Context: an optimization exercise on an open-source flow, tuned for small area. The choices shown serve that exercise and are no tape-out recipe. The RTL was checked by simulation tests, not by an equivalence proof against the original design. Some runs may be left out. An edit can pass the tests and still lose a function that they never use. No activity file was given, so power comes from the tool's default toggle rates.

Figure 1. Routing view (run 1).
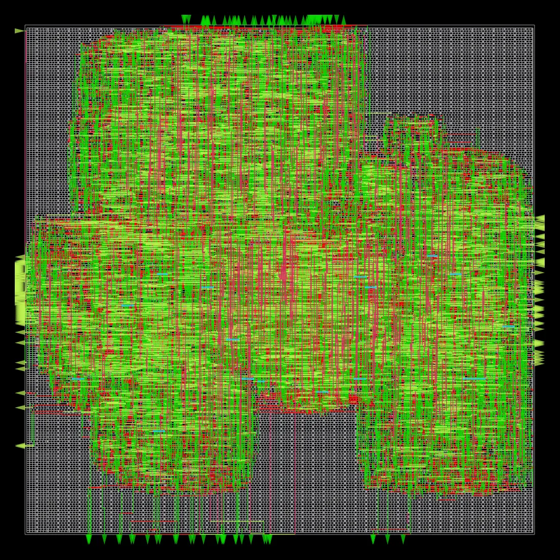
Figure 2. Signal wires by layer (run 1).
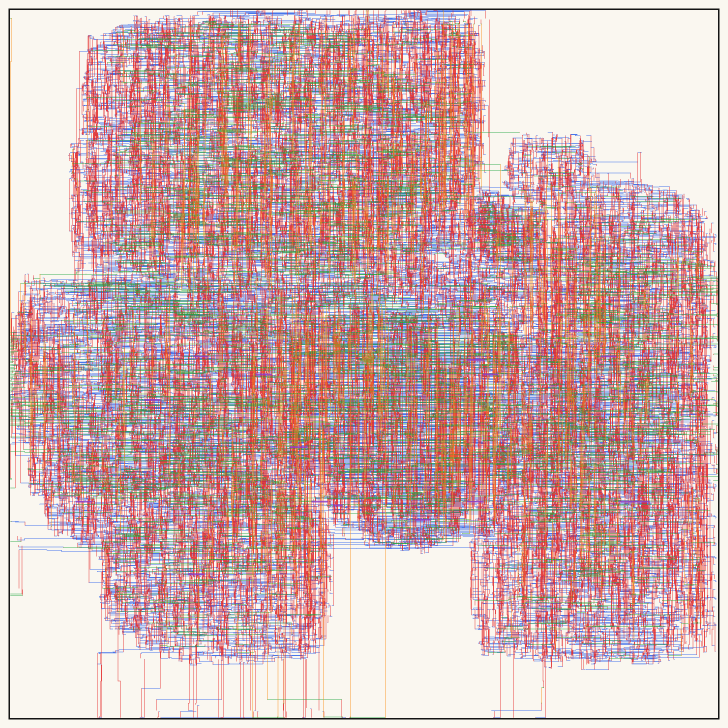
Figure 3. Finished layout with every layer on (run 1).
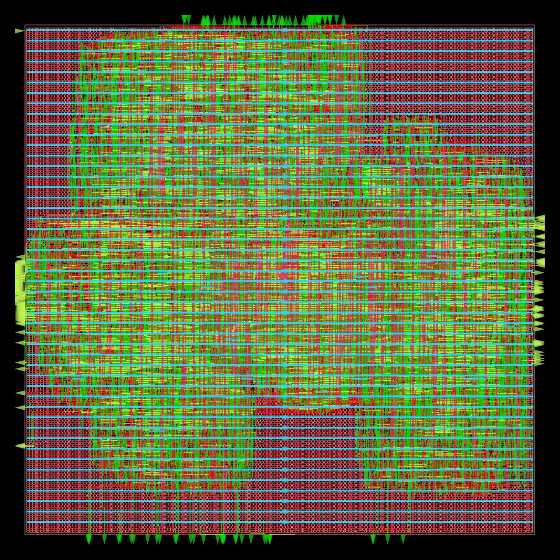
Figure 4. Placement density heat map (run 1).
The die is cut into 33 by 33 equal tiles; dark blue is low, red is high, 0 to 100% covered.
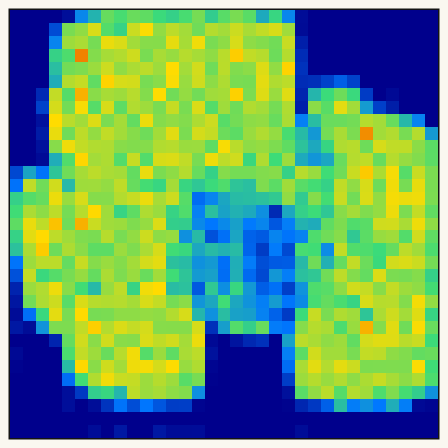
### flow/config.mk
export PLATFORM = sky130hd
export DESIGN_NAME = cpu_pipeline
export DESIGN_NICKNAME = cpu_pipeline
export VERILOG_FILES = /design/flow/design.v
export SDC_FILE = /design/flow/constraint.sdc
export NUM_CORES = 4
export LEC_CHECK = 0
export CAP_MARGIN = 20
export CORE_MARGIN = 2
export CORE_UTILIZATION = 40
export PLACE_DENSITY = 0.6
export SLEW_MARGIN = 20
### flow/constraint.sdc
create_clock -name core_clock -period 15.0 [get_ports {clk}]
set_input_delay 3.0000 -clock core_clock [delete_from_list [all_inputs] [get_ports {clk}]]
set_output_delay 3.0000 -clock core_clock [all_outputs]
set_load 0.01 [all_outputs]
### flow/design.v
module ALU(a,b,ALUop,zero,c);
input [31:0] a;
input [31:0] b;
input [10:0]ALUop;
output reg [31:0] c;
output  reg zero;
always @(* ) begin begin
if ((ALUop[6:0]==7'b0110111)|(ALUop[6:0]==7'b0010111))  
    begin c=a+b ; end
  else if ((ALUop[6:0]==7'b1101111)|(ALUop[6:0]==7'b1100111)|(ALUop[6:0]==7'b0000011)|(ALUop[6:0]==7'b0100011))  
   c<= a+b;
  else begin
   case (ALUop[10:7])
4'b0000: begin c<= a+b ; end  
4'b1000: begin c<= a-b ; end   
4'b0001: begin c=a<<b ; end          
4'b0010:           
c<= ($signed(a)< $signed(b))?1:0;
4'b0011: begin c<=(a>=b)?1:0;  end        
4'b0100: begin c[31:0] <= a[31:0] ^ b[31:0] ;  end     
4'b0101: begin c<=a>>b;  end                
4'b1101: begin  c <= a>>>b ; end      
4'b0110: begin c <= a |b ;  end        
4'b0111: begin c <= a &b ;  end        
default begin c <=0 ; end
endcase end
case (ALUop[9:0])
10'b0001100011: zero <= (a==b)?1:0;  
10'b0011100011: zero <= (a==b)?0:1;  
10'b1001100011: zero <= ($signed(a)< $signed(b))?1:0;  
10'b1011100011: zero <= ($signed(a)> $signed(b))?1:0;  
10'b1101100011: zero <= (a<b)?1:0;  
10'b1111100011: zero <= (a>b)?1:0;  
default: zero <=1;
endcase 
end end
endmodule
module BHT (clk, rst, br_inst_detect,
           ID_EX_br_inst_detect,
            pc,
            ID_EX_pc,
            ID_EX_new_bht,
            bht_out
);
    input               clk, rst;
    input               br_inst_detect;
    input               ID_EX_br_inst_detect;
    input [31:0]        ID_EX_pc,pc;
    input [1:0]         ID_EX_new_bht;
    output [1:0]        bht_out;
    reg [1:0] bht_mem [31:0];
    wire[4:0]          bht_wr_addr;
    wire[4:0]          bht_rd_addr;
    assign bht_wr_addr = ID_EX_pc[5:1];
    assign bht_rd_addr = pc[5:1];
    integer i;
    assign bht_out = br_inst_detect ? bht_mem[bht_rd_addr] : 2'b00;
    always @(posedge clk) begin
        if (rst) begin
            for (i = 0; i < 32; i = i + 1) bht_mem[i] <= 2'b00;
        end else if (ID_EX_br_inst_detect) begin
            bht_mem[bht_wr_addr] <= ID_EX_new_bht;
        end
    end
endmodule
module BTB ( clk, rst, br_inst_detect, ID_EX_br_inst_detect,pc,ID_EX_pc, ID_EX_new_pred_pc_val,
             tag_val,pred_pc_val
);
        input           clk, rst;
        input           br_inst_detect,ID_EX_br_inst_detect;
        input [31:0]    pc, ID_EX_pc;
        input [31:0]    ID_EX_new_pred_pc_val;
        output [25:0]   tag_val;
        output [31:0]   pred_pc_val;
        wire [3:0]      tag_predpc_wr_addr;
        wire [3:0]      tag_predpc_rd_addr;
        reg [25:0]      tag_table [15:0];
        reg [31:0]      pred_pc_table [15:0];
        assign tag_predpc_wr_addr = ID_EX_pc[5:2];
        assign tag_predpc_rd_addr = pc[5:2];
        integer i;
        assign tag_val     = br_inst_detect ? tag_table[tag_predpc_rd_addr] : 26'd0;
        assign pred_pc_val = br_inst_detect ? pred_pc_table[tag_predpc_rd_addr] : 32'd0;
        always @(posedge clk) begin
            if (rst) begin
                for (i = 0; i < 16; i = i + 1) begin
                    tag_table[i] <= 26'd0;
                    pred_pc_table[i] <= 32'd0;
                end
            end else if (ID_EX_br_inst_detect) begin
                tag_table[tag_predpc_wr_addr] <= ID_EX_pc[31:6];
                pred_pc_table[tag_predpc_wr_addr] <= ID_EX_new_pred_pc_val;
            end
        end
endmodule
module controlunit(in, Regwrite, ALUsrc, Memtoreg, Memread,Memwrite, Branch );
  input [6:0]in;
  output reg Regwrite, ALUsrc, Memtoreg, Memread,Memwrite, Branch; 
always @(*)
if((in==7'b0110111)|(in==7'b0010111)|(in==7'b1100111)|(in==7'b1101111)|(in==7'b1100011)|(in==7'b0000011)|(in==7'b0100011)|(in==7'b0010011)|(in==7'b0110011))
begin 
 Branch = (in[6]) & (in[5]) & (~in[4]) & ((~in[3])&(~in[2]) | (in[3])&(in[2]) | (~in[3])&(in[2]))|(in==7'b0010111);   
 Memwrite = (~in[6]) & (in[5]) & (~in[4]);
 Memread = (~in[6]) & (~in[5]) & (~in[4]);
 Memtoreg =(~in[6]) & (~in[5]) & (~in[4])?1'd1:1'd0;
 ALUsrc = (~in[6]) & ((~in[5]) | (~in[4]) | ((in[4]) & (~in[3]) & (in[2])))|(in==7'b1100111)|(in==7'b1101111);
 Regwrite = (~in[6]) & ((~in[5]) | (in[4])) | (((~in[6]) & (in[4]) & (~in[3]) | (in[6]) & (in[5]) & (~in[4])) & (in[2]));
end
else  
begin 
 Branch = 0;
 Memwrite =0;
 Memread = 0;
 Memtoreg = 0;
 ALUsrc = 0;
 Regwrite=0;
end 
endmodule
module data_mem(Nb, mem_wr , mem_rd , wr_data , mem_rdata, mem_we, mem_wdata, rd_data);
input [2:0] Nb;
input mem_wr , mem_rd ;
input [31:0] wr_data, mem_rdata;
output mem_we;
output reg [31:0] mem_wdata;
output reg [31:0] rd_data ;
wire [31:0] b;
assign b = mem_rdata;
assign mem_we = mem_wr && (Nb == 3'b000 || Nb == 3'b001 || Nb == 3'b010);
always @(*) begin
  case (Nb)
    3'b000 :   mem_wdata = { 24'd0,wr_data[7:0]};   
    3'b001 :   mem_wdata = { 16'd0,wr_data[15:0]};  
    default:   mem_wdata = wr_data;                 
  endcase
end
always @(*) begin
  case (Nb)
       3'b010 :   rd_data = b;    
       3'b000 :   rd_data = {24'd0,b[7:0]};    
       3'b001 :   rd_data = {16'd0,b[15:0]};    
       3'b100 :   rd_data = {{24{b[7]}},b[7:0]};    
       3'b101 :   rd_data = {{16{b[15]}},b[15:0]};    
       default:   rd_data = 32'd0;
  endcase
end
endmodule
module decoder ( a , b );
input [31:0] a; 
output [31:0] b ; 
wire [31:0]a ; 
reg [31:0]b ; 
always @(*) 
begin
b = 32'd0;
if ( a[1:0] == 2'b11 ) 
     b = a ; 
 else    if ( a[1:0]==2'b00)
        case (a[15:13]) 
            3'b000 : b[31:0]= {4'd0,a[3:2],a[12],a[6:4],2'd0 ,5'b00010 ,3'b010,a[11:7], 7'b0000011}       ;  
            3'b001 : b[31:0]= {4'd0,a[8:7],a[12],a[6:2],5'b00010 ,3'b010,a[11:9],2'd0, 7'b0100011}  ;  
            3'b010 : b[31:0]= {4'd0,a[10:7],a[12:11],a[5],a[6],2'b0,5'b00010 ,3'b000,2'b0,a[4:2], 7'b0010011}   ;  
            3'b011 : b[31:0]= {6'd0,a[12],a[6:2],a[11:7],3'b001,a[11:7], 7'b0010011}   ;  
            3'b100 : b[31:0]= {7'd0,a[12],a[6:2]      ,a[11:7] ,3'b101,a[11:7], 7'b0010011}       ; 
            endcase
 else if( a[1:0]==2'b10) 
        case (a[15:13])
            3'b000 : b[31:0]= {5'd0,a[5],a[12:10],a[6],2'd0   ,2'b00,a[9:7],3'b010,2'b00,a[4:2], 7'b0000011}       ;  
            3'b001 : b[31:0]= {5'd0,a[5],a[12]        ,2'd0,a[4:2],2'd0,a[9:7],3'b010,a[11:10],a[6],2'b0,7'b0100011}  ;  
            3'b010 : begin 
                     if (a[6:5]==2'b00)
                     b[31:0]= {9'd0,a[12:10],2'd0,a[9:7],3'b000,2'b0,a[4:2], 7'b0010011}   ;  
                     else if (a[6:5]==2'b01)
                     b[31:0]= {9'd0,a[12:10],2'd0,a[9:7],3'b111,2'b0,a[4:2], 7'b0010011}   ;  
                     else if (a[6:5]==2'b10)
                     b[31:0]= {9'd0,a[12:10],2'd0,a[9:7],3'b110,2'b0,a[4:2], 7'b0010011}   ;  
                     else if (a[6:5]==2'b01)
                     b[31:0]= {9'd0,a[12:10],2'd0,a[9:7],3'b100,2'b0,a[4:2], 7'b0010011}   ;  
                    end 
            3'b011:  begin
                     if (a[6:5]==2'b00)
                     b[31:0]= {7'd0      ,2'd0,a[4:2],2'd0,a[9:7],3'b000,2'b0,a[12:10], 7'b0110011}   ;  
                     else if (a[6:5]==2'b01)
                     b[31:0]= {7'b0100000,2'd0,a[4:2],2'd0,a[9:7],3'b000,2'b0,a[12:10], 7'b0110011}   ;  
                     else if (a[6:5]==2'b10)
                     b[31:0]= {7'd0      ,2'd0,a[4:2],2'd0,a[9:7],3'b111,2'b0,a[12:10], 7'b0110011}   ;  
                     else if (a[6:5]==2'b11)
                     b[31:0]= {7'd0      ,2'd0,a[4:2],2'd0,a[9:7],3'b110,2'b0,a[12:10], 7'b0110011}   ;  
                    end  
            3'b100 : b[31:0]= {2'b01,5'd0,a[12],a[6:2],a[11:7] ,3'b101,a[11:7], 7'b0010011}       ;  
            3'b101 : begin
            if({a[15:10],a[6:5]}==8'b10100000)         b[31:0]= {7'd0      ,2'd0,a[4:2],2'd0,a[9:7],3'b100,2'd0,a[9:7], 7'b0110011}  ;  
            else  if({a[15:10],a[6:5]}==8'b10100001)   b[31:0]= {7'd0      ,2'd0,a[4:2],2'd0,a[9:7],3'b001,2'd0,a[9:7], 7'b0110011}  ;  
            else  if({a[15:10],a[6:5]}==8'b10100010)   b[31:0]= {2'b01,5'd0,2'd0,a[4:2],2'd0,a[9:7],3'b101,2'd0,a[9:7], 7'b0110011}  ;  
            else  if({a[15:10],a[6:5]}==8'b10100011)   b[31:0]= {7'd0      ,2'd0,a[4:2],2'd0,a[9:7],3'b101,2'd0,a[9:7], 7'b0110011}  ;  
            else  if({a[15:10],a[6:5]}==8'b10100100)   b[31:0]= {7'd0      ,2'd0,a[4:2],2'd0,a[9:7],3'b010,2'd0,a[9:7], 7'b0110011}  ;  
            else  if({a[15:10],a[6:5]}==8'b10100101)   b[31:0]= {7'd0      ,2'd0,a[4:2],2'd0,a[9:7],3'b011,2'd0,a[9:7], 7'b0110011}  ;  
            else  if({a[15:10],a[6:5]}==8'b10100110)   b[31:0]= {7'd0      ,2'd0,a[4:2],2'd0,a[9:7],3'b001,2'd0,a[4:2], 7'b0110011}  ;  
            else  if({a[15:10],a[6:5]}==8'b10100111)   b[31:0]= {7'd0      ,2'd0,a[4:2],2'd0,a[9:7],3'b101,2'd0,a[4:2], 7'b0110011}  ;  
            else  if({a[15:10],a[6:5]}==8'b10101000)   b[31:0]= {7'd0      ,2'd0,a[4:2],2'd0,a[9:7],3'b010,2'd0,a[4:2], 7'b0110011}  ;  
            else  if({a[15:10],a[6:5]}==8'b10101001)   b[31:0]= {7'd0      ,2'd0,a[4:2],2'd0,a[9:7],3'b011,2'd0,a[4:2], 7'b0110011}  ;  
                     end 
            3'b110 : if(a[12]==1'b0 && a[11:7]!=5'b0 && a[6:2]!=5'h0)
                     b[31:0]={7'b0,a[6:2],5'h0,3'b000,a[11:7],7'b0110011};
                    else if(a[12]==1'b1 && a[11:7]!=5'b0 && a[6:2]!=5'h0) 
                     b[31:0]={7'b0,a[6:2],a[11:7],3'b000,a[11:7],7'b0110011};
            endcase 
 else if( a[1:0]==2'b01)
        case (a[15:13]) 
            3'b000 : if (a[12:2]==11'b0)
                     b[31:0]={25'b0,7'b0010011};             
                     else
                     b[31:0]= {3'd0,a[8:7],a[2],a[6:3],a[12],8'd0 ,5'b00000, 7'b1101111}       ;  
            3'b001 : b[31:0]= {3'd0,a[8:7],a[2],a[6:3],a[12],8'd0 ,5'b00001, 7'b1101111}       ;  
            3'b010 : b[31:0]= {3'd0,a[12:10],a[2]  ,5'd0 ,2'b00,a[9:7] ,3'b000,a[6:3],1'b0, 7'b1100011}       ;  
            3'b011 : b[31:0]= {3'd0,a[12:10],a[2]  ,5'd0 ,2'b00,a[9:7] ,3'b001,a[6:3],1'b0, 7'b1100011}       ;  
            3'b100 : b[31:0]= {{6{a[12]}},a[12],a[6:2] ,5'd0 ,3'b000,a[11:7], 7'b0010011}       ;  
            3'b101 : b[31:0]= {{14{a[12]}},a[12],a[6:0],12'd0, a[11:7], 7'b0110111}       ;  
            3'b110 : b[31:0]= {{6{a[12]}},a[12],a[6:2] ,a[11:7],3'b000,a[11:7], 7'b0010011}       ;  
            3'b111 : if ( a[11:7]!=5'd0)
                     b[31:0]= {    {6'd0},a[12],a[6:2] ,a[11:7],3'b000,a[11:7], 7'b0010011}       ;  
                     else
                     b[31:0]= {{2{a[12]}},a[12],a[4:2],a[5],a[6],a[11:7],3'b000,a[11:7],7'b0010011}       ;  
            endcase     
end
endmodule
module FF_PC(clk , en , rst , pc , pc_out );
input clk , rst , en;
input [31:0] pc ; 
output reg[31:0] pc_out ; 
always @(posedge clk )
begin 
  if(rst ==0 )
     begin
     if (en==1)  pc_out<=pc;
     end
  else 
begin
pc_out <= 0;
 end
end
endmodule 
module FP_PC_IF ( clk, en, rst, pc   , a    ,a_32, bht  
                              , pc_out, a_out ,a_32_out, bht_out);
input clk , rst, en;
input [31:0]a,a_32,pc;
input [1:0] bht;
output reg[1:0] bht_out;
output reg[31:0]a_out ,a_32_out, pc_out ;
always @(posedge clk )
if(rst ==0) begin
   if (en==1) begin 
   pc_out <= pc; bht_out <= bht;  
a_32_out<=a_32;a_out<= a ;   
   end end
else begin pc_out <=0; a_out<=0;  bht_out <= 0;a_32_out<=0;   
end
endmodule
module FP_ID_EX( clk ,en ,rst, a,a_32,pc,rs1,rs2,rd, imm,ALUsrc,Regwrite,Memtoreg, Memread, Memwrite,Branch,ALUop, Nb,rs1_a,rs2_a,bht,
a_out,a_32_out,pc_out,rs1_out,rs2_out,rd_out,imm_out,ALUsrc_out,Regwrite_out, Memtoreg_out, Memread_out, Memwrite_out,Branch_out,ALUop_out,Nb_out,rs1_addr,rs2_addr, bht_out);
input clk ,en , rst;
input [31:0]pc,imm,rs1,rs2 ,a,a_32;
input ALUsrc,Regwrite, Memtoreg, Memread, Memwrite,Branch;
input [10:0]ALUop; 
input [4:0]rd,rs1_a,rs2_a;
input [2:0] Nb;
input [1:0] bht;
output reg [2:0] Nb_out;
output reg [ 4:0] rs1_addr , rs2_addr,rd_out;
output reg[31:0] imm_out,rs1_out,rs2_out,pc_out,a_out,a_32_out;
output reg[1:0] bht_out;
output reg ALUsrc_out,Regwrite_out, Memtoreg_out, Memread_out, Memwrite_out,Branch_out;
output reg[10:0]ALUop_out ;
always @(posedge clk )
if(rst ==0 )
begin if (en==1) begin 
rs1_addr<=rs1_a; 
rs2_addr<=rs2_a;
pc_out <= pc;  imm_out<=imm;a_32_out<=a_32;
Regwrite_out<=Regwrite;
 Memtoreg_out<=Memtoreg; Memread_out<=Memread;a_out<=a;
Memwrite_out<=Memwrite;
Branch_out<=Branch; ALUop_out<=ALUop;ALUsrc_out<=ALUsrc;
rs1_out <= rs1; rs2_out<=rs2;  rd_out<=rd; Nb_out<=Nb; bht_out<=bht ;  
end end
else begin
rs1_addr<=0;
rs2_addr<=0;
pc_out <= 0;ALUsrc_out<=0;imm_out<=0;a_32_out<=0; 
Regwrite_out<=0;  Memtoreg_out<=0;a_out <=0;
 Memread_out<=0;   Memwrite_out<=0;
Branch_out<=0; ALUop_out<=0;
rs1_out <= 0; rs2_out<=0;Nb_out<=0; bht_out<=0 ; 
rd_out<=0;  end
endmodule 
module FP_EX_MEM( clk ,en,rst, pc ,ALU_result,zero,rs2,rd,Regwrite, Memtoreg, Memread, Memwrite,Branch,Nb,
pc_out,ALU_result_out,zero_out,rs2_out,rd_out,Regwrite_out, Memtoreg_out, Memread_out, Memwrite_out,Branch_out,Nb_out  );
input clk,en,rst,zero ;
input [31:0]pc,ALU_result,rs2;
input Regwrite, Memtoreg, Memread, Memwrite,Branch;
input [4:0]rd;
input [2:0]Nb;
output reg[2:0] Nb_out;
output reg[4:0] rd_out;
output reg[31:0] rs2_out,ALU_result_out,pc_out;
output reg Regwrite_out, Memtoreg_out, Memread_out, Memwrite_out,Branch_out;
output reg zero_out;
always @(posedge clk )
if(rst ==0 )
begin
if (en==1)
begin 
pc_out <= pc;
Regwrite_out<=Regwrite; Memtoreg_out<=Memtoreg;
 Memread_out<=Memread; Memwrite_out<=Memwrite;
Branch_out<=Branch; rs2_out<=rs2;
rd_out<=rd; zero_out<=zero;
ALU_result_out<=ALU_result;
Nb_out<= Nb;
end end
else begin
pc_out <= 0;
Regwrite_out<=0;
 Memtoreg_out<=0; Memread_out<=0;
 Memwrite_out<=0; Branch_out<=0;
zero_out <= 0; rs2_out<=0;
rd_out<=0;
ALU_result_out<=0;
Nb_out<=0;
 end
endmodule 
module FP_MEM_WB ( clk ,en,rst,pc,rd,ALU_result,Regwrite, Memtoreg,rd_data,PCsrc,delay1,
pc_out,rd_out,ALU_result_out,Regwrite_out ,Memtoreg_out,rd_data_out  ,PCsrc_out,delay2 );
input clk,en,rst ;
input [31:0]pc,ALU_result,rd_data;
input Regwrite, Memtoreg, PCsrc,delay1;
input [4:0]rd;
output reg[31:0]pc_out,ALU_result_out,rd_data_out;
output reg[4:0]rd_out;
output reg Regwrite_out,Memtoreg_out,PCsrc_out,delay2;
always @(posedge clk )
if(rst ==0 )
begin
if (en==1)
begin 
delay2<=delay1;
PCsrc_out<=PCsrc;
rd_data_out<=rd_data;
pc_out<=pc;rd_out<=rd;
ALU_result_out<=ALU_result;
Regwrite_out<=Regwrite;
 Memtoreg_out<=Memtoreg;
end end
else  begin
PCsrc_out<=0; delay2<=0;
pc_out<=0; rd_data_out<=0;
ALU_result_out<=0; Regwrite_out<=0;
 Memtoreg_out<=0; rd_out<=0;
 end
endmodule
module forwarding(EX_MEM_RegWrite, MEM_WB_RegWrite,Regwrite3 ,     
	EX_MEM_rd, MEM_WB_rd,                       
	ID_EX_rs1, ID_EX_rs2,signal_cache,
         Aforward_sel, Bforward_sel,AAforward_sel, BBforward_sel,
	EX_MEM_WREN,  
	enable_PC,enable_IF_ID,enable_ID_EX,enable_EX_MEM,enable_MEM_WB,
	reset_EX_MEM,reset_MEM_WB,
        delay);
       input [4:0] EX_MEM_rd,MEM_WB_rd;
       input [4:0] ID_EX_rs1,ID_EX_rs2;
       input EX_MEM_RegWrite,MEM_WB_RegWrite,EX_MEM_WREN,Regwrite3,signal_cache;
       output reg [1:0] Aforward_sel,Bforward_sel;
       output reg AAforward_sel, BBforward_sel;
       output reg enable_PC,enable_IF_ID, enable_ID_EX, enable_EX_MEM, enable_MEM_WB;
       output reg reset_EX_MEM,reset_MEM_WB;
       output reg delay;
       always@(*) 
			begin
               Aforward_sel = 2'b00;
				if((EX_MEM_RegWrite == 1'b1) && (EX_MEM_rd != 5'b0) && (EX_MEM_rd == ID_EX_rs1)) 
                    begin
						Aforward_sel = 2'b01;
                    end
				else if((MEM_WB_RegWrite == 1'b1) && (MEM_WB_rd != 5'b0) && (MEM_WB_rd == ID_EX_rs1))
                    begin
						Aforward_sel = 2'b10;
					end
            end
       always@(*)
			begin
               Bforward_sel = 2'b00;
				if((EX_MEM_RegWrite == 1'b1) && (EX_MEM_rd != 5'b0) && (EX_MEM_rd == ID_EX_rs2)) 
					begin
						Bforward_sel = 2'b01;
					end
				else if((MEM_WB_RegWrite == 1'b1)&& (MEM_WB_rd != 5'b0) && (MEM_WB_rd == ID_EX_rs2))
					begin
						Bforward_sel = 2'b10;
                    end
            end
     always@(*) 
		begin
            enable_IF_ID = 1'b1;
            enable_ID_EX = 1'b1;
            enable_EX_MEM= 1'b1;
            enable_MEM_WB= 1'b1;
             enable_PC =1'b1;
              delay =1'b0;AAforward_sel = 1'b0; BBforward_sel=1'b0;
			reset_EX_MEM = 1'b0;
			reset_MEM_WB = 1'b0;
               if((EX_MEM_RegWrite == 1'b1)&& (EX_MEM_rd != 5'b0)&& (EX_MEM_WREN  == 1'b1)&& ((EX_MEM_rd == ID_EX_rs1)|| (EX_MEM_rd == ID_EX_rs2)))
	                begin
                       if ((signal_cache ==1 )   && (EX_MEM_rd == ID_EX_rs1)) AAforward_sel = 1'b1;
                        else if ((signal_cache ==1 )&& (EX_MEM_rd == ID_EX_rs2)) BBforward_sel = 1'b1;
                        else
                        begin   
                        enable_EX_MEM= 1'b0; enable_IF_ID = 1'b0;
                    enable_ID_EX = 1'b0;enable_PC =1'b0;
                       reset_EX_MEM = 1'b1; delay =1'b1;reset_MEM_WB = 1'b1;
                    end
end
                end
endmodule
module imm(in,out);
  input [31:0]in;
  output reg [31:0]out;
  reg[31:0]out1;
always@(*) begin
out1=32'b0;
case (in[6:0])
  55: out={in[31:12],12'b0};  
  23: out={in[31:12],12'b0};  
  111: begin out1={in[31],in[19:12],in[20],in[30:21],12'b0}; out=out1>>>11; end  
  103: begin out={20'b0,in[31:20]};  end  
  99: begin out1={in[31],in[7],in[30:25],in[11:8],20'b0}; out=out1>>>19; end  
  3: begin out1={in[31:20],20'b0}; out=out1>>>20; end  
  35: begin out1={in[31:25],in[11:7],20'b0}; out=out1>>>20; end  
  19: begin out1={in[31:20],20'b0}; out=out1>>>20; end  
  default: out=32'b0;
endcase
end
endmodule
module MUX(a , b ,c , s);
input [31:0]a;
input [31:0]b;
input s;
output [31:0]c ;
assign c= (s==0)?a:b;
endmodule
module MUX3(a,b,c,s,out);
input [31:0]a,b,c;
input [1:0]s;
output reg[31:0]out; 
always @(*)
case (s)
2'b00: out<=a;
2'b01: out<=b;
2'b10: out<=c;
default out<=a;
endcase 
endmodule
module Regfile(clk, rst, we, ra1, ra2, wa, wd, rd1, rd2);
input clk, rst, we;
input [4:0] ra1, ra2, wa;
input [31:0] wd;
output [31:0] rd1, rd2;
reg [31:0] rf [31:1];
integer i;
always @(posedge clk) begin
  if (rst) begin
    for (i = 1; i < 32; i = i + 1) rf[i] <= 32'd0;
  end else if (we && wa != 5'd0) begin
    rf[wa] <= wd;
  end
end
assign rd1 = (ra1 == 5'd0) ? 32'd0 : (we && wa == ra1) ? wd : rf[ra1];
assign rd2 = (ra2 == 5'd0) ? 32'd0 : (we && wa == ra2) ? wd : rf[ra2];
endmodule
module br_inst_detect(opcode,br_inst_detect);
        input [6:0] opcode;
        output reg br_inst_detect;
        always @(*) begin
           if((opcode == 7'b1101111)||(opcode == 7'b1100111)||(opcode == 7'b1100011)||(opcode == 7'b0010111)) begin  
               br_inst_detect = 1'b1;
           end else begin
               br_inst_detect = 1'b0;
           end
        end
endmodule
module cachemem(clk,rst,Nb,mem_wr , mem_rd , addr ,wr_data , rd_data_out,signal);
input [31:0]addr;
input [2:0] Nb;
input mem_wr , mem_rd,clk,rst ;
input [31:0] wr_data;
output [31:0]rd_data_out ;
output signal;
reg        cache_v   [15:0];
reg [27:0] cache_tag [15:0];
reg [31:0] cache_dat [15:0];
reg [31:0] data_w;
reg [31:0] rd_data;
wire [31:0] data_m;
wire hit;
integer i;
always @(*) begin
  case (Nb)
    3'b000 : data_w = {24'd0,wr_data[7:0]};    
    3'b001 : data_w = {16'd0,wr_data[15:0]};   
    default: data_w = wr_data;                 
  endcase
end
always @(posedge clk) begin
  if (rst) begin
    for (i = 0; i < 16; i = i + 1) begin
      cache_v[i] <= 1'b0; cache_tag[i] <= 28'd0; cache_dat[i] <= 32'd0;
    end
  end else if (mem_wr == 1 && (Nb == 3'b000 || Nb == 3'b001 || Nb == 3'b010)) begin
    cache_v[addr[3:0]]   <= 1'b1;
    cache_tag[addr[3:0]] <= addr[31:4];
    cache_dat[addr[3:0]] <= data_w;
  end
end
assign data_m = cache_dat[addr[3:0]];
always @(*) begin
  case (Nb)
    3'b010 :   rd_data = data_m;                           
    3'b000 :   rd_data = {24'd0,data_m[7:0]};              
    3'b001 :   rd_data = {16'd0,data_m[15:0]};             
    3'b100 :   rd_data = {{24{data_m[7]}},data_m[7:0]};    
    3'b101 :   rd_data = {{16{data_m[15]}},data_m[15:0]};  
    default:   rd_data = 32'd0;
  endcase
end
assign hit = cache_v[addr[3:0]] && (addr[31:4] == cache_tag[addr[3:0]]);
assign rd_data_out = hit ? rd_data : 32'd0;
assign signal = hit && (mem_rd == 1);
endmodule
module compare (en, pred_bit_ex, PCsrc,
                miss);
        input en ;
        input pred_bit_ex;
        input PCsrc;
        output reg miss;
        always @(*) begin
           if(en == 1'b0)  begin
               miss <= 1'b0;
           end else begin
               if(pred_bit_ex == PCsrc) begin
                   miss <= 1'b0;
               end else begin
                   miss <= 1'b1;
               end
           end
        end
endmodule
module fsm( br_addr, br_inst_detect_ex, old_bht_ex, miss,
             nex_bht_ex, new_pred_ex);
        input[31:0]       br_addr;
        input             br_inst_detect_ex;
        input[1:0]        old_bht_ex;
        input             miss;
        output reg [1:0]  nex_bht_ex;
        output reg [31:0] new_pred_ex;
        parameter ST = 2'b11;  
        parameter WT = 2'b10;  
        parameter WNT= 2'b01;  
        parameter SNT= 2'b00;  
        always @(*) begin
            if(br_inst_detect_ex==0) begin   
               nex_bht_ex  = 2'b00;
               new_pred_ex = 32'b00; 
            end else begin                      
                case(old_bht_ex) 
                    ST: begin
                        if(miss == 1'b0) begin  
                        nex_bht_ex  = ST;
                        new_pred_ex = br_addr;
                        end else begin          
                        nex_bht_ex  = WT;
                        new_pred_ex = br_addr;
                        end
                    end
                    WT: begin
                        if(miss == 1'b0) begin  
                        nex_bht_ex  = ST;
                        new_pred_ex = br_addr;
                        end else begin          
                        nex_bht_ex  = SNT;
                        new_pred_ex = br_addr; 
                        end
                    end
                    WNT:begin
                        if(miss == 1'b0) begin  
                        nex_bht_ex  = SNT;
                        new_pred_ex = br_addr;
                        end else begin          
                        nex_bht_ex  = WT;
                        new_pred_ex = br_addr;
                        end
                    end
                    SNT:begin
                        if(miss == 1'b0) begin  
                        nex_bht_ex  = SNT;
                        new_pred_ex = br_addr;
                        end else begin          
                        nex_bht_ex  = WNT;
                        new_pred_ex = br_addr; 
                        end
                    end
                endcase
            end
        end
endmodule
module cpu_pipeline(clk, rst,
            imem_addr, imem_rdata,
            dmem_addr, dmem_wdata, dmem_we, dmem_re, dmem_rdata,
            wb_we, wb_rd, wb_data);
input clk, rst;
output [31:0] imem_addr;
input  [31:0] imem_rdata;
output [31:0] dmem_addr, dmem_wdata;
output dmem_we, dmem_re;
input  [31:0] dmem_rdata;
output wb_we;
output [4:0] wb_rd;
output [31:0] wb_data;
wire        PCsrc;
reg         rst_if, rst_ex;
wire        en_pc, en_if, en_ex, rst_mem;
wire        en_pc1, en_if1,en_id1, en_ex1, en_mem1, rst_pc1,rst_id1, en_wb1;
wire [31:0] pc_imm, pc_pc_next;
wire [31:0] rs1_data_ex, rs2_data_ex;
wire [31:0] pc_next,pc_pc_next1,pc_next_1,pred_pc_pc, pc_pc, pc_if, pc_ex, pc_mem, pc_wb;
wire [31:0] a, a_32_if, a_32_ex, a_32_out, a_if, a_ex, imm, imm_ex, data_a_if, data_b_if, data_b_ex, data_a_ex;
wire [31:0] ALU_result_ex_imm, ALU_result_ex, ALU_result_ex1, ALU_result_ex2, ALU_result_mem, ALU_result_wb;
wire [31:0] wr_data, rd_data_mem, rd_data_wb, rs2_data_mem;
wire        Regwrite, ALUsrc, Memtoreg, Memread, Memwrite, Branch, signal_1, signal_2, signal_3, br_inst_detect_pc;
wire        Regwrite_ex, ALUsrc_ex, Memtoreg_ex, Memread_ex, Memwrite_ex, Branch_ex, zero_ex, br_inst_detect_ex, miss_ex;
wire        Regwrite_mem, Memtoreg_mem, Memread_mem, Memwrite_mem, Branch_mem, zero_mem;
wire        Regwrite_wb, Memtoreg_wb, PCsrc2, delay1, delay2;
wire [2:0]  Nb, Nb_ex, Nb_mem;
wire [1:0]  Aforward_sel, Bforward_sel, bht_old_ex, bht_new_ex, bht_pc, bht_if;
wire [10:0] ALUop, ALUop_ex;
wire [4:0]  rs1_ex, rd_ex, rs2_ex, rd_wb, rd_mem;
wire [25:0] tag_val;
wire [31:0] pred_new_pc_ex;
FF_PC    FF_PC           (clk, en_pc, rst, pc_pc_next,
                                           pc_pc);
assign imem_addr = pc_pc;
assign a_32_out = imem_rdata;
decoder a3(a_32_out,a);
assign pc_next = (a_32_out[1:0]==2'b11)?pc_pc+4:pc_pc+2;
br_inst_detect a7(a[6:0],br_inst_detect_pc);
BHT a321(clk, rst, br_inst_detect_pc, br_inst_detect_ex, pc_pc, pc_ex, bht_new_ex,
     bht_pc);
BTB btt2(clk, rst, br_inst_detect_pc, br_inst_detect_ex, pc_pc, pc_ex, pc_imm,
      tag_val, pred_pc_pc);
    assign signal_1 = (pc_pc[31:6] == tag_val) ? 1'b1 : 1'b0;
    assign signal_2 = bht_pc[1];
    and(signal_3,signal_1,signal_2);
    assign pc_next_1 = signal_3 ? pred_pc_pc : pc_next;
    assign pc_pc_next1 = ((PCsrc&miss_ex)==1) ? pc_imm : pc_next_1;
    assign pc_pc_next = ((bht_old_ex[1]==1)&(miss_ex==1))?((a_32_ex[1:0]==2'b11)?pc_ex+4:pc_ex+2):pc_pc_next1;
FP_PC_IF ipcif ( clk, en_if, rst_if | rst, pc_pc, a  ,a_32_out, bht_pc,
                                     pc_if , a_if ,a_32_if, bht_if );
Regfile iregfile( clk, rst, Regwrite_wb, a_if[19:15], a_if[24:20], rd_wb, wr_data,
                               data_a_if, data_b_if);
assign ALUop = {a_if[30],a_if[14:12],a_if[6:0]};
imm a393(a_if ,imm);
assign Nb = a_if[14:12];
controlunit u144(a_if[6:0],Regwrite, ALUsrc, Memtoreg, Memread, Memwrite, Branch);
FP_ID_EX  I1 (clk, en_ex, rst_ex | rst,
              a_if,a_32_if,pc_if, data_a_if, data_b_if, a_if[11:7],imm,    ALUsrc, Regwrite,       Memtoreg,    Memread,    Memwrite,    Branch,    ALUop,    Nb,    a_if[19:15], a_if[24:20], bht_if,
              a_ex,a_32_ex,pc_ex, data_a_ex, data_b_ex, rd_ex, imm_ex,ALUsrc_ex, Regwrite_ex, Memtoreg_ex, Memread_ex, Memwrite_ex, Branch_ex, ALUop_ex, Nb_ex, rs1_ex, rs2_ex, bht_old_ex);
wire [31:0] rd_data_cache;
wire signal_cache;
wire [31:0] rs1_data_ex_cache, rs2_data_ex_cache;
wire AAforward_sel, BBforward_sel;
MUX3 a20(data_a_ex, ALU_result_mem, wr_data,Aforward_sel,rs1_data_ex);
MUX3 a21(data_b_ex, ALU_result_mem, wr_data,Bforward_sel,rs2_data_ex);
assign rs1_data_ex_cache = (AAforward_sel == 1 )?rd_data_cache:rs1_data_ex;
assign rs2_data_ex_cache = (BBforward_sel == 1 )?rd_data_cache:rs2_data_ex;
wire [31:0]data_b_imm_ex, data_a_pc_ex ;
wire [31:0]pc_imm_ex ;
assign pc_imm_ex = pc_ex + imm_ex;
assign data_a_pc_ex = ((a_ex[6:0]==7'b0010111)|(a_ex[6:0]==7'b1101111))?pc_ex : rs1_data_ex_cache ;  
assign data_b_imm_ex = (ALUsrc_ex)? imm_ex : rs2_data_ex_cache ;  
ALU a9(data_a_pc_ex,data_b_imm_ex,ALUop_ex,zero_ex,ALU_result_ex);
assign ALU_result_ex1 = (a_ex[6:0]==7'b1100011)? pc_imm_ex: ALU_result_ex;
assign ALU_result_ex_imm = (a_ex[6:0]==7'b0110111)?imm_ex : ALU_result_ex1 ;  
assign ALU_result_ex2 = ((a_ex[6:0]==7'b1100111)|(a_ex==32'd111))? pc_ex +32'd4 : ALU_result_ex_imm; 
assign pc_imm=ALU_result_ex1;
assign PCsrc= Branch_ex & zero_ex;
always @(*)
 begin
if((PCsrc&miss_ex )==1)begin
rst_ex=1;
rst_if=1;
end else begin
rst_ex=0;
 rst_if=0;
end end
br_inst_detect br_inst_detect2(a_ex[6:0],br_inst_detect_ex);
compare compare2(br_inst_detect_ex, bht_old_ex[1], PCsrc,
                miss_ex);
fsm fsm2( ALU_result_ex, br_inst_detect_ex, bht_old_ex, miss_ex,
             bht_new_ex, pred_new_pc_ex);
FP_EX_MEM b1( clk ,1'b1,rst_mem | rst,
             pc_ex,  ALU_result_ex2, 1'b0,     rs2_data_ex_cache,   rd_ex, Regwrite_ex,  Memtoreg_ex, Memread_ex, Memwrite_ex,Branch_ex, Nb_ex,
             pc_mem, ALU_result_mem, zero_mem, rs2_data_mem,rd_mem,Regwrite_mem, Memtoreg_mem, Memread_mem, Memwrite_mem, Branch_mem, Nb_mem  );
cachemem cache1 (clk,rst,Nb_mem,Memwrite_mem , Memread_mem , ALU_result_mem ,rs2_data_mem ,
             rd_data_cache,signal_cache);
forwarding a122(Regwrite_mem, Regwrite_wb,Regwrite_ex, rd_mem,rd_wb, rs1_ex,rs2_ex,signal_cache,
  Aforward_sel, Bforward_sel,AAforward_sel, BBforward_sel,Memread_mem, en_id1, en_if1, en_ex1, en_mem1,en_wb1,rst_pc1,rst_id1,delay1);
assign en_if=en_if1; assign en_ex=en_ex1;
assign en_pc=en_mem1; assign rst_mem=rst_id1;
data_mem   a10  (Nb_mem, Memwrite_mem , Memread_mem , rs2_data_mem , dmem_rdata,
             dmem_we, dmem_wdata, rd_data_mem);
assign dmem_addr = ALU_result_mem;
assign dmem_re = Memread_mem;
FP_MEM_WB a95( clk ,1'b1,rst,pc_mem,rd_mem,ALU_result_mem,Regwrite_mem, Memtoreg_mem,rd_data_mem,1'b0,delay1 ,
                                  pc_wb ,rd_wb,ALU_result_wb,Regwrite_wb ,Memtoreg_wb ,rd_data_wb,PCsrc2  ,delay2);
MUX u1(ALU_result_wb,rd_data_wb,wr_data,Memtoreg_wb);
assign wb_we = Regwrite_wb;
assign wb_rd = rd_wb;
assign wb_data = wr_data;
endmodule
### flow/run.sh
#!/bin/bash
# synth_recipe.tcl (not shown) runs the flow's synth.tcl, then flattens the netlist and writes it again
# the make line also repeats each setting of config.mk as NAME=value (left out here)
make -C /OpenROAD-flow-scripts/flow DESIGN_CONFIG=/design/flow/config.mk WORK_HOME=/design/flow/orfs CLKGATE_MAP_FILE= SYNTH_SCRIPT=/design/flow/synth_recipe.tcl finish
==> impl_metrics.yaml, run 1 <==
critical_path:
  start_kind: "flip-flop"
  crit_slowest_cell: "or3_1"
  end_kind: "flip-flop"
  arrival_ns: 13.33
  path_class: "flip-flop to flip-flop"
  crit_family: "compound AO/OA/AOI/OAI gates"
layout:
  buffers: 672
  clkCellAreaFrac_pct: 6.19
  regArea_sq_mm: 0.0984
  comb.multi_input.count: 8870
cts:
  clk_pin_slew_ns: 0.06
  cts.path.max_buffers: 4
power:
  total_power_uw: 23500
  switching_share_pct: 27.3
  irDropWorstVdd_v: 0.0000998
  comb_power_share_pct: 14.5
  clkPwrFrac_pct: 39.2
job:
  max_cap_viol_count: 0
logic_synthesis:
  synthAdderAreaFrac_pct: 1.07
  ys_seq_area_share_pct: 56.7
  synthMuxAreaShare_pct: 17.7
  synth_area_sq_mm: 0.173
  synth_edf_count: 2976
  syn_inst: 13800
  synth_top_family_by_area: "multiplexers"
  synth_flop_cell: "edfxtp_1"
global_routing:
  overflow: 0
  top_usage_layer: "met2"
detailed_routing:
  dr.pass1.iters: 6
  num_vias: 123000
  drtIter0Drc: 18400
timing:
  finClkSkew_ns: 0.127
  grt_setup_unrepaired: "no"
  finalSetupViolations: 0
  final-hold-violation-count: 0
outcome:
  outcome: "no timing/DRC/antenna violations"
worst_hold_path:
  min_from: "ipcif.pc_out[25]$_SDFFE_PP0N_"
About Figure 1:
WL per Instance: 34.2 microns
met3 WL post-DR: 80200 microns
Max Used Layer: met5

About Figure 2:
layer	colour	wire length
M4	orange	40.6 mm
M5	purple	224 microns
M2	red	295 mm
M3	green	80.2 mm
M1	blue	255 mm

About Figure 3:
DIE AREA: 0.439 sq mm
width of the die: 662 microns

About Figure 4:
emptiest ninth of the die	top right
tiles over 75% full	1.8%
fullest tile	85%
mean over tiles	43%
nearly empty tiles	20%

-- run 1: logic make-up (layout without fill, tap and decap cells) --
logic type,after synthesis,after routing
other,1,66
multiplexers,1575,1575
buffers and inverters,1512,1559
adder cells (fa/ha/maj),147,147
AND/OR/NAND/NOR,5204,5204
AO/OA/AOI/OAI,1678,1678
flip-flops,3422,3422
XOR/XNOR,234,234
-- run 1: power by group through the flow --
stage / Sequential, uW / Clock, uW / Combinational (uW)
finish: 10900 / 9200 / 3390
global route: 10900 / 9600 / 3490
CTS: 10900 / 9250 / 3310
detailed placement: 11100 / 0 / 3300
global placement: 11000 / 0 / 3310
floorplan: 10900 / 0 / 2060
-- run 1: per-stage QoR --
stage / util [%] / worst slack, ns / area, sq um / std cells / hold slack [ns]
after floorplan: - / 6.45 / 173000 / 13800 / 0.421
after global placement: 42.2 / 2.86 / 182000 / 18900 / 0.429
after detailed placement: 42.3 / 2.94 / 182000 / 18900 / 0.436
after CTS: 45.1 / 2.86 / 194000 / 19600 / 0.433
after global routing: 45.1 / 2.14 / 194000 / 19600 / 0.451
final: 45.1 / 2.59 / 194000 / 19600 / 0.443
-- run 1: sequential cells by signal (all words and copies together), names as in the netlist, 64 cells and up, named ones only --
signal              cells
btt2.pred_pc_table    512
btt2.tag_table        416
a321.bht_mem           64
iregfile.rf          1024
cache1.cache_tag      448
cache1.cache_dat      512
-- run 1: cells in the final DEF (no fill, tap or decap), types with 38 or more instances in the layout --
master	n
edfxtp_1	2976
o21ai_0	328
a22oi_1	52
nand2b_1	39
clkdlybuf4s50_1	197
nor2b_1	57
o2111ai_1	69
a21o_1	43
or3_1	38
a21oi_1	474
o21a_1	52
inv_1	196
ha_1	144
mux2_2	63
a221oi_1	42
o211ai_1	67
nand2_1	956
clkbuf_16	375
and2_1	819
xor2_1	80
clkinv_2	50
buf_4	456
nor2_1	2579
a211oi_1	109
and3_1	119
xnor2_1	154
dfxtp_1	426
nand3_1	130
clkbuf_1	89
nand2_2	75
clkinv_1	71
mux4_2	1183
o22ai_1	93
nor3_1	120
mux2i_1	295
-- run 1: final timing paths --
path	cells past startpoint	end
worst max-delay path	28	I1.rs1_out[18]$_SDFFE_PP0N_
worst min-delay path	2	I1.pc_out[25]$_SDFFE_PP0N_
worst max register to register	28	I1.rs1_out[18]$_SDFFE_PP0N_
worst min register to register	2	I1.pc_out[25]$_SDFFE_PP0N_
==> run 2: a larger rewrite; changed files in full <==
removed: flow/run.sh
==> flow/design.v <==
module decoder ( a , b );
input [31:0] a; 
output [31:0] b ; 
wire [31:0]a ; 
reg [31:0]b ; 
always @(*) 
begin
b = 32'd0;
if ( a[1:0] == 2'b11 ) 
     b = a ; 
 else    if ( a[1:0]==2'b00)
        case (a[15:13]) 
            3'b000 : b[31:0]= {4'd0,a[3:2],a[12],a[6:4],2'd0 ,5'b00010 ,3'b010,a[11:7], 7'b0000011}       ;  
            3'b001 : b[31:0]= {4'd0,a[8:7],a[12],a[6:2],5'b00010 ,3'b010,a[11:9],2'd0, 7'b0100011}  ;  
            3'b010 : b[31:0]= {4'd0,a[10:7],a[12:11],a[5],a[6],2'b0,5'b00010 ,3'b000,2'b0,a[4:2], 7'b0010011}   ;  
            3'b011 : b[31:0]= {6'd0,a[12],a[6:2],a[11:7],3'b001,a[11:7], 7'b0010011}   ;  
            3'b100 : b[31:0]= {7'd0,a[12],a[6:2]      ,a[11:7] ,3'b101,a[11:7], 7'b0010011}       ; 
            endcase
 else if( a[1:0]==2'b10) 
        case (a[15:13])
            3'b000 : b[31:0]= {5'd0,a[5],a[12:10],a[6],2'd0   ,2'b00,a[9:7],3'b010,2'b00,a[4:2], 7'b0000011}       ;  
            3'b001 : b[31:0]= {5'd0,a[5],a[12]        ,2'd0,a[4:2],2'd0,a[9:7],3'b010,a[11:10],a[6],2'b0,7'b0100011}  ;  
            3'b010 : begin 
                     if (a[6:5]==2'b00)
                     b[31:0]= {9'd0,a[12:10],2'd0,a[9:7],3'b000,2'b0,a[4:2], 7'b0010011}   ;  
                     else if (a[6:5]==2'b01)
                     b[31:0]= {9'd0,a[12:10],2'd0,a[9:7],3'b111,2'b0,a[4:2], 7'b0010011}   ;  
                     else if (a[6:5]==2'b10)
                     b[31:0]= {9'd0,a[12:10],2'd0,a[9:7],3'b110,2'b0,a[4:2], 7'b0010011}   ;  
                     else if (a[6:5]==2'b01)
                     b[31:0]= {9'd0,a[12:10],2'd0,a[9:7],3'b100,2'b0,a[4:2], 7'b0010011}   ;  
                    end 
            3'b011:  begin
                     if (a[6:5]==2'b00)
                     b[31:0]= {7'd0      ,2'd0,a[4:2],2'd0,a[9:7],3'b000,2'b0,a[12:10], 7'b0110011}   ;  
                     else if (a[6:5]==2'b01)
                     b[31:0]= {7'b0100000,2'd0,a[4:2],2'd0,a[9:7],3'b000,2'b0,a[12:10], 7'b0110011}   ;  
                     else if (a[6:5]==2'b10)
                     b[31:0]= {7'd0      ,2'd0,a[4:2],2'd0,a[9:7],3'b111,2'b0,a[12:10], 7'b0110011}   ;  
                     else if (a[6:5]==2'b11)
                     b[31:0]= {7'd0      ,2'd0,a[4:2],2'd0,a[9:7],3'b110,2'b0,a[12:10], 7'b0110011}   ;  
                    end  
            3'b100 : b[31:0]= {2'b01,5'd0,a[12],a[6:2],a[11:7] ,3'b101,a[11:7], 7'b0010011}       ;  
            3'b101 : begin
            if({a[15:10],a[6:5]}==8'b10100000)         b[31:0]= {7'd0      ,2'd0,a[4:2],2'd0,a[9:7],3'b100,2'd0,a[9:7], 7'b0110011}  ;  
            else  if({a[15:10],a[6:5]}==8'b10100001)   b[31:0]= {7'd0      ,2'd0,a[4:2],2'd0,a[9:7],3'b001,2'd0,a[9:7], 7'b0110011}  ;  
            else  if({a[15:10],a[6:5]}==8'b10100010)   b[31:0]= {2'b01,5'd0,2'd0,a[4:2],2'd0,a[9:7],3'b101,2'd0,a[9:7], 7'b0110011}  ;  
            else  if({a[15:10],a[6:5]}==8'b10100011)   b[31:0]= {7'd0      ,2'd0,a[4:2],2'd0,a[9:7],3'b101,2'd0,a[9:7], 7'b0110011}  ;  
            else  if({a[15:10],a[6:5]}==8'b10100100)   b[31:0]= {7'd0      ,2'd0,a[4:2],2'd0,a[9:7],3'b010,2'd0,a[9:7], 7'b0110011}  ;  
            else  if({a[15:10],a[6:5]}==8'b10100101)   b[31:0]= {7'd0      ,2'd0,a[4:2],2'd0,a[9:7],3'b011,2'd0,a[9:7], 7'b0110011}  ;  
            else  if({a[15:10],a[6:5]}==8'b10100110)   b[31:0]= {7'd0      ,2'd0,a[4:2],2'd0,a[9:7],3'b001,2'd0,a[4:2], 7'b0110011}  ;  
            else  if({a[15:10],a[6:5]}==8'b10100111)   b[31:0]= {7'd0      ,2'd0,a[4:2],2'd0,a[9:7],3'b101,2'd0,a[4:2], 7'b0110011}  ;  
            else  if({a[15:10],a[6:5]}==8'b10101000)   b[31:0]= {7'd0      ,2'd0,a[4:2],2'd0,a[9:7],3'b010,2'd0,a[4:2], 7'b0110011}  ;  
            else  if({a[15:10],a[6:5]}==8'b10101001)   b[31:0]= {7'd0      ,2'd0,a[4:2],2'd0,a[9:7],3'b011,2'd0,a[4:2], 7'b0110011}  ;  
                     end 
            3'b110 : if(a[12]==1'b0 && a[11:7]!=5'b0 && a[6:2]!=5'h0)
                     b[31:0]={7'b0,a[6:2],5'h0,3'b000,a[11:7],7'b0110011};
                    else if(a[12]==1'b1 && a[11:7]!=5'b0 && a[6:2]!=5'h0) 
                     b[31:0]={7'b0,a[6:2],a[11:7],3'b000,a[11:7],7'b0110011};
            endcase 
 else if( a[1:0]==2'b01)
        case (a[15:13]) 
            3'b000 : if (a[12:2]==11'b0)
                     b[31:0]={25'b0,7'b0010011};             
                     else
                     b[31:0]= {3'd0,a[8:7],a[2],a[6:3],a[12],8'd0 ,5'b00000, 7'b1101111}       ;  
            3'b001 : b[31:0]= {3'd0,a[8:7],a[2],a[6:3],a[12],8'd0 ,5'b00001, 7'b1101111}       ;  
            3'b010 : b[31:0]= {3'd0,a[12:10],a[2]  ,5'd0 ,2'b00,a[9:7] ,3'b000,a[6:3],1'b0, 7'b1100011}       ;  
            3'b011 : b[31:0]= {3'd0,a[12:10],a[2]  ,5'd0 ,2'b00,a[9:7] ,3'b001,a[6:3],1'b0, 7'b1100011}       ;  
            3'b100 : b[31:0]= {{6{a[12]}},a[12],a[6:2] ,5'd0 ,3'b000,a[11:7], 7'b0010011}       ;  
            3'b101 : b[31:0]= {{14{a[12]}},a[12],a[6:0],12'd0, a[11:7], 7'b0110111}       ;  
            3'b110 : b[31:0]= {{6{a[12]}},a[12],a[6:2] ,a[11:7],3'b000,a[11:7], 7'b0010011}       ;  
            3'b111 : if ( a[11:7]!=5'd0)
                     b[31:0]= {    {6'd0},a[12],a[6:2] ,a[11:7],3'b000,a[11:7], 7'b0010011}       ;  
                     else
                     b[31:0]= {{2{a[12]}},a[12],a[4:2],a[5],a[6],a[11:7],3'b000,a[11:7],7'b0010011}       ;  
            endcase     
end
endmodule
module imm(in,out);
  input [31:0]in;
  output reg [31:0]out;
  reg[31:0]out1;
always@(*) begin
out1=32'b0;
case (in[6:0])
  55: out={in[31:12],12'b0};  
  23: out={in[31:12],12'b0};  
  111: begin out1={in[31],in[19:12],in[20],in[30:21],12'b0}; out=out1>>>11; end  
  103: begin out={20'b0,in[31:20]};  end  
  99: begin out1={in[31],in[7],in[30:25],in[11:8],20'b0}; out=out1>>>19; end  
  3: begin out1={in[31:20],20'b0}; out=out1>>>20; end  
  35: begin out1={in[31:25],in[11:7],20'b0}; out=out1>>>20; end  
  19: begin out1={in[31:20],20'b0}; out=out1>>>20; end  
  default: out=32'b0;
endcase
end
endmodule
module cpu_pipeline(clk, rst,
            imem_addr, imem_rdata,
            dmem_addr, dmem_wdata, dmem_we, dmem_re, dmem_rdata,
            wb_we, wb_rd, wb_data);
input clk, rst;
output [31:0] imem_addr;
input  [31:0] imem_rdata;
output [31:0] dmem_addr, dmem_wdata;
output dmem_we, dmem_re;
input  [31:0] dmem_rdata;
output wb_we;
output [4:0] wb_rd;
output [31:0] wb_data;
integer i;
reg  [31:0] pc;
reg  [15:0] poh;         
reg  [31:0] pc_d;
reg  [31:2] a_d;
reg         v_d;         
reg         c32_d;
reg  [1:0]  bht_d;
reg  [31:0] pc_e;
reg  [31:2] a_e;
reg         v_e;
reg         c32_e;
reg  [1:0]  bht_e;
reg  [31:0] ra_e, rb_e;
reg  [31:0] res_m, st_m;
reg  [4:0]  rd_m;
reg  [2:0]  f3_m;
reg         rw_m, ld_m, sw_m;
reg  [15:0] coh_m;       
reg  [31:0] wd_w;
reg  [4:0]  rd_w;
reg         rw_w;
reg  [31:0] rf   [1:31];
reg  [1:0]  bht  [0:31];
reg  [25:0] btag [0:15];
reg  [31:0] btgt [0:15];
reg  [15:0] cv;
reg  [27:0] ct   [0:15];
wire stall, flush, recover;
wire [31:0] tgt_e, pcseq_e;
wire [31:0] a;
decoder dec (imem_rdata, a);
wire c32   = imem_rdata[1:0] == 2'b11;
wire br_f  = (a[6:0] == 7'b1101111) | (a[6:0] == 7'b1100111) |
             (a[6:0] == 7'b1100011) | (a[6:0] == 7'b0010111);
wire [1:0] bht_f = bht[pc[5:1]];
reg [25:0] btag_f;
reg [31:0] btgt_f;
always @(*) begin
  btag_f = 26'd0; btgt_f = 32'd0;
  for (i = 0; i < 16; i = i + 1) begin
    btag_f = btag_f | (btag[i] & {26{poh[i]}});
    btgt_f = btgt_f | (btgt[i] & {32{poh[i]}});
  end
end
wire pred  = br_f & bht_f[1] & (btag_f == pc[31:6]);
wire [31:0] pcseq;
rca #(32) incf (pc, {29'd0, c32, ~c32, 1'b0}, 1'b0, pcseq, );
wire [31:0] npc = recover ? pcseq_e :
                  flush   ? tgt_e :
                  pred    ? btgt_f : pcseq;
assign imem_addr = pc;
always @(posedge clk) begin
  if (rst) pc <= 32'd0;
  else if (!stall) pc <= npc;
  for (i = 0; i < 16; i = i + 1)
    if (rst) poh[i] <= (i == 0);
    else if (!stall) poh[i] <= (npc[5:2] == i);
  if (rst | flush) v_d <= 1'b0;
  else if (!stall) v_d <= a[0];
  if (!stall) begin
    pc_d <= pc; a_d <= a[31:2]; c32_d <= c32; bht_d <= bht_f;
  end
end
wire [31:0] r1 = (a_d[19:15] == 5'd0) ? 32'd0 : rf[a_d[19:15]];
wire [31:0] r2 = (a_d[24:20] == 5'd0) ? 32'd0 : rf[a_d[24:20]];
always @(posedge clk) begin
  if (rst | flush) v_e <= 1'b0;
  else if (!stall) v_e <= v_d;
  if (!stall) begin
    pc_e <= pc_d; a_e <= a_d; c32_e <= c32_d; bht_e <= bht_d;
    ra_e <= r1; rb_e <= r2;
  end
end
wire [4:0] opc = a_e[6:2];
wire isLUI   = v_e & (opc == 5'b01101);
wire isAUIPC = v_e & (opc == 5'b00101);
wire isJAL   = v_e & (opc == 5'b11011);
wire isJALR  = v_e & (opc == 5'b11001);
wire isBR    = v_e & (opc == 5'b11000);
wire isLOAD  = v_e & (opc == 5'b00000);
wire isSTORE = v_e & (opc == 5'b01000);
wire isOPI   = v_e & (opc == 5'b00100);
wire isOP    = v_e & (opc == 5'b01100);
wire br_e    = isJAL | isJALR | isBR | isAUIPC;
wire rw_e    = isLUI | isAUIPC | isJAL | isJALR | isLOAD | isOPI | isOP;
wire [2:0] f3 = a_e[14:12];
wire a30 = a_e[30];
wire [4:0] rs1_e = v_e ? a_e[19:15] : 5'd0;
wire [4:0] rs2_e = v_e ? a_e[24:20] : 5'd0;
wire [31:0] imm_e;
imm immgen ({a_e[31:2], v_e, v_e}, imm_e);
wire fa_m = rw_m & (rd_m != 5'd0) & (rd_m == rs1_e);
wire fb_m = rw_m & (rd_m != 5'd0) & (rd_m == rs2_e);
wire fa_w = rw_w & (rd_w != 5'd0) & (rd_w == rs1_e);
wire fb_w = rw_w & (rd_w != 5'd0) & (rd_w == rs2_e);
wire hit;
wire sc = hit & ld_m;
assign stall = ld_m & (fa_m | fb_m) & ~hit;
wire [31:0] ldv;
wire [31:0] ma = sc ? ldv : res_m;
wire [31:0] mb = (sc & ~fa_m) ? ldv : res_m;
wire [31:0] A = fa_m ? ma : fa_w ? wd_w : ra_e;
wire [31:0] B = fb_m ? mb : fb_w ? wd_w : rb_e;
wire alusrc = isOPI | isLOAD | isSTORE | isJALR;
wire [31:0] opB = alusrc ? imm_e : B;
wire addm = isLOAD | isSTORE | isJALR | ((isOP | isOPI) & (f3 == 3'b000) & ~a30);
wire sub = ~addm;
wire [32:0] S = {1'b0, A} + {1'b0, opB ^ {32{sub}}} + {32'd0, sub};
wire cout = S[32];                        
wire eq   = (S[31:0] == 32'd0);
wire lts  = (A[31] ^ opB[31]) ? A[31] : S[31];
wire shl = ~f3[2];
wire [31:0] shin, shout, shrev;
genvar g;
generate for (g = 0; g < 32; g = g + 1) begin : rv
  assign shin[g]  = shl ? A[31-g] : A[g];
  assign shrev[g] = shout[31-g];
end endgenerate
assign shout = shin >> opB[4:0];
wire big = |opB[31:5];
wire [31:0] shres = big ? 32'd0 : (shl ? shrev : shout);
reg [31:0] alu;
always @(*) begin
  case (f3)
    3'b000: alu = S[31:0];
    3'b001: alu = a30 ? 32'd0 : shres;
    3'b010: alu = a30 ? 32'd0 : {31'd0, lts};
    3'b011: alu = a30 ? 32'd0 : {31'd0, cout};
    3'b100: alu = a30 ? 32'd0 : A ^ opB;
    3'b101: alu = shres;
    3'b110: alu = a30 ? 32'd0 : A | opB;
    default: alu = a30 ? 32'd0 : A & opB;
  endcase
end
reg cond;
always @(*) begin
  case (f3)
    3'b000: cond = eq;
    3'b001: cond = ~eq;
    3'b100: cond = lts;
    3'b101: cond = ~lts & ~eq;
    3'b110: cond = ~cout;
    3'b111: cond = cout & ~eq;
    default: cond = 1'b1;
  endcase
end
assign tgt_e   = isJALR ? S[31:0] : pc_e + imm_e;
rca #(32) ince (pc_e, {29'd0, c32_e, ~c32_e, 1'b0}, 1'b0, pcseq_e, );
wire pcsrc = br_e & (~isBR | cond);
wire miss  = br_e & (bht_e[1] ^ pcsrc);
assign flush   = pcsrc & miss;
assign recover = bht_e[1] & miss;
wire [31:0] res_e = isLUI ? imm_e :
                    (isAUIPC | isJAL) ? tgt_e :
                    isJALR ? pcseq_e :
                    (isLOAD | isSTORE) ? S[31:0] : alu;
reg [1:0] bht_n;
always @(*) begin
  case (bht_e)
    2'b11: bht_n = miss ? 2'b10 : 2'b11;
    2'b10: bht_n = miss ? 2'b00 : 2'b11;
    2'b01: bht_n = miss ? 2'b10 : 2'b00;
    default: bht_n = miss ? 2'b01 : 2'b00;
  endcase
end
always @(posedge clk) begin
  for (i = 0; i < 32; i = i + 1)
    if (rst | (br_e & (pc_e[5:1] == i))) bht[i] <= bht_n & {2{~rst}};
  if (br_e) begin
    btag[pc_e[5:2]] <= pc_e[31:6];
    btgt[pc_e[5:2]] <= tgt_e;
  end
end
always @(posedge clk) begin
  if (rst | stall) begin
    rw_m <= 1'b0; ld_m <= 1'b0; sw_m <= 1'b0;
  end else begin
    rw_m <= rw_e; ld_m <= isLOAD; sw_m <= isSTORE & ~f3[2] & ~(f3[1] & f3[0]);
  end
  res_m <= res_e; st_m <= B; rd_m <= a_e[11:7]; f3_m <= f3;
  for (i = 0; i < 16; i = i + 1) coh_m[i] <= (res_e[3:0] == i);
end
assign dmem_addr = res_m;
assign dmem_we   = sw_m;
assign dmem_re   = ld_m;
assign dmem_wdata = (f3_m[1:0] == 2'b00) ? {24'd0, st_m[7:0]} :
                    (f3_m[1:0] == 2'b01) ? {16'd0, st_m[15:0]} : st_m;
reg [31:0] ldf;
always @(*) begin
  case (f3_m)
    3'b010:  ldf = dmem_rdata;
    3'b000:  ldf = {24'd0, dmem_rdata[7:0]};
    3'b001:  ldf = {16'd0, dmem_rdata[15:0]};
    3'b100:  ldf = {{24{dmem_rdata[7]}}, dmem_rdata[7:0]};
    3'b101:  ldf = {{16{dmem_rdata[15]}}, dmem_rdata[15:0]};
    default: ldf = 32'd0;
  endcase
end
assign ldv = ldf;
reg [27:0] ct_m;
always @(*) begin
  ct_m = 28'd0;
  for (i = 0; i < 16; i = i + 1) ct_m = ct_m | (ct[i] & {28{coh_m[i]}});
end
assign hit = |(cv & coh_m) & (ct_m == res_m[31:4]);
always @(posedge clk) begin
  for (i = 0; i < 16; i = i + 1) begin
    if (rst | (sw_m & coh_m[i])) cv[i] <= ~rst;
    if (sw_m & coh_m[i]) ct[i] <= res_m[31:4];
  end
end
wire [31:0] wd_m = ld_m ? ldv : res_m;
always @(posedge clk) begin
  rw_w <= rw_m & ~rst;
  wd_w <= wd_m;
  rd_w <= rd_m;
end
assign wb_we   = rw_w;
assign wb_rd   = rd_w;
assign wb_data = wd_w;
always @(posedge clk)
  for (i = 1; i < 32; i = i + 1)
    if (rst | (rw_m & (rd_m == i))) rf[i] <= wd_m & {32{~rst}};
endmodule
module rca #(parameter W = 32) (a, b, ci, s, co);
input  [W-1:0] a, b;
input  ci;
output [W-1:0] s;
output co;
wire [W:0] c;
assign c[0] = ci;
genvar k;
generate for (k = 0; k < W; k = k + 1) begin : bitk
  assign s[k]   = a[k] ^ b[k] ^ c[k];
  assign c[k+1] = (a[k] & b[k]) | (c[k] & (a[k] ^ b[k]));
end endgenerate
assign co = c[W];
endmodule
==> flow/flow/run.sh <==
#!/bin/bash
# Own layout flow: the standard synthesis and layout, with a leaner clock
# tree (no dummy loads, small clock buffers) and minimum-size port buffers.
# Every tool's full output goes to a log file in the work folder.
set -euo pipefail
cd "$(dirname "$0")/.."
export CTS_ARGS="-sink_clustering_enable -repair_clock_nets -dont_use_dummy_load -buf_list {sky130_fd_sc_hd__clkbuf_8} -sink_clustering_size 12 -sink_clustering_max_diameter 50"
export BUFFER_PORTS_ARGS="-buffer_cell sky130_fd_sc_hd__buf_1"
bash standard.sh synth > log_synth.txt 2>&1
bash standard.sh floorplan > log_floorplan.txt 2>&1
bash standard.sh place > log_place.txt 2>&1
bash standard.sh cts > log_cts.txt 2>&1
bash standard.sh route > log_route.txt 2>&1
bash standard.sh finish > log_finish.txt 2>&1
==> flow/standard.sh <==
#!/bin/bash
# synth_recipe.tcl (not shown) runs the flow's synth.tcl, then flattens the netlist and writes it again
# the make line also repeats each setting of config.mk as NAME=value (left out here)
make -C /OpenROAD-flow-scripts/flow DESIGN_CONFIG=/design/flow/config.mk WORK_HOME=/design/flow/orfs CLKGATE_MAP_FILE= SYNTH_SCRIPT=/design/flow/synth_recipe.tcl "${@:-finish}"
==> flow/config.mk <==
export PLATFORM = sky130hd
export DESIGN_NAME = cpu_pipeline
export DESIGN_NICKNAME = cpu_pipeline
export VERILOG_FILES = /design/flow/design.v
export SDC_FILE = /design/flow/constraint.sdc
export NUM_CORES = 4
export LEC_CHECK = 0
export CAP_MARGIN = 20
export CORE_MARGIN = 2
export CORE_UTILIZATION = 50
export PLACE_DENSITY = 0.6
export SLEW_MARGIN = 20
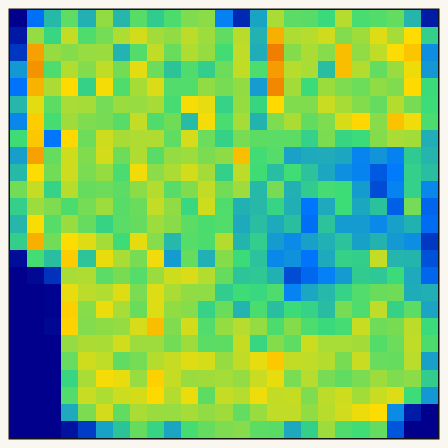
Figure 5: run 2, placement density heat map.
The die is cut into 25 by 25 equal tiles; dark blue is low, red is high, 0 to 100% covered.
nearly empty tiles	5.3%
tiles over 75% full	4.5%
mean over tiles	52%

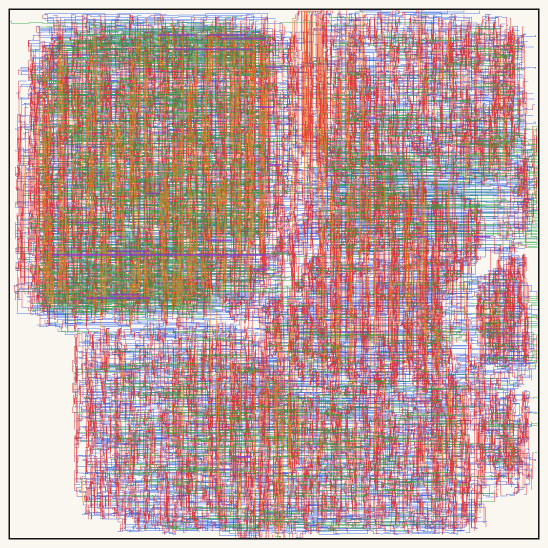
Figure 6: run 2, signal wires by layer.
vias: 92100
GRT Overall Usage: 39.5%
Total Routed Length: 506000 microns
WL per Instance: 41.7 microns

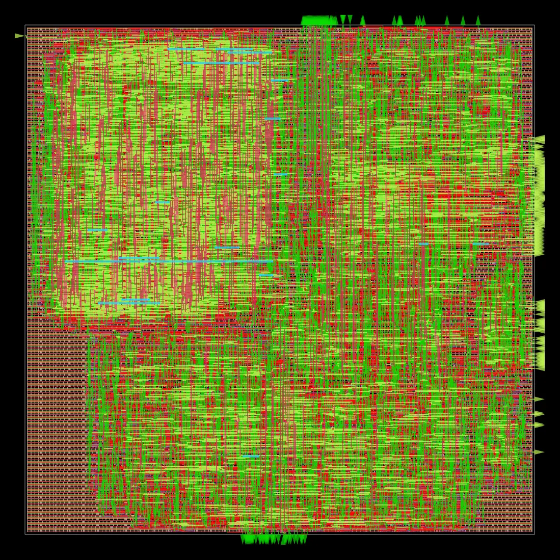
Figure 7: run 2, routing view.
met3 WL post-DR: 79000 microns
DRT met1 WL: 186000 microns
Met2 Wirelength: 210000 microns

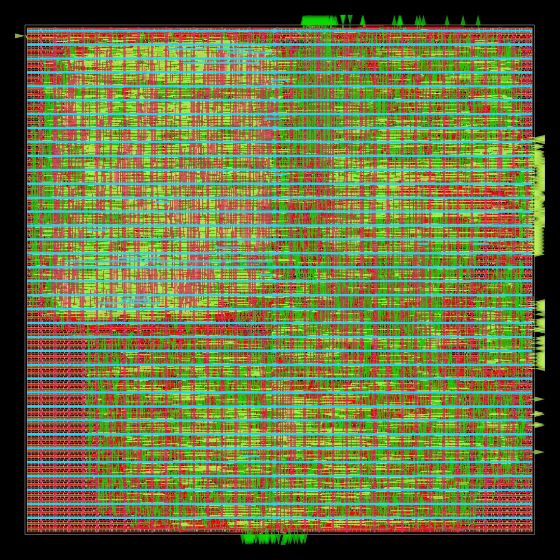
Figure 8: run 2, finished layout with every layer on.
row cnt: 181
chip height: 498 microns
width of the die: 498 microns
final core utilization: 54.5%
fin cells: 12200

==> run 2 against run 1 <==
- still clean on timing, DRC and antenna
- via count shrank 25%
- utilization grew 9.5 points
- critical path depth up 5
- count of clock-buffer cells in the layout fell by 164
- cell count fell by 38%
- critical endpoint is now pc[0]$_SDFFE_PP0P_
==> impl_metrics.yaml, run 2 <==
outcome:
  outcome: "no timing/DRC/antenna violations"
global_routing:
  top_usage_layer: "met2"
  antenna_found_initial: 37
  overflow: 0
logic_synthesis:
  synth_area_sq_mm: 0.122
  ys_seq_area_share_pct: 68.0
  synth_edf_count: 2642
  syn_inst: 8677
timing:
  final-hold-violation-count: 0
  finalSetupViolations: 0
  grt_setup_unrepaired: "no"
layout:
  largest_reg_flops: 992
  drive_above_1_share_pct: 11.3
  layout_common_cells: "edfxtp_1 (2642), a22oi_1 (548), a221oi_1 (535), a22o_1 (517), nand2_1 (403)"
  max_flop_register: "rf"
cts:
  clk_pin_slew_ns: 0.08
  cts_buffers: 332
  cts_tree: "built"
critical_path:
  crit_family: "simple AND/OR/NAND/NOR gates"
  path_buf_inv: 4
  crit_end: "pc[0]$_SDFFE_PP0P_"
  r2r_end: "pc[0]$_SDFFE_PP0P_"
  crit_cells: 33
  end_kind: "flip-flop"
  start_kind: "flip-flop"
  ff2ff_path_depth: 33
  crit_fanout: 28
  arrival_ns: 14.03
  r2r-start: "coh_m[1]$_DFF_P_"
  crit_slowest_cell: "dfxtp_1"
power:
  switching_share_pct: 35.1
  irDropWorstVdd_v: 0.0000872
  clkPwrFrac_pct: 22.2
die:
  die-area_sq_mm: 0.248
job:
  max_cap_viol_count: 0
detailed_routing:
  drtIter0Drc: 18200
  dr.pass1.iters: 11
run 2: per-stage QoR:
step	area [sq um]	power [uW]	setup WS, ns	instances	hold WS (ns)
4_1_cts	132000	20300	2.24	12100	0.372
2_1_floorplan	122000	13300	5.13	8677	0.329
3_5_place_dp	128000	15900	2.34	11800	0.405
6_report	132000	20600	1.96	12200	0.375
3_3_place_gp	128000	15900	2.57	11800	0.401
5_1_grt	132000	21100	1.31	12100	0.388
run 2: kinds of logic (layout without fill, tap and decap cells):
| kind of cell | Yosys count | in the layout | share of synthesized area (%) |
|---|---|---|---|
| fa+ha+maj | 193 | 193 | 2.00 |
| flops | 2821 | 2821 | 68.0 |
| other cells | 0 | 13 | 0 |
| compound gates | 2717 | 2717 | 16.8 |
| mux | 248 | 248 | 2.42 |
| xor+xnor | 139 | 139 | 0.998 |
| buf+inv | 759 | 1017 | 2.54 |
| simple gates | 1800 | 1800 | 7.24 |
run 2: final cells by class:
type / instances / area, sq um
Fill cell: 19900 / 110000
Inverter: 141 / 536
Multi-Input combinational cell: 5097 / 36900
Sequential cell: 2821 / 83000
Tap cell: 3202 / 4010
Timing Repair Buffer: 544 / 3360
Clock buffer: 332 / 4570
Antenna cell: 13 / 32.5
run 2: worst min-delay path by stage:
stage	startpoint	to	slack, ns	cells after the start
floorplan	rd_m[0]$_DFF_P_	rd_w[0]$_DFF_P_	0.33	0
global placement	pc_d[25]$_DFFE_PN_	pc_e[25]$_DFFE_PN_	0.40	0
detailed placement	pc_d[11]$_DFFE_PN_	pc_e[11]$_DFFE_PN_	0.40	0
CTS	pc_d[9]$_DFFE_PN_	pc_e[9]$_DFFE_PN_	0.37	0
global route	pc_d[9]$_DFFE_PN_	pc_e[9]$_DFFE_PN_	0.39	0
finish	pc_d[5]$_DFFE_PN_	pc_e[5]$_DFFE_PN_	0.38	0
run 2: power groups by stage:
stage | Sequential (uW) | Clock [uW] | Combinational, uW
finish | 10400 | 4570 | 5650
global route | 10400 | 4870 | 5850
CTS | 10300 | 4580 | 5400
detailed placement | 10500 | 0 | 5380
global placement | 10500 | 0 | 5370
floorplan | 10300 | 0 | 3030
run 2: layer usage:
layer / share of wire (%) / wire length, microns
met5: 0.13 / 643
met4: 6.1 / 30700
met3: 16 / 79000
met2: 41 / 210000
met1: 37 / 186000
--- run 3 (diff from run 2) ---
--- a/flow/flow/run.sh
+++ b/flow/flow/run.sh
@@ -5,5 +5,5 @@
 set -euo pipefail
 cd "$(dirname "$0")/.."
-export CTS_ARGS="-sink_clustering_enable -repair_clock_nets -dont_use_dummy_load -buf_list {sky130_fd_sc_hd__clkbuf_8} -sink_clustering_size 12 -sink_clustering_max_diameter 50"
+export CTS_ARGS="-sink_clustering_enable -repair_clock_nets -dont_use_dummy_load -buf_list {sky130_fd_sc_hd__clkbuf_8} -sink_clustering_size 15 -sink_clustering_max_diameter 50"
 export BUFFER_PORTS_ARGS="-buffer_cell sky130_fd_sc_hd__buf_1"
 bash standard.sh synth > log_synth.txt 2>&1
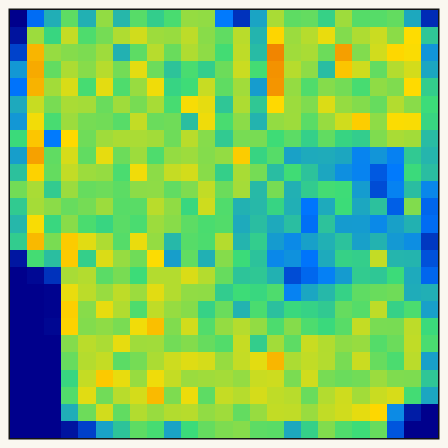
Figure 9: run 3, placement density heat map.
The die is cut into 25 by 25 equal tiles; dark blue is low, red is high, 0 to 100% covered.
fullest tile	85%
tiles over 75% full	4.5%
nearly empty tiles	5.3%
mean over tiles	52%

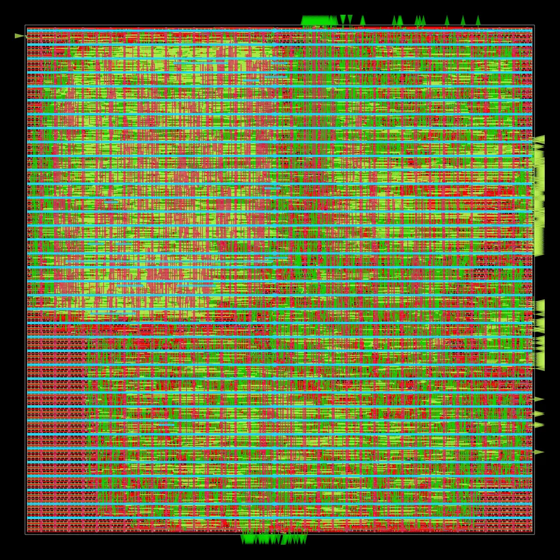
Figure 10: run 3, finished layout with every layer on.
io pins: 202
DIE AREA: 0.248 sq mm
final instance area: 0.132 sq mm

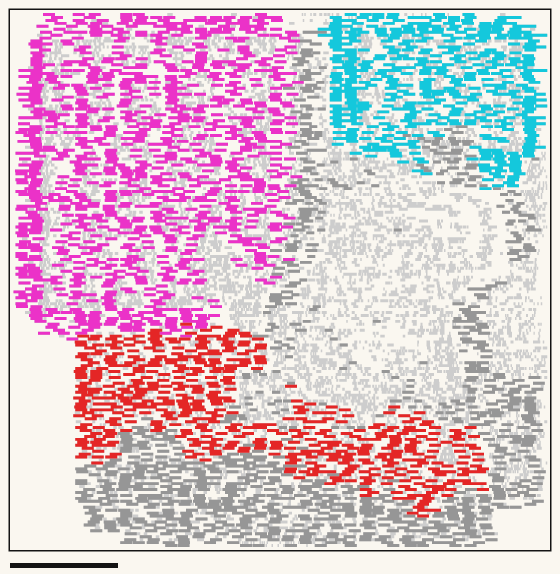
Figure 11: run 3, where the registers sit.
Scale bar: 100 microns. Other sequential cells in the stronger grey, the rest of the logic in the fainter grey.
name in the netlist	colour	flops
ct	cyan	448
rf	magenta	992
btgt	red	512
not coloured	869

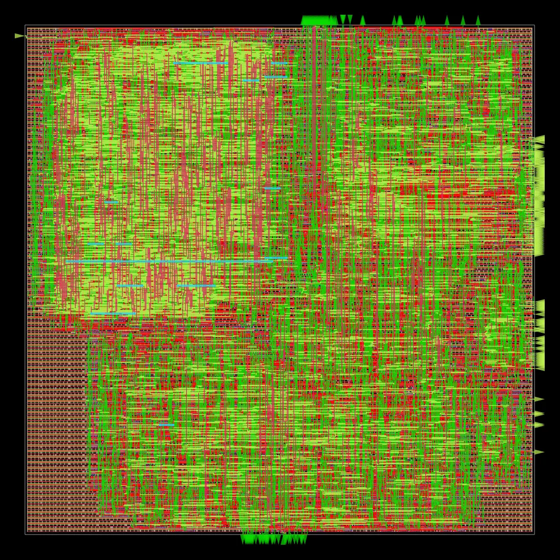
Figure 12: run 3, routing view.
GRT Overall Usage: 39.5%
vias: 91900
DRT met1 WL: 185000 microns

==> run 3 against run 2 <==
- critical path type unchanged
- count of clock-buffer cells in the layout is 24 lower
- final area is 0.24% lower
- combinational power hardly changed
- via count is 0.22% lower
- wire length is 0.21% lower
- clock power is 4% lower
- hold slack worse by 0.013 ns
- clock skew is 0.021 ns lower
- largest cell class unchanged
- still clean
==> impl_metrics.yaml, run 3 <==
cts:
  cts_tree: "built"
  cts_buffers: 308
  clk_pin_slew_ns: 0.09
timing:
  grt_setup_unrepaired: "no"
  fin_ws_ns: 2.01
  finalSetupViolations: 0
  final-hold-violation-count: 0
layout:
  multi_input_area_sq_mm: 0.0369
  max_flop_register: "rf"
  fillCellCount: 19900
  drive_above_1_share_pct: 11.1
  largest_reg_flops: 992
  layout_common_cells: "edfxtp_1 (2642), a22oi_1 (548), a221oi_1 (535), a22o_1 (517), nand2_1 (403)"
  fin_util_pct: 54.4
  fin_cells: 12100
logic_synthesis:
  synth_edf_count: 2642
  ys_seq_area_share_pct: 68.0
  synth_area_sq_mm: 0.122
  syn_inst: 8677
detailed_routing:
  drtIter0Drc: 17800
  wl_microns: 505000
  routedWlPerCell_microns: 41.6
  dr.pass1.iters: 12
die:
  die_h_microns: 498
  die_w_microns: 498
  fp-row-count: 181
critical_path:
  start_kind: "flip-flop"
  crit_slowest_cell: "dfxtp_1"
  crit_fanout: 30
  end_kind: "flip-flop"
global_routing:
  antenna_found_initial: 39
outcome:
  outcome: "no timing/DRC/antenna violations"
power:
  irDropWorstVdd_v: 0.0000987
  clkPwrFrac_pct: 21.5
  switching_share_pct: 35.2
placement:
  post-place-ws_ns: 2.34
-- run 3: layout make-up --
| class | instances | share of cell area, % |
|---|---|---|
| Sequential cell | 2821 | 62.8 |
| Multi-Input combinational cell | 5097 | 28.0 |
| Clock buffer | 308 | 3.21 |
| Tap cell | 3202 | 3.03 |
| Timing Repair Buffer | 542 | 2.53 |
| Inverter | 141 | 0.405 |
| Antenna cell | 26 | 0.0492 |
-- run 3: logic make-up (layout without fill, tap and decap cells) --
family	after synthesis	count (layout)	synth area share, %
AOI/OAI and AO/OA	2717	2717	16.8
adders and majority gates	193	193	2.00
DFF	2821	2821	68.0
xor gates and xnor gates	139	139	0.998
and+or+nand+nor	1800	1800	7.24
muxes	248	248	2.42
buffers and inverters	759	991	2.54
other	0	26	0
-- run 3: worst max-delay path: cells and delay by family, from the launching register on --
family / cells / cell delay [ns]
AOI/OAI and AO/OA: 13 / 4.35
xor gates and xnor gates: 2 / 0.62
adders and majority gates: 1 / 0.38
buffers and inverters: 5 / 2.17
DFF: 1 / 1.09
muxes: 2 / 0.41
and+or+nand+nor: 10 / 3.70
-- run 3: path summary, 6_finish.rpt --
check,start,end,depth (start not counted)
worst max-delay path,coh_m[1]$_DFF_P_,pc[0]$_SDFFE_PP0P_,33
worst min-delay path,a_d[12]$_DFFE_PN_,a_e[12]$_DFFE_PN_,0
worst max register to register,coh_m[1]$_DFF_P_,pc[0]$_SDFFE_PP0P_,33
worst min register to register,a_d[12]$_DFFE_PN_,a_e[12]$_DFFE_PN_,0
-- run 3: layer usage --
layer / GRT usage (%) / part of all wire, % / up-vias
li1: - / - / 35600
met1: 53.8 / 37 / 45700
met2: 56.1 / 42 / 8694
met3: 14.8 / 16 / 1922
met4: 17.9 / 5.9 / 28
met5: 0.752 / 0.096 / -
-- run 3: power by group through the flow --
stage / clock [uW] / combinational [uW] / sequential (uW)
2_1_floorplan: 0 / 3030 / 10300
5_1_grt: 4680 / 5840 / 10400
3_3_place_gp: 0 / 5370 / 10500
3_5_place_dp: 0 / 5380 / 10500
4_1_cts: 4400 / 5400 / 10300
6_report: 4390 / 5660 / 10400
-- run 3: stage by stage --
step                instance area (sq um)  hold WS (ns)  total power (uW)
finish                             132000         0.362             20400
global route                       132000         0.377             20900
CTS                                132000         0.362             20100
detailed placement                 128000         0.405             15900
global placement                   128000         0.401             15900
floorplan                          122000         0.329             13300

-- port drivers added, routing unchanged --
The results above use ideal ports. As a check the final layouts listed here were re-extracted and re-timed, cells and wires unchanged. Step 1, drivers: a clkbuf_16 drives clk and a buf_2 each remaining input, both assumed. Step 2 also shifts input and output timing later by t, the mid clock arrival at the registers, as if the neighbouring blocks saw the same clock. Three values: ideal, step 1, step 2; two values: the first two.
| run | t, ns | setup WS [ns] | slew at the worst register clock pin (ns) | pins driven straight from the clock port |
|---|---|---|---|---|
| run 1 | 1.103 | 2.593 / 2.593 / 2.593 | 0.07 / 0.07 | 1 |
| run 2 | 1.245 | 1.959 / 1.959 / 1.959 | 0.09 / 0.09 | 1 |
| run 3 | 1.218 | 2.007 / 2.007 / 2.007 | 0.10 / 0.10 | 1 |
After both steps setup and hold are still met in every run listed.
